From an optimization exercise on the open Yosys and OpenROAD flow, aimed at small area and a short achievable clock period; shortcuts taken in it are not production practice.
Where RTL was checked, it was by simulation tests only, not by an equivalence proof against the original.
The series may have gaps, and a smaller design here may also do less where the tests do not look.
The RTL of runs 2 to 5 was laid out without a check of its function.
Power and IR drop assume default switching activity.

**Run 1: IR drop map**

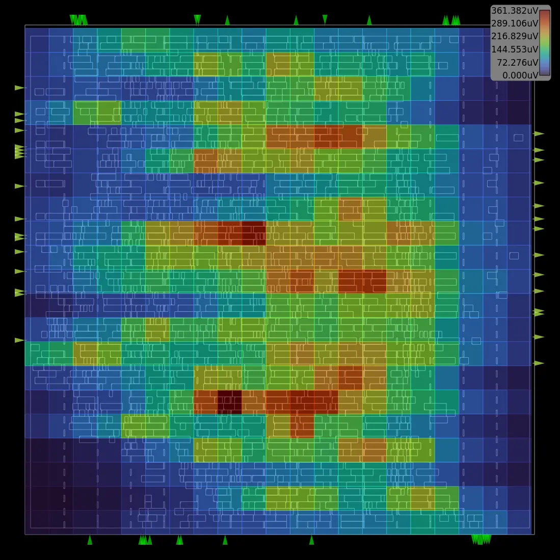
**Run 1: signal metal coverage by tile**

The bar under the picture is 50 microns long. 21 x 21 tiles, from dark purple (low) to yellow (high), scaled to the fullest tile. Values are wire area over tile area, all layers added.
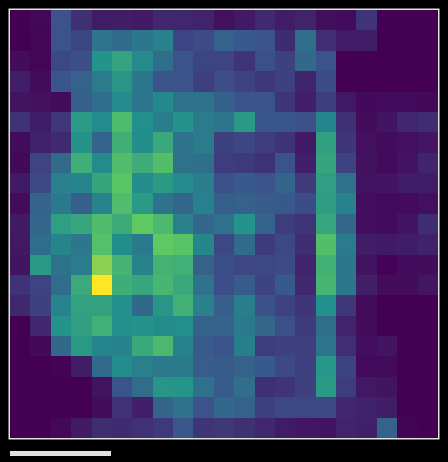
**Run 1: logic cells by family**

The bar under the picture is 50 microns long.
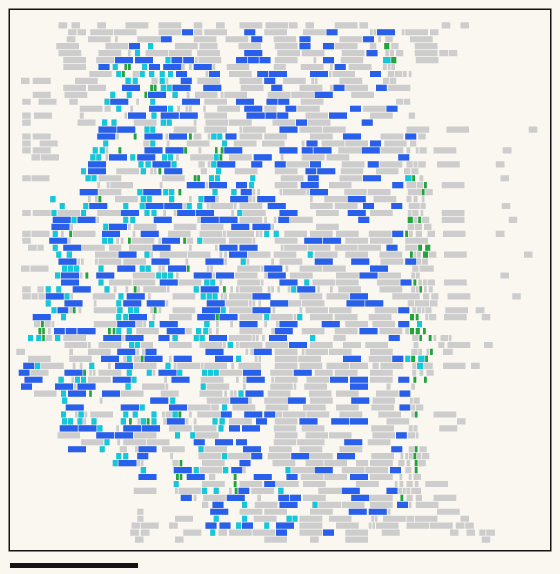
--- design/flow/run.sh ---
#!/bin/bash
# synth_recipe.tcl (not shown) runs the flow's synth.tcl, then flattens the netlist and writes it again
# the make line also repeats each setting of config.mk as NAME=value (left out here)
make -C /OpenROAD-flow-scripts/flow DESIGN_CONFIG=/design/flow/config.mk WORK_HOME=/design/flow/orfs CLKGATE_MAP_FILE= SYNTH_SCRIPT=/design/flow/synth_recipe.tcl finish
--- design/flow/config.mk ---
export PLATFORM = sky130hd
export DESIGN_NAME = Optimized_Wallace
export DESIGN_NICKNAME = Optimized_Wallace
export VERILOG_FILES = /design/flow/design.v
export SDC_FILE = /design/flow/constraint.sdc
export NUM_CORES = 4
export LEC_CHECK = 0
export CAP_MARGIN = 20
export CORE_MARGIN = 2
export CORE_UTILIZATION = 40
export SLEW_MARGIN = 20
--- design/flow/constraint.sdc ---
create_clock -name core_clock -period 3.0 [get_ports {clk}]
set_input_delay 0.6000 -clock core_clock [delete_from_list [all_inputs] [get_ports {clk}]]
set_output_delay 0.6000 -clock core_clock [all_outputs]
set_load 0.01 [all_outputs]
--- design/flow/design.v ---
`timescale 1ns / 1ps
module black_cell(
    input  wire g_left, p_left,
    input  wire g_right, p_right,
    output wire g_out, p_out
);
    assign g_out = g_left | (p_left & g_right);
    assign p_out = p_left & p_right;
endmodule
module gray_cell(
    input  wire g_left, p_left,
    input  wire g_right,
    output wire g_out
);
    assign g_out = g_left | (p_left & g_right);
endmodule
module han_carlson_32(
    input  wire [31:0] a,
    input  wire [31:0] b,
    output wire [31:0] s,
    output wire        ca
);
    wire [31:0] g0, p0;
    assign g0 = a & b;
    assign p0 = a ^ b;
    wire [31:0] gg1, pp1;
    wire [31:0] gg2, pp2;
    wire [31:0] gg3, pp3;
    wire [31:0] gg4, pp4;
    wire [31:0] gg5, pp5;
    genvar i;
    generate
        for (i = 0; i < 32; i = i + 1) begin : STAGE1
            if (i >= 1) begin
                assign gg1[i] = g0[i] | (p0[i] & g0[i-1]);
                assign pp1[i] = p0[i] & p0[i-1];
            end else begin
                assign gg1[i] = g0[i];
                assign pp1[i] = p0[i];
            end
        end
    endgenerate
    generate
        for (i = 0; i < 32; i = i + 1) begin : STAGE2
            if (i >= 2) begin
                assign gg2[i] = gg1[i] | (pp1[i] & gg1[i-2]);
                assign pp2[i] = pp1[i] & pp1[i-2];
            end else begin
                assign gg2[i] = gg1[i];
                assign pp2[i] = pp1[i];
            end
        end
    endgenerate
    generate
        for (i = 0; i < 32; i = i + 1) begin : STAGE3
            if (i >= 4) begin
                assign gg3[i] = gg2[i] | (pp2[i] & gg2[i-4]);
                assign pp3[i] = pp2[i] & pp2[i-4];
            end else begin
                assign gg3[i] = gg2[i];
                assign pp3[i] = pp2[i];
            end
        end
    endgenerate
    generate
        for (i = 0; i < 32; i = i + 1) begin : STAGE4
            if (i >= 8) begin
                assign gg4[i] = gg3[i] | (pp3[i] & gg3[i-8]);
                assign pp4[i] = pp3[i] & pp3[i-8];
            end else begin
                assign gg4[i] = gg3[i];
                assign pp4[i] = pp3[i];
            end
        end
    endgenerate
    generate
        for (i = 0; i < 32; i = i + 1) begin : STAGE5
            if (i >= 16) begin
                assign gg5[i] = gg4[i] | (pp4[i] & gg4[i-16]);
                assign pp5[i] = pp4[i] & pp4[i-16];
            end else begin
                assign gg5[i] = gg4[i];
                assign pp5[i] = pp4[i];
            end
        end
    endgenerate
    wire [31:0] c;
    assign c[0] = 1'b0;
    generate
        for (i = 1; i < 32; i = i + 1) begin : CARRY_ASSIGN
            assign c[i] = gg5[i-1];
        end
    endgenerate
    assign ca = gg5[31];
    assign s = p0 ^ c;
endmodule
module full_adder(
    input a, b, c,
    output s, ca
);
    assign s  = a ^ b ^ c;
    assign ca = (a & b) | (b & c) | (c & a);
endmodule
module compressor_7to3(
    input  [31:0] a1, a2, a3, a4, a5, a6, a7,
    output [31:0] s,
    output [31:0] c1,   
    output [31:0] c2    
);
    genvar j;
    generate
        for (j = 0; j < 32; j = j + 1) begin
            wire s1, s2, s3, s4, d1, d2, d3, d4;
            full_adder f1 (.a(a1[j]), .b(a2[j]), .c(a3[j]), .s(s1), .ca(d1));
            full_adder f2 (.a(a4[j]), .b(a5[j]), .c(a6[j]), .s(s2), .ca(d2));
            full_adder f3 (.a(s1),   .b(s2),   .c(a7[j]),  .s(s3), .ca(d3));
            full_adder f4 (.a(d1),   .b(d2),   .c(d3),    .s(s4), .ca(d4));
            assign s[j]  = s3;
            assign c1[j] = s4;  
            assign c2[j] = d4;  
        end
    endgenerate
endmodule
module csa(
    input  [31:0] a, b, c,
    output [31:0] s,
    output [31:0] ca 
);
    assign s  = a ^ b ^ c;
    assign ca = ((a & b) | (b & c) | (c & a)) << 1;
endmodule
module Optimized_Wallace(
    input clk, rst,
    input [15:0] A, B,
    output reg [31:0] PRODUCT
);
    genvar i, j;
    wire [31:0] pp [0:15];
    generate
        for (i = 0; i < 16; i = i + 1) begin
            for (j = 0; j < 32; j = j + 1) begin
                if ((j >= i) && (j < i + 16))
                    assign pp[i][j] = A[j - i] & B[i];
                else
                    assign pp[i][j] = 1'b0;
            end
        end
    endgenerate
    wire [31:0] s0, s1_1, c0, c1, c0_2, c1_2, b0, b1, b0_2, b1_2;
     compressor_7to3 u1 (.a1(pp[0]), .a2(pp[1]), .a3(pp[2]), .a4(pp[3]), .a5(pp[4]), .a6(pp[5]), .a7(pp[6]), .s(s0), .c1(b0), .c2(b0_2));
     compressor_7to3 u2 (.a1(pp[7]), .a2(pp[8]), .a3(pp[9]), .a4(pp[10]), .a5(pp[11]), .a6(pp[12]), .a7(pp[13]), .s(s1_1), .c1(b1), .c2(b1_2));
   assign c0   = b0<<1;      
   assign c1   = b1<<1;      
   assign c0_2 = b0_2<<2;    
   assign c1_2 = b1_2<<2;   
    reg [31:0] r_s0, r_s1, r_c0, r_c1, r_c02, r_c12, r_pp14, r_pp15;
    always @(posedge clk or posedge rst) begin
        if (rst) begin
            r_s0 <= 0; r_s1 <= 0;
            r_c0 <= 0; r_c1 <= 0;
            r_c02 <= 0; r_c12 <= 0;
            r_pp14 <= 0; r_pp15 <= 0;
        end 
        else begin
            r_s0 <= s0; r_s1 <= s1_1;
            r_c0 <= c0; r_c1 <= c1;
            r_c02 <= c0_2; r_c12 <= c1_2;
            r_pp14 <= pp[14]; r_pp15 <= pp[15];
        end
    end
    wire [31:0] sum2, c1_s2, c2_s2, ca1, ca2;
    compressor_7to3 p1 (.a1(r_s0), .a2(r_s1), .a3(r_c0), .a4(r_c1), .a5(r_c02), .a6(r_c12), .a7(r_pp14), .s(sum2), .c1(c1_s2), .c2(c2_s2));
    assign ca1 = c1_s2<<1;     
    assign ca2 = c2_s2<<2;     
    reg [31:0] rsum2, rca1, rca2, rlt;
    always @(posedge clk or posedge rst) begin
        if (rst) begin
            rsum2 <= 0;
            rca1 <= 0;
            rca2 <= 0;
            rlt <= 0;
        end
        else begin
            rsum2 <= sum2;
            rca1 <= ca1;
            rca2 <= ca2;
            rlt <= r_pp15;
        end
    end
    wire [31:0] ps1, pca1, s, ca;
    csa q1 (.a(rsum2), .b(rca1), .c(rca2), .s(ps1), .ca(pca1));
    csa q2 (.a(rlt), .b(ps1), .c(pca1), .s(s), .ca(ca));
    reg [31:0] rsum, rcarry;
    always @(posedge clk or posedge rst) begin
        if (rst) begin
            rsum <= 0;
            rcarry <= 0;
        end 
        else begin
            rsum <= s;
            rcarry <= ca;
        end
    end
    wire [31:0] sum;
    wire carry;
    han_carlson_32 p2 (.a(rsum), .b(rcarry), .s(sum), .ca(carry));
    always @(posedge clk or posedge rst) begin
        if (rst)
            PRODUCT <= 0;
        else
            PRODUCT <= sum;
    end
endmodule
==> results list, run 1 <==
* DIE AREA: 44,670 sq um
- For this run, the share of the core covered by cells in the final layout is 48.22%.
* Status: complete, no violations
- Between clock sinks in the finished design, the worst skew comes to between 0.01 and 0.015 ns.
* Biggest register: PRODUCT
- Setup repair after global routing left no endpoint under its margin.
- Traced cell by cell, the critical path runs through ha_1, inv_1, fa_1, nand2b_1, a21oi_1, a211oi_1, buf_4, o31ai_2, a2111oi_0, o21bai_1, xor2_1.
- Critical register-to-register path startpoint: rcarry[5]
- The first detailed-routing pass ran for 5 iterations.
- Dominant register cell in the synthesized netlist: sky130_fd_sc_hd__dfrtp_1
- Worst hold slack after final layout: between 0.3 and 0.4 ns
- The core region is 42,230 sq um.
* Vert. Die Dim: 211.4 microns
* Setup crit end: PRODUCT[31]
- Timing would allow up to around 360 MHz.
* Largest family of logic cells by synthesized area: adder cells
- The tree built by TritonCTS fans out to 337 sinks.
* Pin count of the biggest net entering global routing: between 70 and 80
- Setup TNS: 0 ns
* Vias in the first global route: 10,137
- Top Layer Used: met4
- Detailed routing placed a total of ~15 mm of wire on met2.
- During placement, the flow inserted port buffers numbering 65.
* Detail-routed via count per cell: about 4.6
- Area fraction in and, or, nand and nor cells after synthesis: 10.34%
* Compound-gate portion of the synthesized area: between 2 and 3%
- In the synthesized netlist, mux cells make up 0.1237% of the area.
- Gr busiest metal: met2
- Net count after synthesis: 1,641
* Post-synth cell types: 49
- The tightest min-delay check is of the flop to flop type.
* Normalized max-slew margin: 52.39%
- Summed over all instances, the cell type with the most area after synthesis is sky130_fd_sc_hd__dfrtp_1.
* Hold endpoint: q2.a[18]
- DRC violations left: 0
- Period utilization: 93.01%
* Crit path DAT: around 3.2 ns
- After Yosys synthesis, XOR and XNOR cells account for around 1.1% of the synthesized area.
## Picture notes: 'IR drop map'
switching power of the nets: 5.315 mW
total power per unit cell area: 809.2 nW/um^2
total power consumption of the routed design: 16.48 mW
internal power of the cells: 11.16 mW

## Picture notes: 'signal metal coverage by tile'
nearly empty tiles: 12%
tiles over half the peak: 14%
densest ninth of the die: west
emptiest ninth of the die: north-east
fullest tile: 0.46
mean over tiles: 0.12
post-detailed-route wirelength per cell: 16.84 microns
final wirelength: 33.45 mm

## Picture notes: 'logic cells by family'
legend:
  green:
    family: nand cells
    cells: 78
    where: spread over the die
  cyan:
    family: and/or cells
    cells: 216
  blue:
    family: fa/ha/maj cells
    cells: 307
commonest non-fill, non-tap cell in the layout: sky130_fd_sc_hd__dfrtp_1
multi-input combinational area share: 38.54%

==> run 1: layout by cell type (no fill, tap or decap), drive strengths merged, types with 4 or more instances in the layout <==
cell type      instances
dfrtp                337
and2                 210
inv                  207
fa                   203
ha                   104
nand2                 68
clkdlybuf4s50         65
buf                   53
clkbuf                50
a21oi                 28
nor2                  21
xnor2                 14
a21o                  10
o21ai                  8
xor2                   7
o211ai                 6
clkinv                 6
nand3                  5
o21a                   5
bufinv                 4
==> run 1: critical path: cells and delay by family, from the launching register on <==
family          cells  cell delay [ns]
flops               1             0.34
simple gates        1             0.18
compound gates      5             1.20
buf+inv             2             0.22
xor+xnor            1             0.15
fa+ha+maj           2             0.63
==> run 1: final cells by class <==
type | instances | area [sq um]
fillers | 3703 | 21870
flip-flops and latches | 337 | 8433
multi-input cells | 722 | 7848
repair buffers | 118 | 1386
clock buffers | 50 | 1055
inverters | 205 | 773.2
well taps | 539 | 674.4
clock inverters | 15 | 191.4
==> run 1: power by group <==
part	switching [mW]	total, mW	internal, mW
Combinational	3.03	5.56	2.53
Sequential	0.497	6.31	5.82
Clock	1.79	4.61	2.82
--- run 2 (changed files replaced; the others as in run 1) ---
==> design/flow/design.v <==
`timescale 1ns / 1ps
module Optimized_Wallace(
    input clk, rst,
    input [15:0] A, B,
    output reg [31:0] PRODUCT
);
    reg [15:0] ra;
    reg rb15;
    reg one0;
    reg two0;
    reg neg0;
    reg one1;
    reg two1;
    reg neg1;
    reg one2;
    reg two2;
    reg neg2;
    reg one3;
    reg two3;
    reg neg3;
    reg one4;
    reg two4;
    reg neg4;
    reg one5;
    reg two5;
    reg neg5;
    reg one6;
    reg two6;
    reg neg6;
    reg one7;
    reg two7;
    reg neg7;
    reg [127:0] r2;
    reg [75:0] r3;
    reg v1, v2, v3;
    wire pp1;
    wire pp2;
    wire pp3;
    wire pp4;
    wire pp5;
    wire pp6;
    wire pp7;
    wire pp8;
    wire pp9;
    wire pp10;
    wire pp11;
    wire pp12;
    wire pp13;
    wire pp14;
    wire pp15;
    wire pp16;
    wire pp17;
    wire ns18;
    wire pp19;
    wire pp20;
    wire pp21;
    wire pp22;
    wire pp23;
    wire pp24;
    wire pp25;
    wire pp26;
    wire pp27;
    wire pp28;
    wire pp29;
    wire pp30;
    wire pp31;
    wire pp32;
    wire pp33;
    wire pp34;
    wire pp35;
    wire ns36;
    wire pp37;
    wire pp38;
    wire pp39;
    wire pp40;
    wire pp41;
    wire pp42;
    wire pp43;
    wire pp44;
    wire pp45;
    wire pp46;
    wire pp47;
    wire pp48;
    wire pp49;
    wire pp50;
    wire pp51;
    wire pp52;
    wire pp53;
    wire ns54;
    wire pp55;
    wire pp56;
    wire pp57;
    wire pp58;
    wire pp59;
    wire pp60;
    wire pp61;
    wire pp62;
    wire pp63;
    wire pp64;
    wire pp65;
    wire pp66;
    wire pp67;
    wire pp68;
    wire pp69;
    wire pp70;
    wire pp71;
    wire ns72;
    wire pp73;
    wire pp74;
    wire pp75;
    wire pp76;
    wire pp77;
    wire pp78;
    wire pp79;
    wire pp80;
    wire pp81;
    wire pp82;
    wire pp83;
    wire pp84;
    wire pp85;
    wire pp86;
    wire pp87;
    wire pp88;
    wire pp89;
    wire ns90;
    wire pp91;
    wire pp92;
    wire pp93;
    wire pp94;
    wire pp95;
    wire pp96;
    wire pp97;
    wire pp98;
    wire pp99;
    wire pp100;
    wire pp101;
    wire pp102;
    wire pp103;
    wire pp104;
    wire pp105;
    wire pp106;
    wire pp107;
    wire ns108;
    wire pp109;
    wire pp110;
    wire pp111;
    wire pp112;
    wire pp113;
    wire pp114;
    wire pp115;
    wire pp116;
    wire pp117;
    wire pp118;
    wire pp119;
    wire pp120;
    wire pp121;
    wire pp122;
    wire pp123;
    wire pp124;
    wire pp125;
    wire ns126;
    wire pp127;
    wire pp128;
    wire pp129;
    wire pp130;
    wire pp131;
    wire pp132;
    wire pp133;
    wire pp134;
    wire pp135;
    wire pp136;
    wire pp137;
    wire pp138;
    wire pp139;
    wire pp140;
    wire pp141;
    wire pp142;
    wire pp143;
    wire ns144;
    wire pp145;
    wire pp146;
    wire pp147;
    wire pp148;
    wire pp149;
    wire pp150;
    wire pp151;
    wire pp152;
    wire pp153;
    wire pp154;
    wire pp155;
    wire pp156;
    wire pp157;
    wire pp158;
    wire pp159;
    wire pp160;
    wire s161;
    wire c162;
    wire s163;
    wire c164;
    wire s165;
    wire c166;
    wire s167;
    wire c168;
    wire s169;
    wire c170;
    wire s171;
    wire c172;
    wire s173;
    wire c174;
    wire s175;
    wire c176;
    wire s177;
    wire c178;
    wire s179;
    wire c180;
    wire s181;
    wire c182;
    wire s183;
    wire c184;
    wire s185;
    wire c186;
    wire s187;
    wire c188;
    wire s189;
    wire c190;
    wire s191;
    wire c192;
    wire s193;
    wire c194;
    wire s195;
    wire c196;
    wire s197;
    wire c198;
    wire s199;
    wire c200;
    wire s201;
    wire c202;
    wire s203;
    wire c204;
    wire s205;
    wire c206;
    wire s207;
    wire c208;
    wire s209;
    wire c210;
    wire s211;
    wire c212;
    wire s213;
    wire c214;
    wire s215;
    wire c216;
    wire s217;
    wire c218;
    wire s219;
    wire c220;
    wire s221;
    wire c222;
    wire s223;
    wire c224;
    wire s225;
    wire c226;
    wire s227;
    wire c228;
    wire s229;
    wire c230;
    wire s231;
    wire c232;
    wire s233;
    wire c234;
    wire s235;
    wire c236;
    wire s237;
    wire c238;
    wire s239;
    wire c240;
    wire s241;
    wire c242;
    wire s243;
    wire c244;
    wire s245;
    wire c246;
    wire s247;
    wire c248;
    wire s249;
    wire c250;
    wire s251;
    wire c252;
    wire s253;
    wire c254;
    wire s255;
    wire c256;
    wire s257;
    wire c258;
    wire s259;
    wire c260;
    wire s261;
    wire c262;
    wire s263;
    wire c264;
    wire s265;
    wire c266;
    wire s267;
    wire c268;
    wire s269;
    wire c270;
    wire s271;
    wire c272;
    wire s273;
    wire c274;
    wire s275;
    wire c276;
    wire s277;
    wire c278;
    wire s279;
    wire c280;
    wire s281;
    wire c282;
    wire s283;
    wire c284;
    wire s285;
    wire c286;
    wire s287;
    wire c288;
    wire s289;
    wire c290;
    wire s291;
    wire c292;
    wire s293;
    wire c294;
    wire s295;
    wire c296;
    wire s297;
    wire c298;
    wire s299;
    wire c300;
    wire s301;
    wire c302;
    wire s303;
    wire c304;
    wire s305;
    wire c306;
    wire s307;
    wire c308;
    wire s309;
    wire c310;
    wire s311;
    wire c312;
    wire s313;
    wire c314;
    wire s315;
    wire c316;
    wire s317;
    wire c318;
    wire s319;
    wire c320;
    wire s321;
    wire c322;
    wire s323;
    wire c324;
    wire s325;
    wire c326;
    wire s327;
    wire c328;
    wire s329;
    wire c330;
    wire s331;
    wire c332;
    wire s333;
    wire c334;
    wire s335;
    wire c336;
    wire s337;
    wire c338;
    wire s339;
    wire c340;
    wire s341;
    wire c342;
    wire s343;
    wire c344;
    wire s345;
    wire c346;
    wire s347;
    wire c348;
    wire s349;
    wire c350;
    wire s351;
    wire c352;
    wire s353;
    wire c354;
    wire s355;
    wire c356;
    wire s357;
    wire c358;
    wire s359;
    wire c360;
    wire s361;
    wire c362;
    wire s363;
    wire c364;
    wire s365;
    wire c366;
    wire s367;
    wire c368;
    wire s369;
    wire c370;
    wire s371;
    wire c372;
    wire s373;
    wire c374;
    wire s375;
    wire c376;
    wire s377;
    wire c378;
    wire s379;
    wire c380;
    wire s381;
    wire c382;
    wire s383;
    wire c384;
    wire s385;
    wire c386;
    wire s387;
    wire c388;
    wire s389;
    wire c390;
    wire s391;
    wire c392;
    wire s393;
    wire c394;
    wire s395;
    wire c396;
    wire s397;
    wire c398;
    wire s399;
    wire c400;
    wire s401;
    wire c402;
    wire s403;
    wire c404;
    wire s405;
    wire c406;
    wire s407;
    wire c408;
    wire s409;
    wire c410;
    wire s411;
    wire c412;
    wire s413;
    wire c414;
    wire s415;
    wire c416;
    wire s417;
    wire c418;
    wire s419;
    wire c420;
    wire s421;
    wire c422;
    wire s423;
    wire c424;
    wire s425;
    wire c426;
    wire s427;
    wire c428;
    wire s429;
    wire c430;
    wire s431;
    wire c432;
    wire s433;
    wire c434;
    wire s435;
    wire c436;
    assign pp1 = ((one0 & ra[0])) ^ neg0;
    assign pp2 = ((one0 & ra[1]) | (two0 & ra[0])) ^ neg0;
    assign pp3 = ((one0 & ra[2]) | (two0 & ra[1])) ^ neg0;
    assign pp4 = ((one0 & ra[3]) | (two0 & ra[2])) ^ neg0;
    assign pp5 = ((one0 & ra[4]) | (two0 & ra[3])) ^ neg0;
    assign pp6 = ((one0 & ra[5]) | (two0 & ra[4])) ^ neg0;
    assign pp7 = ((one0 & ra[6]) | (two0 & ra[5])) ^ neg0;
    assign pp8 = ((one0 & ra[7]) | (two0 & ra[6])) ^ neg0;
    assign pp9 = ((one0 & ra[8]) | (two0 & ra[7])) ^ neg0;
    assign pp10 = ((one0 & ra[9]) | (two0 & ra[8])) ^ neg0;
    assign pp11 = ((one0 & ra[10]) | (two0 & ra[9])) ^ neg0;
    assign pp12 = ((one0 & ra[11]) | (two0 & ra[10])) ^ neg0;
    assign pp13 = ((one0 & ra[12]) | (two0 & ra[11])) ^ neg0;
    assign pp14 = ((one0 & ra[13]) | (two0 & ra[12])) ^ neg0;
    assign pp15 = ((one0 & ra[14]) | (two0 & ra[13])) ^ neg0;
    assign pp16 = ((one0 & ra[15]) | (two0 & ra[14])) ^ neg0;
    assign pp17 = ((two0 & ra[15])) ^ neg0;
    assign ns18 = ~neg0;
    assign pp19 = ((one1 & ra[0])) ^ neg1;
    assign pp20 = ((one1 & ra[1]) | (two1 & ra[0])) ^ neg1;
    assign pp21 = ((one1 & ra[2]) | (two1 & ra[1])) ^ neg1;
    assign pp22 = ((one1 & ra[3]) | (two1 & ra[2])) ^ neg1;
    assign pp23 = ((one1 & ra[4]) | (two1 & ra[3])) ^ neg1;
    assign pp24 = ((one1 & ra[5]) | (two1 & ra[4])) ^ neg1;
    assign pp25 = ((one1 & ra[6]) | (two1 & ra[5])) ^ neg1;
    assign pp26 = ((one1 & ra[7]) | (two1 & ra[6])) ^ neg1;
    assign pp27 = ((one1 & ra[8]) | (two1 & ra[7])) ^ neg1;
    assign pp28 = ((one1 & ra[9]) | (two1 & ra[8])) ^ neg1;
    assign pp29 = ((one1 & ra[10]) | (two1 & ra[9])) ^ neg1;
    assign pp30 = ((one1 & ra[11]) | (two1 & ra[10])) ^ neg1;
    assign pp31 = ((one1 & ra[12]) | (two1 & ra[11])) ^ neg1;
    assign pp32 = ((one1 & ra[13]) | (two1 & ra[12])) ^ neg1;
    assign pp33 = ((one1 & ra[14]) | (two1 & ra[13])) ^ neg1;
    assign pp34 = ((one1 & ra[15]) | (two1 & ra[14])) ^ neg1;
    assign pp35 = ((two1 & ra[15])) ^ neg1;
    assign ns36 = ~neg1;
    assign pp37 = ((one2 & ra[0])) ^ neg2;
    assign pp38 = ((one2 & ra[1]) | (two2 & ra[0])) ^ neg2;
    assign pp39 = ((one2 & ra[2]) | (two2 & ra[1])) ^ neg2;
    assign pp40 = ((one2 & ra[3]) | (two2 & ra[2])) ^ neg2;
    assign pp41 = ((one2 & ra[4]) | (two2 & ra[3])) ^ neg2;
    assign pp42 = ((one2 & ra[5]) | (two2 & ra[4])) ^ neg2;
    assign pp43 = ((one2 & ra[6]) | (two2 & ra[5])) ^ neg2;
    assign pp44 = ((one2 & ra[7]) | (two2 & ra[6])) ^ neg2;
    assign pp45 = ((one2 & ra[8]) | (two2 & ra[7])) ^ neg2;
    assign pp46 = ((one2 & ra[9]) | (two2 & ra[8])) ^ neg2;
    assign pp47 = ((one2 & ra[10]) | (two2 & ra[9])) ^ neg2;
    assign pp48 = ((one2 & ra[11]) | (two2 & ra[10])) ^ neg2;
    assign pp49 = ((one2 & ra[12]) | (two2 & ra[11])) ^ neg2;
    assign pp50 = ((one2 & ra[13]) | (two2 & ra[12])) ^ neg2;
    assign pp51 = ((one2 & ra[14]) | (two2 & ra[13])) ^ neg2;
    assign pp52 = ((one2 & ra[15]) | (two2 & ra[14])) ^ neg2;
    assign pp53 = ((two2 & ra[15])) ^ neg2;
    assign ns54 = ~neg2;
    assign pp55 = ((one3 & ra[0])) ^ neg3;
    assign pp56 = ((one3 & ra[1]) | (two3 & ra[0])) ^ neg3;
    assign pp57 = ((one3 & ra[2]) | (two3 & ra[1])) ^ neg3;
    assign pp58 = ((one3 & ra[3]) | (two3 & ra[2])) ^ neg3;
    assign pp59 = ((one3 & ra[4]) | (two3 & ra[3])) ^ neg3;
    assign pp60 = ((one3 & ra[5]) | (two3 & ra[4])) ^ neg3;
    assign pp61 = ((one3 & ra[6]) | (two3 & ra[5])) ^ neg3;
    assign pp62 = ((one3 & ra[7]) | (two3 & ra[6])) ^ neg3;
    assign pp63 = ((one3 & ra[8]) | (two3 & ra[7])) ^ neg3;
    assign pp64 = ((one3 & ra[9]) | (two3 & ra[8])) ^ neg3;
    assign pp65 = ((one3 & ra[10]) | (two3 & ra[9])) ^ neg3;
    assign pp66 = ((one3 & ra[11]) | (two3 & ra[10])) ^ neg3;
    assign pp67 = ((one3 & ra[12]) | (two3 & ra[11])) ^ neg3;
    assign pp68 = ((one3 & ra[13]) | (two3 & ra[12])) ^ neg3;
    assign pp69 = ((one3 & ra[14]) | (two3 & ra[13])) ^ neg3;
    assign pp70 = ((one3 & ra[15]) | (two3 & ra[14])) ^ neg3;
    assign pp71 = ((two3 & ra[15])) ^ neg3;
    assign ns72 = ~neg3;
    assign pp73 = ((one4 & ra[0])) ^ neg4;
    assign pp74 = ((one4 & ra[1]) | (two4 & ra[0])) ^ neg4;
    assign pp75 = ((one4 & ra[2]) | (two4 & ra[1])) ^ neg4;
    assign pp76 = ((one4 & ra[3]) | (two4 & ra[2])) ^ neg4;
    assign pp77 = ((one4 & ra[4]) | (two4 & ra[3])) ^ neg4;
    assign pp78 = ((one4 & ra[5]) | (two4 & ra[4])) ^ neg4;
    assign pp79 = ((one4 & ra[6]) | (two4 & ra[5])) ^ neg4;
    assign pp80 = ((one4 & ra[7]) | (two4 & ra[6])) ^ neg4;
    assign pp81 = ((one4 & ra[8]) | (two4 & ra[7])) ^ neg4;
    assign pp82 = ((one4 & ra[9]) | (two4 & ra[8])) ^ neg4;
    assign pp83 = ((one4 & ra[10]) | (two4 & ra[9])) ^ neg4;
    assign pp84 = ((one4 & ra[11]) | (two4 & ra[10])) ^ neg4;
    assign pp85 = ((one4 & ra[12]) | (two4 & ra[11])) ^ neg4;
    assign pp86 = ((one4 & ra[13]) | (two4 & ra[12])) ^ neg4;
    assign pp87 = ((one4 & ra[14]) | (two4 & ra[13])) ^ neg4;
    assign pp88 = ((one4 & ra[15]) | (two4 & ra[14])) ^ neg4;
    assign pp89 = ((two4 & ra[15])) ^ neg4;
    assign ns90 = ~neg4;
    assign pp91 = ((one5 & ra[0])) ^ neg5;
    assign pp92 = ((one5 & ra[1]) | (two5 & ra[0])) ^ neg5;
    assign pp93 = ((one5 & ra[2]) | (two5 & ra[1])) ^ neg5;
    assign pp94 = ((one5 & ra[3]) | (two5 & ra[2])) ^ neg5;
    assign pp95 = ((one5 & ra[4]) | (two5 & ra[3])) ^ neg5;
    assign pp96 = ((one5 & ra[5]) | (two5 & ra[4])) ^ neg5;
    assign pp97 = ((one5 & ra[6]) | (two5 & ra[5])) ^ neg5;
    assign pp98 = ((one5 & ra[7]) | (two5 & ra[6])) ^ neg5;
    assign pp99 = ((one5 & ra[8]) | (two5 & ra[7])) ^ neg5;
    assign pp100 = ((one5 & ra[9]) | (two5 & ra[8])) ^ neg5;
    assign pp101 = ((one5 & ra[10]) | (two5 & ra[9])) ^ neg5;
    assign pp102 = ((one5 & ra[11]) | (two5 & ra[10])) ^ neg5;
    assign pp103 = ((one5 & ra[12]) | (two5 & ra[11])) ^ neg5;
    assign pp104 = ((one5 & ra[13]) | (two5 & ra[12])) ^ neg5;
    assign pp105 = ((one5 & ra[14]) | (two5 & ra[13])) ^ neg5;
    assign pp106 = ((one5 & ra[15]) | (two5 & ra[14])) ^ neg5;
    assign pp107 = ((two5 & ra[15])) ^ neg5;
    assign ns108 = ~neg5;
    assign pp109 = ((one6 & ra[0])) ^ neg6;
    assign pp110 = ((one6 & ra[1]) | (two6 & ra[0])) ^ neg6;
    assign pp111 = ((one6 & ra[2]) | (two6 & ra[1])) ^ neg6;
    assign pp112 = ((one6 & ra[3]) | (two6 & ra[2])) ^ neg6;
    assign pp113 = ((one6 & ra[4]) | (two6 & ra[3])) ^ neg6;
    assign pp114 = ((one6 & ra[5]) | (two6 & ra[4])) ^ neg6;
    assign pp115 = ((one6 & ra[6]) | (two6 & ra[5])) ^ neg6;
    assign pp116 = ((one6 & ra[7]) | (two6 & ra[6])) ^ neg6;
    assign pp117 = ((one6 & ra[8]) | (two6 & ra[7])) ^ neg6;
    assign pp118 = ((one6 & ra[9]) | (two6 & ra[8])) ^ neg6;
    assign pp119 = ((one6 & ra[10]) | (two6 & ra[9])) ^ neg6;
    assign pp120 = ((one6 & ra[11]) | (two6 & ra[10])) ^ neg6;
    assign pp121 = ((one6 & ra[12]) | (two6 & ra[11])) ^ neg6;
    assign pp122 = ((one6 & ra[13]) | (two6 & ra[12])) ^ neg6;
    assign pp123 = ((one6 & ra[14]) | (two6 & ra[13])) ^ neg6;
    assign pp124 = ((one6 & ra[15]) | (two6 & ra[14])) ^ neg6;
    assign pp125 = ((two6 & ra[15])) ^ neg6;
    assign ns126 = ~neg6;
    assign pp127 = ((one7 & ra[0])) ^ neg7;
    assign pp128 = ((one7 & ra[1]) | (two7 & ra[0])) ^ neg7;
    assign pp129 = ((one7 & ra[2]) | (two7 & ra[1])) ^ neg7;
    assign pp130 = ((one7 & ra[3]) | (two7 & ra[2])) ^ neg7;
    assign pp131 = ((one7 & ra[4]) | (two7 & ra[3])) ^ neg7;
    assign pp132 = ((one7 & ra[5]) | (two7 & ra[4])) ^ neg7;
    assign pp133 = ((one7 & ra[6]) | (two7 & ra[5])) ^ neg7;
    assign pp134 = ((one7 & ra[7]) | (two7 & ra[6])) ^ neg7;
    assign pp135 = ((one7 & ra[8]) | (two7 & ra[7])) ^ neg7;
    assign pp136 = ((one7 & ra[9]) | (two7 & ra[8])) ^ neg7;
    assign pp137 = ((one7 & ra[10]) | (two7 & ra[9])) ^ neg7;
    assign pp138 = ((one7 & ra[11]) | (two7 & ra[10])) ^ neg7;
    assign pp139 = ((one7 & ra[12]) | (two7 & ra[11])) ^ neg7;
    assign pp140 = ((one7 & ra[13]) | (two7 & ra[12])) ^ neg7;
    assign pp141 = ((one7 & ra[14]) | (two7 & ra[13])) ^ neg7;
    assign pp142 = ((one7 & ra[15]) | (two7 & ra[14])) ^ neg7;
    assign pp143 = ((two7 & ra[15])) ^ neg7;
    assign ns144 = ~neg7;
    assign pp145 = rb15 & ra[0];
    assign pp146 = rb15 & ra[1];
    assign pp147 = rb15 & ra[2];
    assign pp148 = rb15 & ra[3];
    assign pp149 = rb15 & ra[4];
    assign pp150 = rb15 & ra[5];
    assign pp151 = rb15 & ra[6];
    assign pp152 = rb15 & ra[7];
    assign pp153 = rb15 & ra[8];
    assign pp154 = rb15 & ra[9];
    assign pp155 = rb15 & ra[10];
    assign pp156 = rb15 & ra[11];
    assign pp157 = rb15 & ra[12];
    assign pp158 = rb15 & ra[13];
    assign pp159 = rb15 & ra[14];
    assign pp160 = rb15 & ra[15];
    assign s161 = neg0 ^ pp1;
    assign c162 = neg0 & pp1;
    assign s163 = pp2 ^ c162;
    assign c164 = pp2 & c162;
    assign s165 = neg1 ^ pp3 ^ pp19;
    assign c166 = (neg1 & pp3) | (neg1 & pp19) | (pp3 & pp19);
    assign s167 = neg2 ^ pp5 ^ pp21;
    assign c168 = (neg2 & pp5) | (neg2 & pp21) | (pp5 & pp21);
    assign s169 = pp6 ^ pp22 ^ pp38;
    assign c170 = (pp6 & pp22) | (pp6 & pp38) | (pp22 & pp38);
    assign s171 = neg3 ^ pp7 ^ pp23;
    assign c172 = (neg3 & pp7) | (neg3 & pp23) | (pp7 & pp23);
    assign s173 = pp8 ^ pp24 ^ pp40;
    assign c174 = (pp8 & pp24) | (pp8 & pp40) | (pp24 & pp40);
    assign s175 = neg4 ^ pp9 ^ pp25;
    assign c176 = (neg4 & pp9) | (neg4 & pp25) | (pp9 & pp25);
    assign s177 = pp41 ^ pp57 ^ pp73;
    assign c178 = (pp41 & pp57) | (pp41 & pp73) | (pp57 & pp73);
    assign s179 = pp10 ^ pp26 ^ pp42;
    assign c180 = (pp10 & pp26) | (pp10 & pp42) | (pp26 & pp42);
    assign s181 = neg5 ^ pp11 ^ pp27;
    assign c182 = (neg5 & pp11) | (neg5 & pp27) | (pp11 & pp27);
    assign s183 = pp43 ^ pp59 ^ pp75;
    assign c184 = (pp43 & pp59) | (pp43 & pp75) | (pp59 & pp75);
    assign s185 = pp12 ^ pp28 ^ pp44;
    assign c186 = (pp12 & pp28) | (pp12 & pp44) | (pp28 & pp44);
    assign s187 = pp60 ^ pp76 ^ pp92;
    assign c188 = (pp60 & pp76) | (pp60 & pp92) | (pp76 & pp92);
    assign s189 = neg6 ^ pp13 ^ pp29;
    assign c190 = (neg6 & pp13) | (neg6 & pp29) | (pp13 & pp29);
    assign s191 = pp45 ^ pp61 ^ pp77;
    assign c192 = (pp45 & pp61) | (pp45 & pp77) | (pp61 & pp77);
    assign s193 = pp14 ^ pp30 ^ pp46;
    assign c194 = (pp14 & pp30) | (pp14 & pp46) | (pp30 & pp46);
    assign s195 = pp62 ^ pp78 ^ pp94;
    assign c196 = (pp62 & pp78) | (pp62 & pp94) | (pp78 & pp94);
    assign s197 = neg7 ^ pp15 ^ pp31;
    assign c198 = (neg7 & pp15) | (neg7 & pp31) | (pp15 & pp31);
    assign s199 = pp47 ^ pp63 ^ pp79;
    assign c200 = (pp47 & pp63) | (pp47 & pp79) | (pp63 & pp79);
    assign s201 = pp95 ^ pp111 ^ pp127;
    assign c202 = (pp95 & pp111) | (pp95 & pp127) | (pp111 & pp127);
    assign s203 = pp16 ^ pp32 ^ pp48;
    assign c204 = (pp16 & pp32) | (pp16 & pp48) | (pp32 & pp48);
    assign s205 = pp64 ^ pp80 ^ pp96;
    assign c206 = (pp64 & pp80) | (pp64 & pp96) | (pp80 & pp96);
    assign s207 = pp145 ^ pp17 ^ pp33;
    assign c208 = (pp145 & pp17) | (pp145 & pp33) | (pp17 & pp33);
    assign s209 = pp49 ^ pp65 ^ pp81;
    assign c210 = (pp49 & pp65) | (pp49 & pp81) | (pp65 & pp81);
    assign s211 = pp97 ^ pp113 ^ pp129;
    assign c212 = (pp97 & pp113) | (pp97 & pp129) | (pp113 & pp129);
    assign s213 = 1'b1 ^ ns18 ^ pp146;
    assign c214 = (1'b1 & ns18) | (1'b1 & pp146) | (ns18 & pp146);
    assign s215 = pp34 ^ pp50 ^ pp66;
    assign c216 = (pp34 & pp50) | (pp34 & pp66) | (pp50 & pp66);
    assign s217 = pp82 ^ pp98 ^ pp114;
    assign c218 = (pp82 & pp98) | (pp82 & pp114) | (pp98 & pp114);
    assign s219 = 1'b1 ^ pp147 ^ pp35;
    assign c220 = (1'b1 & pp147) | (1'b1 & pp35) | (pp147 & pp35);
    assign s221 = pp51 ^ pp67 ^ pp83;
    assign c222 = (pp51 & pp67) | (pp51 & pp83) | (pp67 & pp83);
    assign s223 = pp99 ^ pp115 ^ pp131;
    assign c224 = (pp99 & pp115) | (pp99 & pp131) | (pp115 & pp131);
    assign s225 = ns36 ^ pp148 ^ pp52;
    assign c226 = (ns36 & pp148) | (ns36 & pp52) | (pp148 & pp52);
    assign s227 = pp68 ^ pp84 ^ pp100;
    assign c228 = (pp68 & pp84) | (pp68 & pp100) | (pp84 & pp100);
    assign s229 = 1'b1 ^ pp149 ^ pp53;
    assign c230 = (1'b1 & pp149) | (1'b1 & pp53) | (pp149 & pp53);
    assign s231 = pp69 ^ pp85 ^ pp101;
    assign c232 = (pp69 & pp85) | (pp69 & pp101) | (pp85 & pp101);
    assign s233 = ns54 ^ pp150 ^ pp70;
    assign c234 = (ns54 & pp150) | (ns54 & pp70) | (pp150 & pp70);
    assign s235 = pp86 ^ pp102 ^ pp118;
    assign c236 = (pp86 & pp102) | (pp86 & pp118) | (pp102 & pp118);
    assign s237 = 1'b1 ^ pp151 ^ pp71;
    assign c238 = (1'b1 & pp151) | (1'b1 & pp71) | (pp151 & pp71);
    assign s239 = pp87 ^ pp103 ^ pp119;
    assign c240 = (pp87 & pp103) | (pp87 & pp119) | (pp103 & pp119);
    assign s241 = ns72 ^ pp152 ^ pp88;
    assign c242 = (ns72 & pp152) | (ns72 & pp88) | (pp152 & pp88);
    assign s243 = pp104 ^ pp120 ^ pp136;
    assign c244 = (pp104 & pp120) | (pp104 & pp136) | (pp120 & pp136);
    assign s245 = 1'b1 ^ pp153 ^ pp89;
    assign c246 = (1'b1 & pp153) | (1'b1 & pp89) | (pp153 & pp89);
    assign s247 = pp105 ^ pp121 ^ pp137;
    assign c248 = (pp105 & pp121) | (pp105 & pp137) | (pp121 & pp137);
    assign s249 = ns90 ^ pp154 ^ pp106;
    assign c250 = (ns90 & pp154) | (ns90 & pp106) | (pp154 & pp106);
    assign s251 = 1'b1 ^ pp155 ^ pp107;
    assign c252 = (1'b1 & pp155) | (1'b1 & pp107) | (pp155 & pp107);
    assign s253 = ns108 ^ pp156 ^ pp124;
    assign c254 = (ns108 & pp156) | (ns108 & pp124) | (pp156 & pp124);
    assign s255 = 1'b1 ^ pp157 ^ pp125;
    assign c256 = (1'b1 & pp157) | (1'b1 & pp125) | (pp157 & pp125);
    assign s257 = ns126 ^ pp158 ^ pp142;
    assign c258 = (ns126 & pp158) | (ns126 & pp142) | (pp158 & pp142);
    assign s259 = 1'b1 ^ pp159 ^ pp143;
    assign c260 = (1'b1 & pp159) | (1'b1 & pp143) | (pp159 & pp143);
    assign s261 = r2[2] ^ r2[3];
    assign c262 = r2[2] & r2[3];
    assign s263 = r2[4] ^ r2[5] ^ r2[6];
    assign c264 = (r2[4] & r2[5]) | (r2[4] & r2[6]) | (r2[5] & r2[6]);
    assign s265 = c262 ^ s263;
    assign c266 = c262 & s263;
    assign s267 = r2[7] ^ r2[8] ^ c264;
    assign c268 = (r2[7] & r2[8]) | (r2[7] & c264) | (r2[8] & c264);
    assign s269 = r2[11] ^ r2[12] ^ r2[13];
    assign c270 = (r2[11] & r2[12]) | (r2[11] & r2[13]) | (r2[12] & r2[13]);
    assign s271 = r2[15] ^ r2[16] ^ r2[17];
    assign c272 = (r2[15] & r2[16]) | (r2[15] & r2[17]) | (r2[16] & r2[17]);
    assign s273 = r2[18] ^ r2[19] ^ r2[20];
    assign c274 = (r2[18] & r2[19]) | (r2[18] & r2[20]) | (r2[19] & r2[20]);
    assign s275 = r2[21] ^ r2[22] ^ r2[23];
    assign c276 = (r2[21] & r2[22]) | (r2[21] & r2[23]) | (r2[22] & r2[23]);
    assign s277 = r2[24] ^ r2[25] ^ c274;
    assign c278 = (r2[24] & r2[25]) | (r2[24] & c274) | (r2[25] & c274);
    assign s279 = r2[26] ^ r2[27] ^ r2[28];
    assign c280 = (r2[26] & r2[27]) | (r2[26] & r2[28]) | (r2[27] & r2[28]);
    assign s281 = r2[29] ^ c276 ^ s279;
    assign c282 = (r2[29] & c276) | (r2[29] & s279) | (c276 & s279);
    assign s283 = r2[30] ^ r2[31] ^ r2[32];
    assign c284 = (r2[30] & r2[31]) | (r2[30] & r2[32]) | (r2[31] & r2[32]);
    assign s285 = r2[33] ^ c280 ^ s283;
    assign c286 = (r2[33] & c280) | (r2[33] & s283) | (c280 & s283);
    assign s287 = r2[34] ^ r2[35] ^ r2[36];
    assign c288 = (r2[34] & r2[35]) | (r2[34] & r2[36]) | (r2[35] & r2[36]);
    assign s289 = r2[37] ^ r2[38] ^ r2[39];
    assign c290 = (r2[37] & r2[38]) | (r2[37] & r2[39]) | (r2[38] & r2[39]);
    assign s291 = c284 ^ s287 ^ s289;
    assign c292 = (c284 & s287) | (c284 & s289) | (s287 & s289);
    assign s293 = r2[40] ^ r2[41] ^ r2[42];
    assign c294 = (r2[40] & r2[41]) | (r2[40] & r2[42]) | (r2[41] & r2[42]);
    assign s295 = r2[43] ^ r2[44] ^ c288;
    assign c296 = (r2[43] & r2[44]) | (r2[43] & c288) | (r2[44] & c288);
    assign s297 = r2[45] ^ r2[46] ^ r2[47];
    assign c298 = (r2[45] & r2[46]) | (r2[45] & r2[47]) | (r2[46] & r2[47]);
    assign s299 = r2[48] ^ r2[49] ^ c294;
    assign c300 = (r2[48] & r2[49]) | (r2[48] & c294) | (r2[49] & c294);
    assign s301 = r2[50] ^ r2[51] ^ r2[52];
    assign c302 = (r2[50] & r2[51]) | (r2[50] & r2[52]) | (r2[51] & r2[52]);
    assign s303 = r2[53] ^ r2[54] ^ r2[55];
    assign c304 = (r2[53] & r2[54]) | (r2[53] & r2[55]) | (r2[54] & r2[55]);
    assign s305 = r2[56] ^ c298 ^ s301;
    assign c306 = (r2[56] & c298) | (r2[56] & s301) | (c298 & s301);
    assign s307 = r2[57] ^ r2[58] ^ r2[59];
    assign c308 = (r2[57] & r2[58]) | (r2[57] & r2[59]) | (r2[58] & r2[59]);
    assign s309 = r2[60] ^ r2[61] ^ c302;
    assign c310 = (r2[60] & r2[61]) | (r2[60] & c302) | (r2[61] & c302);
    assign s311 = r2[62] ^ r2[63] ^ r2[64];
    assign c312 = (r2[62] & r2[63]) | (r2[62] & r2[64]) | (r2[63] & r2[64]);
    assign s313 = r2[65] ^ r2[66] ^ r2[67];
    assign c314 = (r2[65] & r2[66]) | (r2[65] & r2[67]) | (r2[66] & r2[67]);
    assign s315 = r2[68] ^ c308 ^ s311;
    assign c316 = (r2[68] & c308) | (r2[68] & s311) | (c308 & s311);
    assign s317 = r2[69] ^ r2[70] ^ r2[71];
    assign c318 = (r2[69] & r2[70]) | (r2[69] & r2[71]) | (r2[70] & r2[71]);
    assign s319 = r2[72] ^ r2[73] ^ r2[74];
    assign c320 = (r2[72] & r2[73]) | (r2[72] & r2[74]) | (r2[73] & r2[74]);
    assign s321 = c312 ^ c314 ^ s317;
    assign c322 = (c312 & c314) | (c312 & s317) | (c314 & s317);
    assign s323 = r2[75] ^ r2[76] ^ r2[77];
    assign c324 = (r2[75] & r2[76]) | (r2[75] & r2[77]) | (r2[76] & r2[77]);
    assign s325 = r2[78] ^ r2[79] ^ r2[80];
    assign c326 = (r2[78] & r2[79]) | (r2[78] & r2[80]) | (r2[79] & r2[80]);
    assign s327 = r2[81] ^ c318 ^ c320;
    assign c328 = (r2[81] & c318) | (r2[81] & c320) | (c318 & c320);
    assign s329 = r2[82] ^ r2[83] ^ r2[84];
    assign c330 = (r2[82] & r2[83]) | (r2[82] & r2[84]) | (r2[83] & r2[84]);
    assign s331 = r2[85] ^ r2[86] ^ r2[87];
    assign c332 = (r2[85] & r2[86]) | (r2[85] & r2[87]) | (r2[86] & r2[87]);
    assign s333 = c324 ^ c326 ^ s329;
    assign c334 = (c324 & c326) | (c324 & s329) | (c326 & s329);
    assign s335 = r2[88] ^ r2[89] ^ r2[90];
    assign c336 = (r2[88] & r2[89]) | (r2[88] & r2[90]) | (r2[89] & r2[90]);
    assign s337 = r2[91] ^ r2[92] ^ c330;
    assign c338 = (r2[91] & r2[92]) | (r2[91] & c330) | (r2[92] & c330);
    assign s339 = r2[93] ^ r2[94] ^ r2[95];
    assign c340 = (r2[93] & r2[94]) | (r2[93] & r2[95]) | (r2[94] & r2[95]);
    assign s341 = r2[96] ^ r2[97] ^ c336;
    assign c342 = (r2[96] & r2[97]) | (r2[96] & c336) | (r2[97] & c336);
    assign s343 = r2[98] ^ r2[99] ^ r2[100];
    assign c344 = (r2[98] & r2[99]) | (r2[98] & r2[100]) | (r2[99] & r2[100]);
    assign s345 = r2[101] ^ c340 ^ s343;
    assign c346 = (r2[101] & c340) | (r2[101] & s343) | (c340 & s343);
    assign s347 = r2[102] ^ r2[103] ^ r2[104];
    assign c348 = (r2[102] & r2[103]) | (r2[102] & r2[104]) | (r2[103] & r2[104]);
    assign s349 = r2[105] ^ c344 ^ s347;
    assign c350 = (r2[105] & c344) | (r2[105] & s347) | (c344 & s347);
    assign s351 = r2[106] ^ r2[107] ^ r2[108];
    assign c352 = (r2[106] & r2[107]) | (r2[106] & r2[108]) | (r2[107] & r2[108]);
    assign s353 = r2[109] ^ r2[110] ^ c348;
    assign c354 = (r2[109] & r2[110]) | (r2[109] & c348) | (r2[110] & c348);
    assign s355 = r2[111] ^ r2[112] ^ r2[113];
    assign c356 = (r2[111] & r2[112]) | (r2[111] & r2[113]) | (r2[112] & r2[113]);
    assign s357 = r2[114] ^ c352 ^ s355;
    assign c358 = (r2[114] & c352) | (r2[114] & s355) | (c352 & s355);
    assign s359 = r2[115] ^ r2[116] ^ r2[117];
    assign c360 = (r2[115] & r2[116]) | (r2[115] & r2[117]) | (r2[116] & r2[117]);
    assign s361 = r2[118] ^ r2[119] ^ r2[120];
    assign c362 = (r2[118] & r2[119]) | (r2[118] & r2[120]) | (r2[119] & r2[120]);
    assign s363 = r2[121] ^ r2[122] ^ c362;
    assign c364 = (r2[121] & r2[122]) | (r2[121] & c362) | (r2[122] & c362);
    assign s365 = r2[125] ^ r2[126] ^ r2[127];
    assign c366 = (r2[125] & r2[126]) | (r2[125] & r2[127]) | (r2[126] & r2[127]);
    assign s367 = r3[6] ^ r3[7] ^ r3[8];
    assign c368 = (r3[6] & r3[7]) | (r3[6] & r3[8]) | (r3[7] & r3[8]);
    assign s369 = r3[9] ^ r3[10] ^ c368;
    assign c370 = (r3[9] & r3[10]) | (r3[9] & c368) | (r3[10] & c368);
    assign s371 = r3[11] ^ r3[12] ^ c370;
    assign c372 = (r3[11] & r3[12]) | (r3[11] & c370) | (r3[12] & c370);
    assign s373 = r3[13] ^ r3[14] ^ c372;
    assign c374 = (r3[13] & r3[14]) | (r3[13] & c372) | (r3[14] & c372);
    assign s375 = r3[15] ^ r3[16] ^ c374;
    assign c376 = (r3[15] & r3[16]) | (r3[15] & c374) | (r3[16] & c374);
    assign s377 = r3[17] ^ r3[18] ^ c376;
    assign c378 = (r3[17] & r3[18]) | (r3[17] & c376) | (r3[18] & c376);
    assign s379 = r3[19] ^ r3[20] ^ c378;
    assign c380 = (r3[19] & r3[20]) | (r3[19] & c378) | (r3[20] & c378);
    assign s381 = r3[21] ^ r3[22] ^ c380;
    assign c382 = (r3[21] & r3[22]) | (r3[21] & c380) | (r3[22] & c380);
    assign s383 = r3[23] ^ r3[24] ^ r3[25];
    assign c384 = (r3[23] & r3[24]) | (r3[23] & r3[25]) | (r3[24] & r3[25]);
    assign s385 = r3[26] ^ s383 ^ c382;
    assign c386 = (r3[26] & s383) | (r3[26] & c382) | (s383 & c382);
    assign s387 = r3[27] ^ r3[28] ^ r3[29];
    assign c388 = (r3[27] & r3[28]) | (r3[27] & r3[29]) | (r3[28] & r3[29]);
    assign s389 = c384 ^ s387 ^ c386;
    assign c390 = (c384 & s387) | (c384 & c386) | (s387 & c386);
    assign s391 = r3[30] ^ r3[31] ^ r3[32];
    assign c392 = (r3[30] & r3[31]) | (r3[30] & r3[32]) | (r3[31] & r3[32]);
    assign s393 = c388 ^ s391 ^ c390;
    assign c394 = (c388 & s391) | (c388 & c390) | (s391 & c390);
    assign s395 = r3[33] ^ r3[34] ^ r3[35];
    assign c396 = (r3[33] & r3[34]) | (r3[33] & r3[35]) | (r3[34] & r3[35]);
    assign s397 = r3[36] ^ c392 ^ s395;
    assign c398 = (r3[36] & c392) | (r3[36] & s395) | (c392 & s395);
    assign s399 = r3[37] ^ r3[38] ^ r3[39];
    assign c400 = (r3[37] & r3[38]) | (r3[37] & r3[39]) | (r3[38] & r3[39]);
    assign s401 = c396 ^ s399 ^ c398;
    assign c402 = (c396 & s399) | (c396 & c398) | (s399 & c398);
    assign s403 = r3[40] ^ r3[41] ^ r3[42];
    assign c404 = (r3[40] & r3[41]) | (r3[40] & r3[42]) | (r3[41] & r3[42]);
    assign s405 = c400 ^ s403 ^ c402;
    assign c406 = (c400 & s403) | (c400 & c402) | (s403 & c402);
    assign s407 = r3[43] ^ r3[44] ^ r3[45];
    assign c408 = (r3[43] & r3[44]) | (r3[43] & r3[45]) | (r3[44] & r3[45]);
    assign s409 = r3[46] ^ c404 ^ s407;
    assign c410 = (r3[46] & c404) | (r3[46] & s407) | (c404 & s407);
    assign s411 = r3[47] ^ r3[48] ^ r3[49];
    assign c412 = (r3[47] & r3[48]) | (r3[47] & r3[49]) | (r3[48] & r3[49]);
    assign s413 = c408 ^ s411 ^ c410;
    assign c414 = (c408 & s411) | (c408 & c410) | (s411 & c410);
    assign s415 = r3[50] ^ r3[51] ^ r3[52];
    assign c416 = (r3[50] & r3[51]) | (r3[50] & r3[52]) | (r3[51] & r3[52]);
    assign s417 = r3[53] ^ c412 ^ s415;
    assign c418 = (r3[53] & c412) | (r3[53] & s415) | (c412 & s415);
    assign s419 = r3[54] ^ r3[55] ^ r3[56];
    assign c420 = (r3[54] & r3[55]) | (r3[54] & r3[56]) | (r3[55] & r3[56]);
    assign s421 = c416 ^ s419 ^ c418;
    assign c422 = (c416 & s419) | (c416 & c418) | (s419 & c418);
    assign s423 = r3[57] ^ r3[58] ^ c420;
    assign c424 = (r3[57] & r3[58]) | (r3[57] & c420) | (r3[58] & c420);
    assign s425 = r3[59] ^ r3[60] ^ c424;
    assign c426 = (r3[59] & r3[60]) | (r3[59] & c424) | (r3[60] & c424);
    assign s427 = r3[61] ^ r3[62] ^ r3[63];
    assign c428 = (r3[61] & r3[62]) | (r3[61] & r3[63]) | (r3[62] & r3[63]);
    assign s429 = r3[64] ^ r3[65] ^ c428;
    assign c430 = (r3[64] & r3[65]) | (r3[64] & c428) | (r3[65] & c428);
    assign s431 = r3[66] ^ r3[67] ^ r3[68];
    assign c432 = (r3[66] & r3[67]) | (r3[66] & r3[68]) | (r3[67] & r3[68]);
    assign s433 = r3[69] ^ r3[70] ^ c432;
    assign c434 = (r3[69] & r3[70]) | (r3[69] & c432) | (r3[70] & c432);
    assign s435 = r3[72] ^ r3[73] ^ r3[74];
    assign c436 = (r3[72] & r3[73]) | (r3[72] & r3[74]) | (r3[73] & r3[74]);
    wire [31:0] opx = {r3[75], s435, r3[71], s433, s431, s429, s427, s425, s423, s421, s417, s413, s409, s405, s401, s397, s393, s389, s385, s381, s379, s377, s375, s373, s371, s369, s367, r3[4], r3[3], r3[2], r3[1], r3[0]};
    wire [31:0] opy = {c436, 1'b0, c434, 1'b0, c430, 1'b0, c426, 1'b0, c422, 1'b0, c414, 1'b0, c406, 1'b0, 1'b0, c394, 1'b0, 1'b0, 1'b0, 1'b0, 1'b0, 1'b0, 1'b0, 1'b0, 1'b0, 1'b0, 1'b0, r3[5], 1'b0, 1'b0, 1'b0, 1'b0};
    wire [31:0] sum = opx + opy;
    always @(posedge clk or posedge rst) begin
        if (rst) begin
            v1 <= 1'b0; v2 <= 1'b0; v3 <= 1'b0;
            PRODUCT <= 32'd0;
        end else begin
            v1 <= 1'b1; v2 <= v1; v3 <= v2;
            PRODUCT <= sum & {32{v3}};
        end
    end
    always @(posedge clk) begin
        ra <= A;
        rb15 <= B[15];
        one0 <= B[0] ^ 1'b0;
        two0 <= (B[1] & ~B[0] & ~1'b0) | (~B[1] & B[0] & 1'b0);
        neg0 <= B[1] & ~(B[0] & 1'b0);
        one1 <= B[2] ^ B[1];
        two1 <= (B[3] & ~B[2] & ~B[1]) | (~B[3] & B[2] & B[1]);
        neg1 <= B[3] & ~(B[2] & B[1]);
        one2 <= B[4] ^ B[3];
        two2 <= (B[5] & ~B[4] & ~B[3]) | (~B[5] & B[4] & B[3]);
        neg2 <= B[5] & ~(B[4] & B[3]);
        one3 <= B[6] ^ B[5];
        two3 <= (B[7] & ~B[6] & ~B[5]) | (~B[7] & B[6] & B[5]);
        neg3 <= B[7] & ~(B[6] & B[5]);
        one4 <= B[8] ^ B[7];
        two4 <= (B[9] & ~B[8] & ~B[7]) | (~B[9] & B[8] & B[7]);
        neg4 <= B[9] & ~(B[8] & B[7]);
        one5 <= B[10] ^ B[9];
        two5 <= (B[11] & ~B[10] & ~B[9]) | (~B[11] & B[10] & B[9]);
        neg5 <= B[11] & ~(B[10] & B[9]);
        one6 <= B[12] ^ B[11];
        two6 <= (B[13] & ~B[12] & ~B[11]) | (~B[13] & B[12] & B[11]);
        neg6 <= B[13] & ~(B[12] & B[11]);
        one7 <= B[14] ^ B[13];
        two7 <= (B[15] & ~B[14] & ~B[13]) | (~B[15] & B[14] & B[13]);
        neg7 <= B[15] & ~(B[14] & B[13]);
        r2 <= {c260, pp160, ns144, s259, c258, s257, c256, s255, c254, pp141, s253, c252, pp140, s251, c250, pp139, pp123, s249, c248, c246, pp138, pp122, s247, s245, c244, c242, s243, s241, c240, c238, s239, s237, c236, c234, pp135, s235, s233, c232, c230, pp134, s231, s229, c228, c226, pp133, pp117, s227, s225, c224, c222, c220, pp132, pp116, s223, s221, s219, c218, c216, c214, s217, s215, c212, c210, c208, s213, pp130, s211, s209, s207, c206, c204, s205, s203, c202, c200, c198, pp128, pp112, s201, s199, s197, c196, c194, s195, s193, c192, c190, pp110, s191, s189, c188, c186, pp109, pp93, s187, s185, c184, c182, s183, s181, c180, pp91, s179, c178, c176, pp74, pp58, s177, s175, c174, s173, c172, pp56, s171, c170, pp55, pp39, s169, c168, s167, pp37, c166, pp20, pp4, s165, c164, s163, s161};
        r3 <= {s365, c364, r2[124], r2[123], s363, s361, c360, c358, s359, c356, s357, c354, s353, c350, s351, s349, c346, s345, c342, s341, c338, s339, s337, c334, s335, c332, s333, c328, s331, s327, c322, s325, s323, s321, c316, s319, s315, c310, s313, s309, c306, s307, c304, s305, c300, s303, s299, c296, s297, s295, c292, s293, c290, s291, c286, s285, c282, s281, c278, s277, s275, s273, c272, s271, c270, s269, r2[14], c268, r2[10], r2[9], s267, c266, s265, s261, r2[1], r2[0]};
    end
endmodule
==> run 2 against run 1 <==
Now fails the layout checks on negative setup slack. Clock power is 15% lower. Total power up 27%. Cell area fell by 23%. Sequential cell count fell by 57. Via count is 12% lower. Wire length down 17%. Fmax shrank 47%. Worst hold slack worse by 0.017 ns. Worst setup slack got worse by 2.5 ns. Clock skew down 0.0028 ns. Utilization hardly changed. Critical endpoint is now PRODUCT[26].
==> results list, run 2 <==
- The run finished, with violations left.
* Failing Checks: negative setup slack
- In this run the power density over the cells is 1339 nW/um^2.
- The most critical setup path has its endpoint at PRODUCT[26].
- In this run the critical register-to-register path is launched from r3[7].
- Of the available clock period, the critical path in the final layout requires 176.1%.
- Among all cell classes, the greatest summed area belongs to multi-input combinational cells.
- In this run, distinct cell masters in the synthesized netlist total 48.
* Setup violation total in the final timing report: 21
- Area fraction in and, or, nand and nor cells after synthesis: under 10%
- Once routing completed, OpenROAD measured the worst setup slack at -2.282 ns.
- The flow inserted 442 tap cells.
- slightly above 600 cells are multi-input combinational gates.
* Clock distribution area overhead in the final layout: 6.957%
- Met2 layer wire length in the routed design: 12.30 mm
- The die covers around 34,000 sq um.
- The worst pin sits at a relative slew slack of 38.85%.
* Vert. Die Dim: 184.9 microns
* Commonest non-fill, non-tap cell in the layout: sky130_fd_sc_hd__dfxtp_1
- Among all flip-flop cells after synthesis, the most frequent one is sky130_fd_sc_hd__dfxtp_1.
- On the final layout, the worst clock skew is 0.01155 ns.
* Setup repair after global routing missed its margin: yes
* Top Layer Used: met4
- Across all hold checks on the routed design, the worst slack comes to 0.3262 ns.
- met2 is the most crowded layer.
* DRC violations left: 0
- Biggest register: r2
* Core area: 32,370 sq um
- Vias in the first global route: 8,483
- Walking the worst path, the cells encountered are fa_2, inv_2, fa_2, fa_2, fa_2, fa_2, fa_2, fa_2, fa_2, inv_2, fa_2, inv_2, fa_2, inv_2, fa_1, and4bb_2, a41oi_4, buf_6, o221ai_2, xnor2_1, and2_1.
- The layout has 40 clock buffers.
- The first detailed-routing pass ran for 5 iterations.
- Non-clock buffer share of cell area: roughly 7.0%
* Multi-input combinational area share: slightly above 40%
- Static timing analysis puts the maximum clock frequency at approximately 190 MHz.
[run 2: cell types whose count changed after synthesis, moves of 17 or more]
cell | previous run | this run
sky130_fd_sc_hd__clkbuf_1 | 33 | 76
sky130_fd_sc_hd__dfxtp_1 | 0 | 245
sky130_fd_sc_hd__a22oi_1 | 0 | 120
sky130_fd_sc_hd__xnor2_1 | 14 | 146
sky130_fd_sc_hd__and2_1 | 210 | 29
sky130_fd_sc_hd__nand2_1 | 68 | 38
sky130_fd_sc_hd__ha_1 | 104 | 27
sky130_fd_sc_hd__a21oi_1 | 26 | 9
sky130_fd_sc_hd__dfrtp_1 | 337 | 35
sky130_fd_sc_hd__fa_1 | 203 | 124
[run 2: power by group]
part	leakage [nW]	switching, mW	internal [mW]
Sequential	2.51	0.641	4.96
Combinational	3.70	5.49	5.87
Clock	0.534	1.49	2.43
Total	6.74	7.62	13.3
[run 2: worst min path at each step]
stage	to	from
floorplan	r3[6]	r2[9]
global placement	r3[73]	r2[124]
detailed placement	r3[0]	r2[0]
CTS	r3[0]	r2[0]
global route	r3[73]	r2[124]
finish	r3[72]	r2[123]
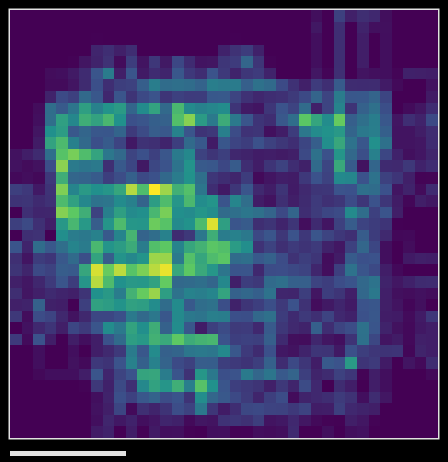
**Above:** run 2 (signal metal coverage by tile).
The bar under the picture is 50 microns long. 37 x 37 tiles, from dark purple (low) to yellow (high), scaled to the fullest tile. Values are wire area over tile area, all layers added.
mean over tiles: 0.13
nearly empty tiles: 21%
emptiest ninth of the die: south-east
tiles over half the peak: 10%
fullest tile: 0.63
number of vias in the routed layout: 8,033
all-layer global routing usage: 16.92%
final wirelength: 27.76 mm

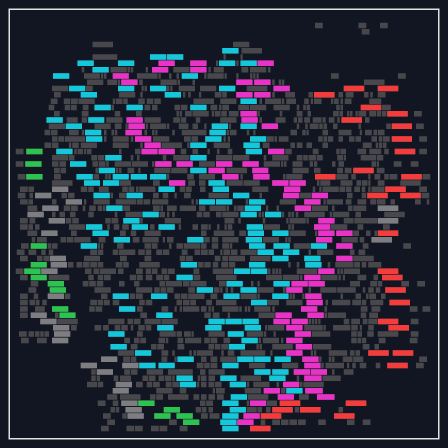
**Above:** run 2 (sequential cells colored by netlist name).
Other sequential cells in the stronger gray, the rest of the logic in the fainter gray.
legend:
  cyan:
    signal: r2
    sequential_cells: 128
  green:
    signal: ra
    sequential_cells: 16
  magenta:
    signal: r3
    sequential_cells: 76
  red:
    signal: PRODUCT
    sequential_cells: 32
proportion of cell area occupied by registers: 37.09%
Seq group: 5.60 mW
total area of sequential cells: 5784 sq um

--- run 3: outline of the changes from run 2 ---
design/flow/design.v: 950 -> 1394 lines; modules unchanged: 0
  Optimized_Wallace: edited, 949 -> 1393 lines
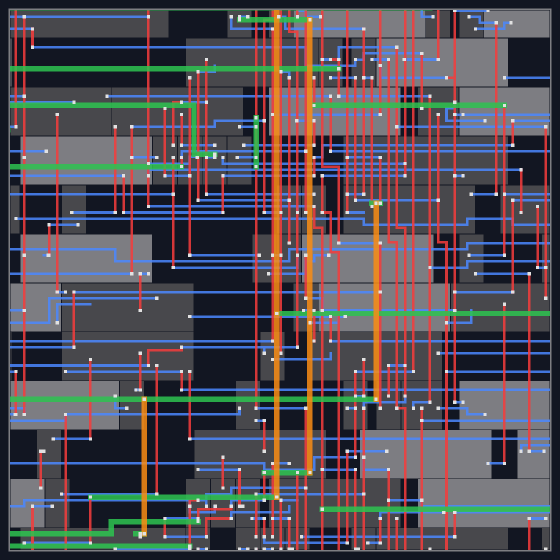
**Above:** run 3 (zoomed window).
Region (85, 45) to (115, 75) microns. Cells in gray, sequential cells in the stronger gray; small squares are vias.
legend:
  red:
    layer: M2
  green:
    layer: M3
  orange:
    layer: M4
  blue:
    layer: M1
cells with their middle in the window: 53
most frequent: nand2_1 (15), inv_1 (12), dfxtp_1 (12)
netlist names of flops here include: r2 (12)
sequential cells in the window: 12

==> run 3 against run 2 <==
Still fails the layout checks on negative setup slack. Worst hold slack got worse by 0.0025 ns. Total power is 9.4% higher. Count of clock-buffer cells in the layout increased by 16. Sequential cell count rose by 67. Final cell count up 21%.
==> results list, run 3 <==
* Critical register-to-register path startpoint: r3[6]
* Final worst clock skew: 0.01353 ns
- The first detailed-routing pass took 6 iterations.
* Number of vias in the routed layout: 9,001
- Of the total standard cell area in the layout, the multi-input combinational portion is between 30% and 40%.
- Non-clock buffers in the final layout number 120.
- Setup violations remaining at the end of the flow were counted as 21.
- For this run, design rule violations remaining after detail routing come to 0.
- In the final layout, the multi-input gates occupy 6620 sq um.
* Nonclk inv count: just under 400
* Dominant register cell in the synthesized netlist: sky130_fd_sc_hd__dfxtp_1
- Kind of cell adding the most delay to the critical path: adder cells
- Post-synth cell types: 46
- Failing Checks: negative setup slack
- Total area of sequential cells: 7126 sq um
- The flow ran to the end, but the layout failed its checks.
- The most critical setup path has its endpoint at PRODUCT[26].
- Vert. Die Dim: approximately 200 microns
* Post-detailed-route wirelength per cell: 15.64 microns
- The worst hold path belongs to the class flop to flop.
- Worst path cell trace: fa_2, inv_2, fa_2, fa_1, inv_1, fa_2, inv_2, fa_2, fa_2, fa_1, inv_2, fa_2, fa_2, fa_2, fa_2, fa_2, ha_4, nand2_4, nor3_4, nand4_1, a21oi_2, o21ai_1, and3b_1
- The layout has 3,350 filler cells.
- Entering global routing, the biggest net connects 37 pins.
- By area, the combinational part of the netlist is dominated by adder cells.
- The critical path crosses 23 cells after its start point.
- Counting both buffers and inverters, the worst setup path holds a total of 4.
- The number of nets handed over by synthesis was about 1,700.
- Of all cell types, the one taking the most synthesized area is sky130_fd_sc_hd__dfxtp_1.
- Leaving out fill and tap cells, the most frequent cell in the layout is sky130_fd_sc_hd__inv_1.
* Core area: 37,580 sq um
- For this run, combinational gates with multiple inputs come to 637.
- The register with the most flip-flops in the final layout is r2.
- Highest-count cells in the layout ignoring fill and taps: 382 x sky130_fd_sc_hd__inv_1, 309 x sky130_fd_sc_hd__dfxtp_1, 242 x sky130_fd_sc_hd__nand2_1, 200 x sky130_fd_sc_hd__fa_1, 65 x sky130_fd_sc_hd__clkdlybuf4s50_1
- Final wirelength: 32.36 mm
* All-layer global routing usage: between 10% and 20%
- Multiplexer fraction of the synthesized cell area: 0.1974%
* Crit path DAT: 5.68 ns
- The clock buffers instantiated in the layout total between 50 and 60.
* Hold endpoint: r3[0]
- Summing the areas of all compound-gate instances in the mapped netlist gives 1.957% of the synthesized area.
* Period utilization: 175.2%
* Setup repair after global routing missed its margin: yes
- Hold is met by 0.3237 ns.
- Setup slack on the critical path of the routed design comes to -2.255 ns.
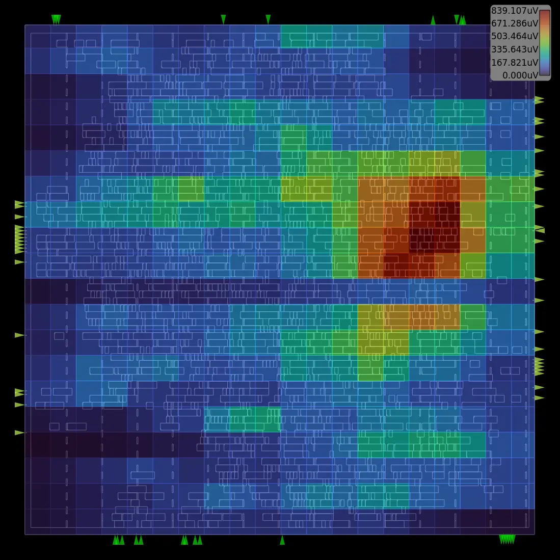
**Above:** run 3 (IR drop map).
switching power of the nets: 8.182 mW
internal power of the cells: 14.65 mW
total power per unit cell area: 1250 nW/um^2
total power consumption of the routed design: 22.83 mW

run 3: kinds of logic after synthesis:
logic type,count (synthesis)
multiplexers,3
other,1
buffers and inverters,431
AND/OR/NAND/NOR,340
XOR/XNOR,18
AO/OA/AOI/OAI,46
flip-flops,347
adder cells (fa/ha/maj),229
run 3: routing by layer:
metal | up-vias | GRT usage (%) | wire length (microns)
met3 | 60 | 3.255 | 1813
met2 | 221 | 28.95 | 15010
li1 | 4209 | - | -
met1 | 4511 | 23.74 | 14890
met4 | 0 | 4.837 | 650
met5 | - | 0 | 0
run 3: where the power goes:
group | internal [mW] | switching [mW] | leakage (nW) | total (mW)
Combinational | 6.06 | 5.81 | 5.27 | 11.9
Clock | 3.09 | 1.89 | 0.667 | 4.98
Sequential | 5.50 | 0.479 | 3.06 | 5.97
Total | 14.7 | 8.18 | 9.00 | 22.8
run 3: what timing repair did:
| action | 4_1_cts | 5_1_grt |
|---|---|---|
| setup buffers | 3 | 1 |
| pin swaps | 16 | 9 |
| endpoints found under the setup margin | 21 | 22 |
| gates resized for setup | 7 | 10 |
==> run 4: too many edits to list; what changed since run 3 <==
design/flow/design.v: 1394 -> 732 lines; modules unchanged: 0
  fa: new, 4 lines
  ha: new, 4 lines
  Optimized_Wallace: edited, 1393 -> 723 lines
==> module fa as of run 4 <==
module fa(input a, b, c, output s, co);
    assign s = a ^ b ^ c;
    assign co = (a & b) | (a & c) | (b & c);
endmodule
==> module ha as of run 4 <==
module ha(input a, b, output s, co);
    assign s = a ^ b;
    assign co = a & b;
endmodule
--- a/design/flow/config.mk
+++ b/design/flow/config.mk
@@ -9,3 +9,6 @@
 export CORE_MARGIN = 2
 export CORE_UTILIZATION = 40
+export SETUP_SLACK_MARGIN = 1.4
 export SLEW_MARGIN = 20
+export SYNTH_HIERARCHICAL = 1
+export SYNTH_MINIMUM_KEEP_SIZE = 0
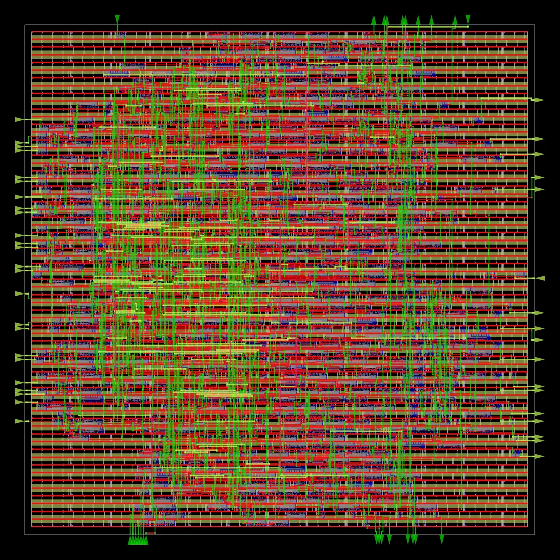
**Above:** run 4 (signal routing as the flow saved it).
met2 layer wire length in the routed design: 11.44 mm
wire length the detailed router placed on met1: 12.14 mm
all-layer global routing usage: 16.88%
Top Layer Used: met4

==> run 4 against run 3 <==
The layout still fails its checks (negative setup slack). Area after synthesis is 19% lower. Worst setup slack worse by 0.56 ns. Total power is 15% lower. Register-to-register slack worse by 0.56 ns. Global-route usage is 0.66 points lower. Sequential share of layout area is 0.80 points higher. Die area is 19% lower. Critical path type unchanged. Largest cell class is now multi-input combinational cells. Highest routed layer unchanged.
==> results list, run 4 <==
- Dominant cell type by area after synthesis: sky130_fd_sc_hd__dfxtp_1
* Non-clock buffer share of cell area: 7.426%
* Setup violation total in the final timing report: 22
* Multi-input combinational area share: 42.48%
- Crit path DAT: 6.20 ns
- The layout checks failed on negative setup slack.
- In this run the most critical hold path is launched from r2[1].
- Layout clock buffers: 40
- The core region is 30,350 sq um.
* Min-Delay Path Class: flop to flop
- Timing would allow up to 172.0 MHz.
- Minimum setup slack in the final design: -2.813 ns
- Registers are responsible for 29.3% of the overall power.
- Switching power of the nets: 7.034 mW
- After detailed routing, the average wire length per cell comes to 17.80 microns.
- The flow ran to the end, but the layout failed its checks.
- The design has 280 sequential cells.
- Kind of cell adding the most delay to the critical path: adder cells
- Commonest non-fill, non-tap cell in the layout: sky130_fd_sc_hd__dfxtp_1
- After detailed routing, the number of vias per cell comes to 4.910.
- The layout contains a multi-input combinational cell count of between 500 and 600.
* Sw frac: 36.11%
- Ranked by flip-flop count, first place goes to r2.
- Setup repair after global routing missed its margin: yes
- Net count after synthesis: 1,163
- Port buffering added 65 buffers.
* Number of well taps: 396
* Signal buffers: 128
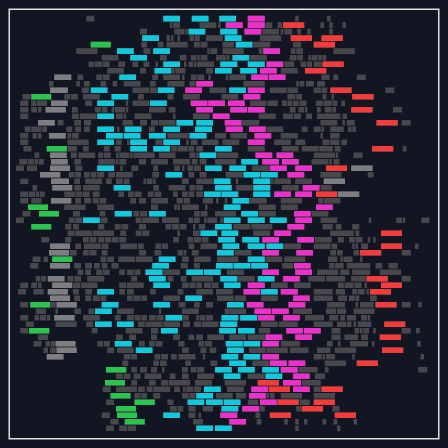
**Above:** run 4 (sequential cells colored by netlist name).
Other sequential cells in the stronger gray, the rest of the logic in the fainter gray.
legend:
  magenta:
    signal: r3
    sequential_cells: 76
    where: a vertical strip down the middle
  green:
    signal: ra
    sequential_cells: 16
  cyan:
    signal: r2
    sequential_cells: 128
  red:
    signal: PRODUCT
    sequential_cells: 32
    where: a vertical strip on the right
Seq group: 5.71 mW
Layout Utilization: 48.86%
proportion of cell area occupied by registers: 39.79%
total area of sequential cells: 5901 sq um

[run 4: layer usage]
| metal | vias to the layer above | global-route usage (%) | share of wire [%] |
|---|---|---|---|
| met3 | 32 | 3.541 | 8.1 |
| met4 | 0 | 3.864 | 1.3 |
| met2 | 253 | 25.64 | 44 |
| met1 | 3560 | 24.78 | 47 |
| li1 | 3338 | - | - |
| met5 | - | 0 | 0 |
[run 4: logic make-up after synthesis]
family                   after synthesis  synth area share, %
AO/OA/AOI/OAI                        147                9.305
XOR/XNOR                             148                10.57
adder cells (fa/ha/maj)              158                23.83
buffers and inverters                114                3.571
flip-flops                           280                47.14
multiplexers                           4               0.3265
other                                  1              0.03058
AND/OR/NAND/NOR                      119                5.224
[run 4: Yosys stat by module, one instance, submodules excluded]
module	cell area [sq um]	times used
ha	12.51	4
Optimized_Wallace	9691	1
fa	20.02	126
[run 4: how the worst min path moves through the flow]
stage	slack [ns]	cells past startpoint	end
after global placement	0.31	0	r3[72]
after CTS	0.33	0	r3[1]
after floorplan	0.31	0	r3[0]
final	0.33	0	r3[1]
after detailed placement	0.31	0	r3[1]
after global routing	0.34	0	r3[9]
**Run 4: zoomed window**

Region (75, 39) to (105, 69) microns. Cells in gray, sequential cells in the stronger gray; small squares are vias.
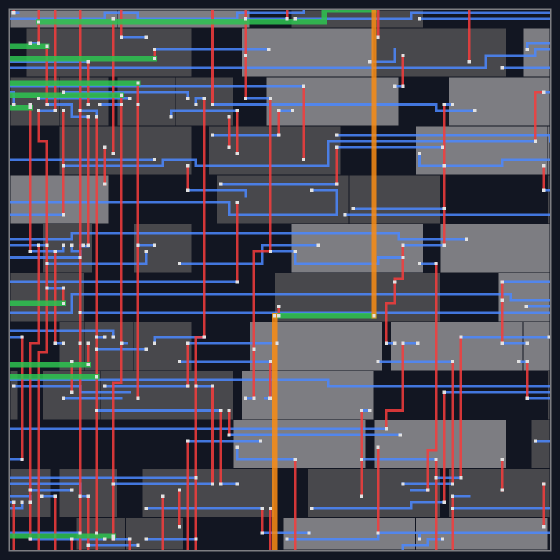

==> run 5, diff against run 4 <==
--- a/design/flow/config.mk
+++ b/design/flow/config.mk
@@ -8,7 +8,6 @@
 export CAP_MARGIN = 20
 export CORE_MARGIN = 2
 export CORE_UTILIZATION = 40
-export SETUP_SLACK_MARGIN = 1.4
 export SLEW_MARGIN = 20
 export SYNTH_HIERARCHICAL = 1
 export SYNTH_MINIMUM_KEEP_SIZE = 0
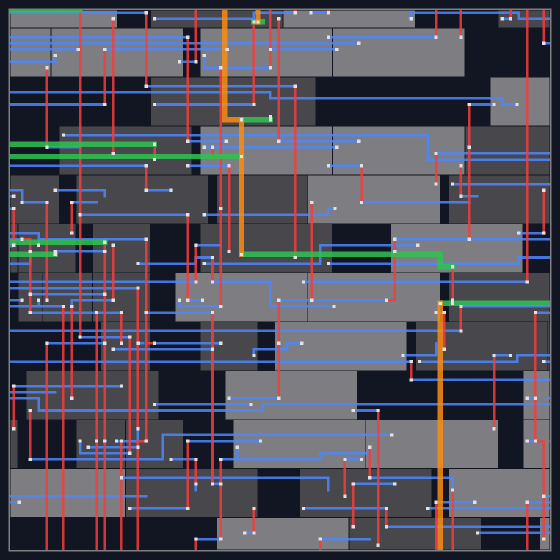
**Above:** run 5 (zoomed window).
Region (75, 39) to (105, 69) microns. Cells in gray, sequential cells in the stronger gray; small squares are vias.
legend:
  blue:
    layer: M1
  red:
    layer: M2
  green:
    layer: M3
  orange:
    layer: M4
netlist names of flops here include: r2 (13), r3 (3)
cells with their middle in the window: 39
sequential cells in the window: 16
most frequent: dfxtp_1 (16), fa_1 (9), xnor2_1 (6)

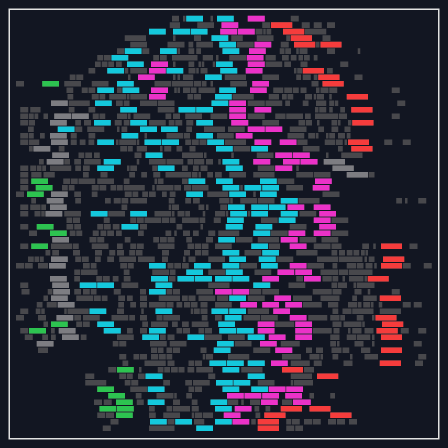
**Above:** run 5 (sequential cells colored by netlist name).
Other sequential cells in the stronger gray, the rest of the logic in the fainter gray.
legend:
  magenta:
    signal: r3
    sequential_cells: 76
    where: a vertical strip down the middle
  red:
    signal: PRODUCT
    sequential_cells: 32
  cyan:
    signal: r2
    sequential_cells: 128
  green:
    signal: ra
    sequential_cells: 16
total area of sequential cells: 5782 sq um
Seq group: 5.70 mW
Layout Utilization: 48.51%
proportion of cell area occupied by registers: 39.27%

==> run 5 against run 4 <==
Still fails the layout checks on negative setup slack. Worst setup slack got worse by 0.0084 ns. Wire length shrank 0.31%. Sequential cell count unchanged. Count of clock-buffer cells in the layout is the same. Die area unchanged. Via count is 1.0% lower.
==> results list, run 5 <==
* Proportion of power drawn by the clock network: around a fifth
- Wires add up to about 26 mm.
* P_comb: 10.1 mW
- Biggest register: r2
* Internal power of the cells: 12.53 mW
* Post-synth cell types: 46
* Total clock network power: 3.61 mW
* Worst path cell trace: fa_2, fa_2, fa_2, fa_2, fa_2, fa_2, fa_2, fa_2, fa_2, fa_2, fa_2, nand4_4, or4_4, a2111oi_4, o211a_1, nor3_2
- Broken down by cell family, the worst path's largest delay share belongs to adder cells.
- GR met1 Demand/Resource: approximately 24%
- Number of vias in the routed layout: 7,108
* Switching power of the nets: ~7 mW
- Min-Delay Path Class: flop to flop
- Setup violations remaining at the end of the flow were counted as 22.
- Across all setup checks in the final design, the least slack found is -2.822 ns.
- Final hold analysis gives a worst-case slack of between 0.3 and 0.4 ns.
- Crit path DAT: just over 6 ns
- sky130_fd_sc_hd__dfxtp_1 takes more of the synthesized area than any other cell.
* DRC violations left: 0
* Fill count: 2,649
- Post-detailed-route wirelength per cell: ~18 microns
* Highest-count cells in the layout ignoring fill and taps: 244 x sky130_fd_sc_hd__dfxtp_1, 140 x sky130_fd_sc_hd__xnor2_1, 121 x sky130_fd_sc_hd__a22oi_1, 115 x sky130_fd_sc_hd__fa_1, 65 x sky130_fd_sc_hd__clkdlybuf4s50_1
* Count of clock tree sinks: 280
* Failing Checks: negative setup slack
- Measured against its own limit, the worst slew margin works out to between 30% and 40%.
- Largest power group: combinational logic
- Vias in the first global route: 7,556
- Met2 layer wire length in the routed design: between 10 and 15 mm
- Power spread over the standard cell area amounts to 1317 nW/um^2.
- The die covers 32,070 sq um.
- For this run, the leading register cell type out of synthesis is sky130_fd_sc_hd__dfxtp_1.
* Top Layer Used: met4
* Iteration count of the initial detailed-routing pass: 5
- Setup total negative slack on the finished layout was measured at -49.71 ns.
* Status: failed layout checks
* Met3 GRT Util: 3.265%
- Sequential cells account for 29.4% of the total power.
* Final worst clock skew: 0.009726 ns
- Power share of the combinational group: 52.0%
* Count of buffer and inverter cells on the critical path: 0
* Pin count of the biggest net entering global routing: 36
- Combined area of the multi-input logic cells: 6216 sq um
- Gr busiest metal: met2
- Wire length the detailed router placed on met1: 12.39 mm
- Core area: 30,350 sq um
- Buffers placed on the I/O ports in this run total 65.
## run 5: final timing paths
path	startpoint	to	cells past startpoint
setup reg to reg	r3[6]	PRODUCT[27]	16
hold / removal	r2[1]	r3[1]	0
hold reg to reg	r2[1]	r3[1]	0
max in group asynchronous	rst	PRODUCT[28]	3
setup / recovery	r3[6]	PRODUCT[27]	16
min in group asynchronous	rst	PRODUCT[19]	3
## run 5: cells by family after synthesis
kind of cell    count (synthesis)  synth area share, %
xor+xnor                      148                10.57
simple gates                  119                5.224
mux                             4               0.3265
fa+ha+maj                     158                23.83
flops                         280                47.14
buf+inv                       114                3.571
other cells                     1              0.03058
compound gates                147                9.305
## run 5: cell type report
type | instances | area share, %
clock buffer | 40 | 5.549
clock inverter | 13 | 1.156
inverter | 30 | 0.7818
multi-input combinational | 577 | 42.22
sequential | 280 | 39.27
tap | 396 | 3.365
timing repair buffer | 122 | 7.657
## run 5: what timing repair did
| item | CTS | global route |
|---|---|---|
| endpoints found under the setup margin | 22 | 22 |
| resized for setup | 27 | 3 |
| endpoints found under the hold margin | 0 | 0 |
| hold buffers | 0 | 0 |
| buffers inserted | 3 | 3 |
| pin swaps | 9 | 4 |

==> gallery <==
Logic cells by family.
The bar under the picture is 50 microns long.
panel A
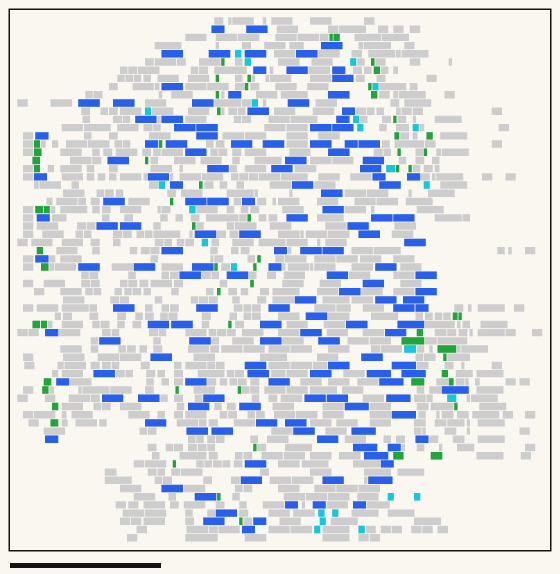
panel B
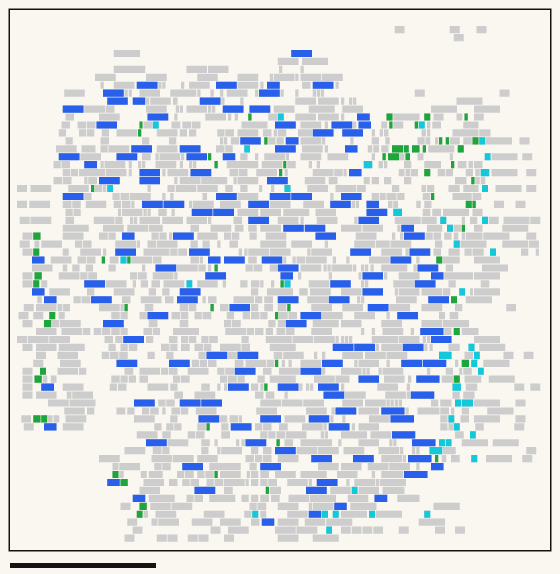
panel B -> run 2
panel A -> run 5
The one with the most cells is panel B.

Key to panel B:
legend:
  cyan:
    family: and/or cells
    cells: 43
  blue:
    family: fa/ha/maj cells
    cells: 151
  green:
    family: nand cells
    cells: 66


==> screenshots <==
IR drop map.
shot_01.png
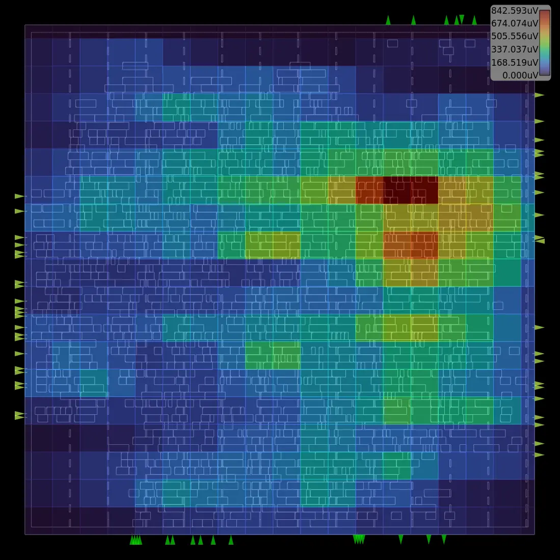
shot_02.png
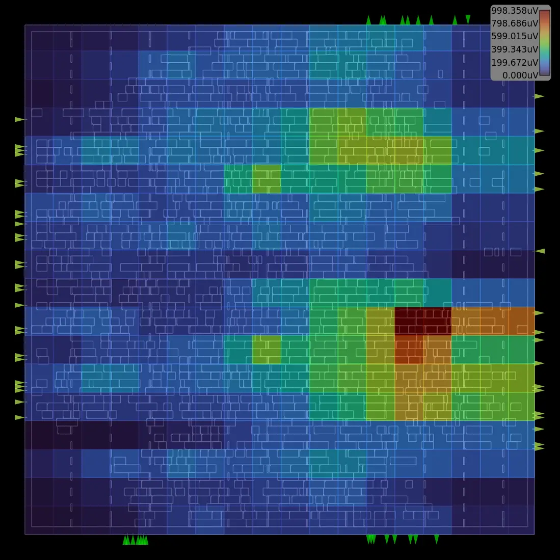
shot_01.png is run 2.
shot_02.png is run 5.

## static timing again, ports no longer ideal
The results above use ideal ports. As a check the final layouts listed here were re-extracted and re-timed, cells and wires unchanged. Step 1, drivers: a clkbuf_16 drives clk and a buf_2 each remaining input, both assumed. Step 2, shift: input delay + t, output delay - t, t = (earliest + latest rising clock arrival at the registers) / 2. This alone moves slack from input paths to output paths. a / b / c = no drivers / after step 1 / after step 2; a / b = the first two.
run	t, ns	setup WS [ns]	pins driven straight from the clock port
run 1	0.567	0.210 / 0.210 / -0.098	1
run 2	0.591	-2.282 / -2.282 / -2.282	1
run 3	0.590	-2.255 / -2.255 / -2.255	1
run 4	0.577	-2.813 / -2.813 / -2.813	1
run 5	0.575	-2.822 / -2.822 / -2.822	1
With both steps, setup timing fails in run 1, where it was met with ideal ports. For run 1, which loses most, drivers alone change the setup slack by 0.000 ns; drivers and shift together by -0.308 ns.
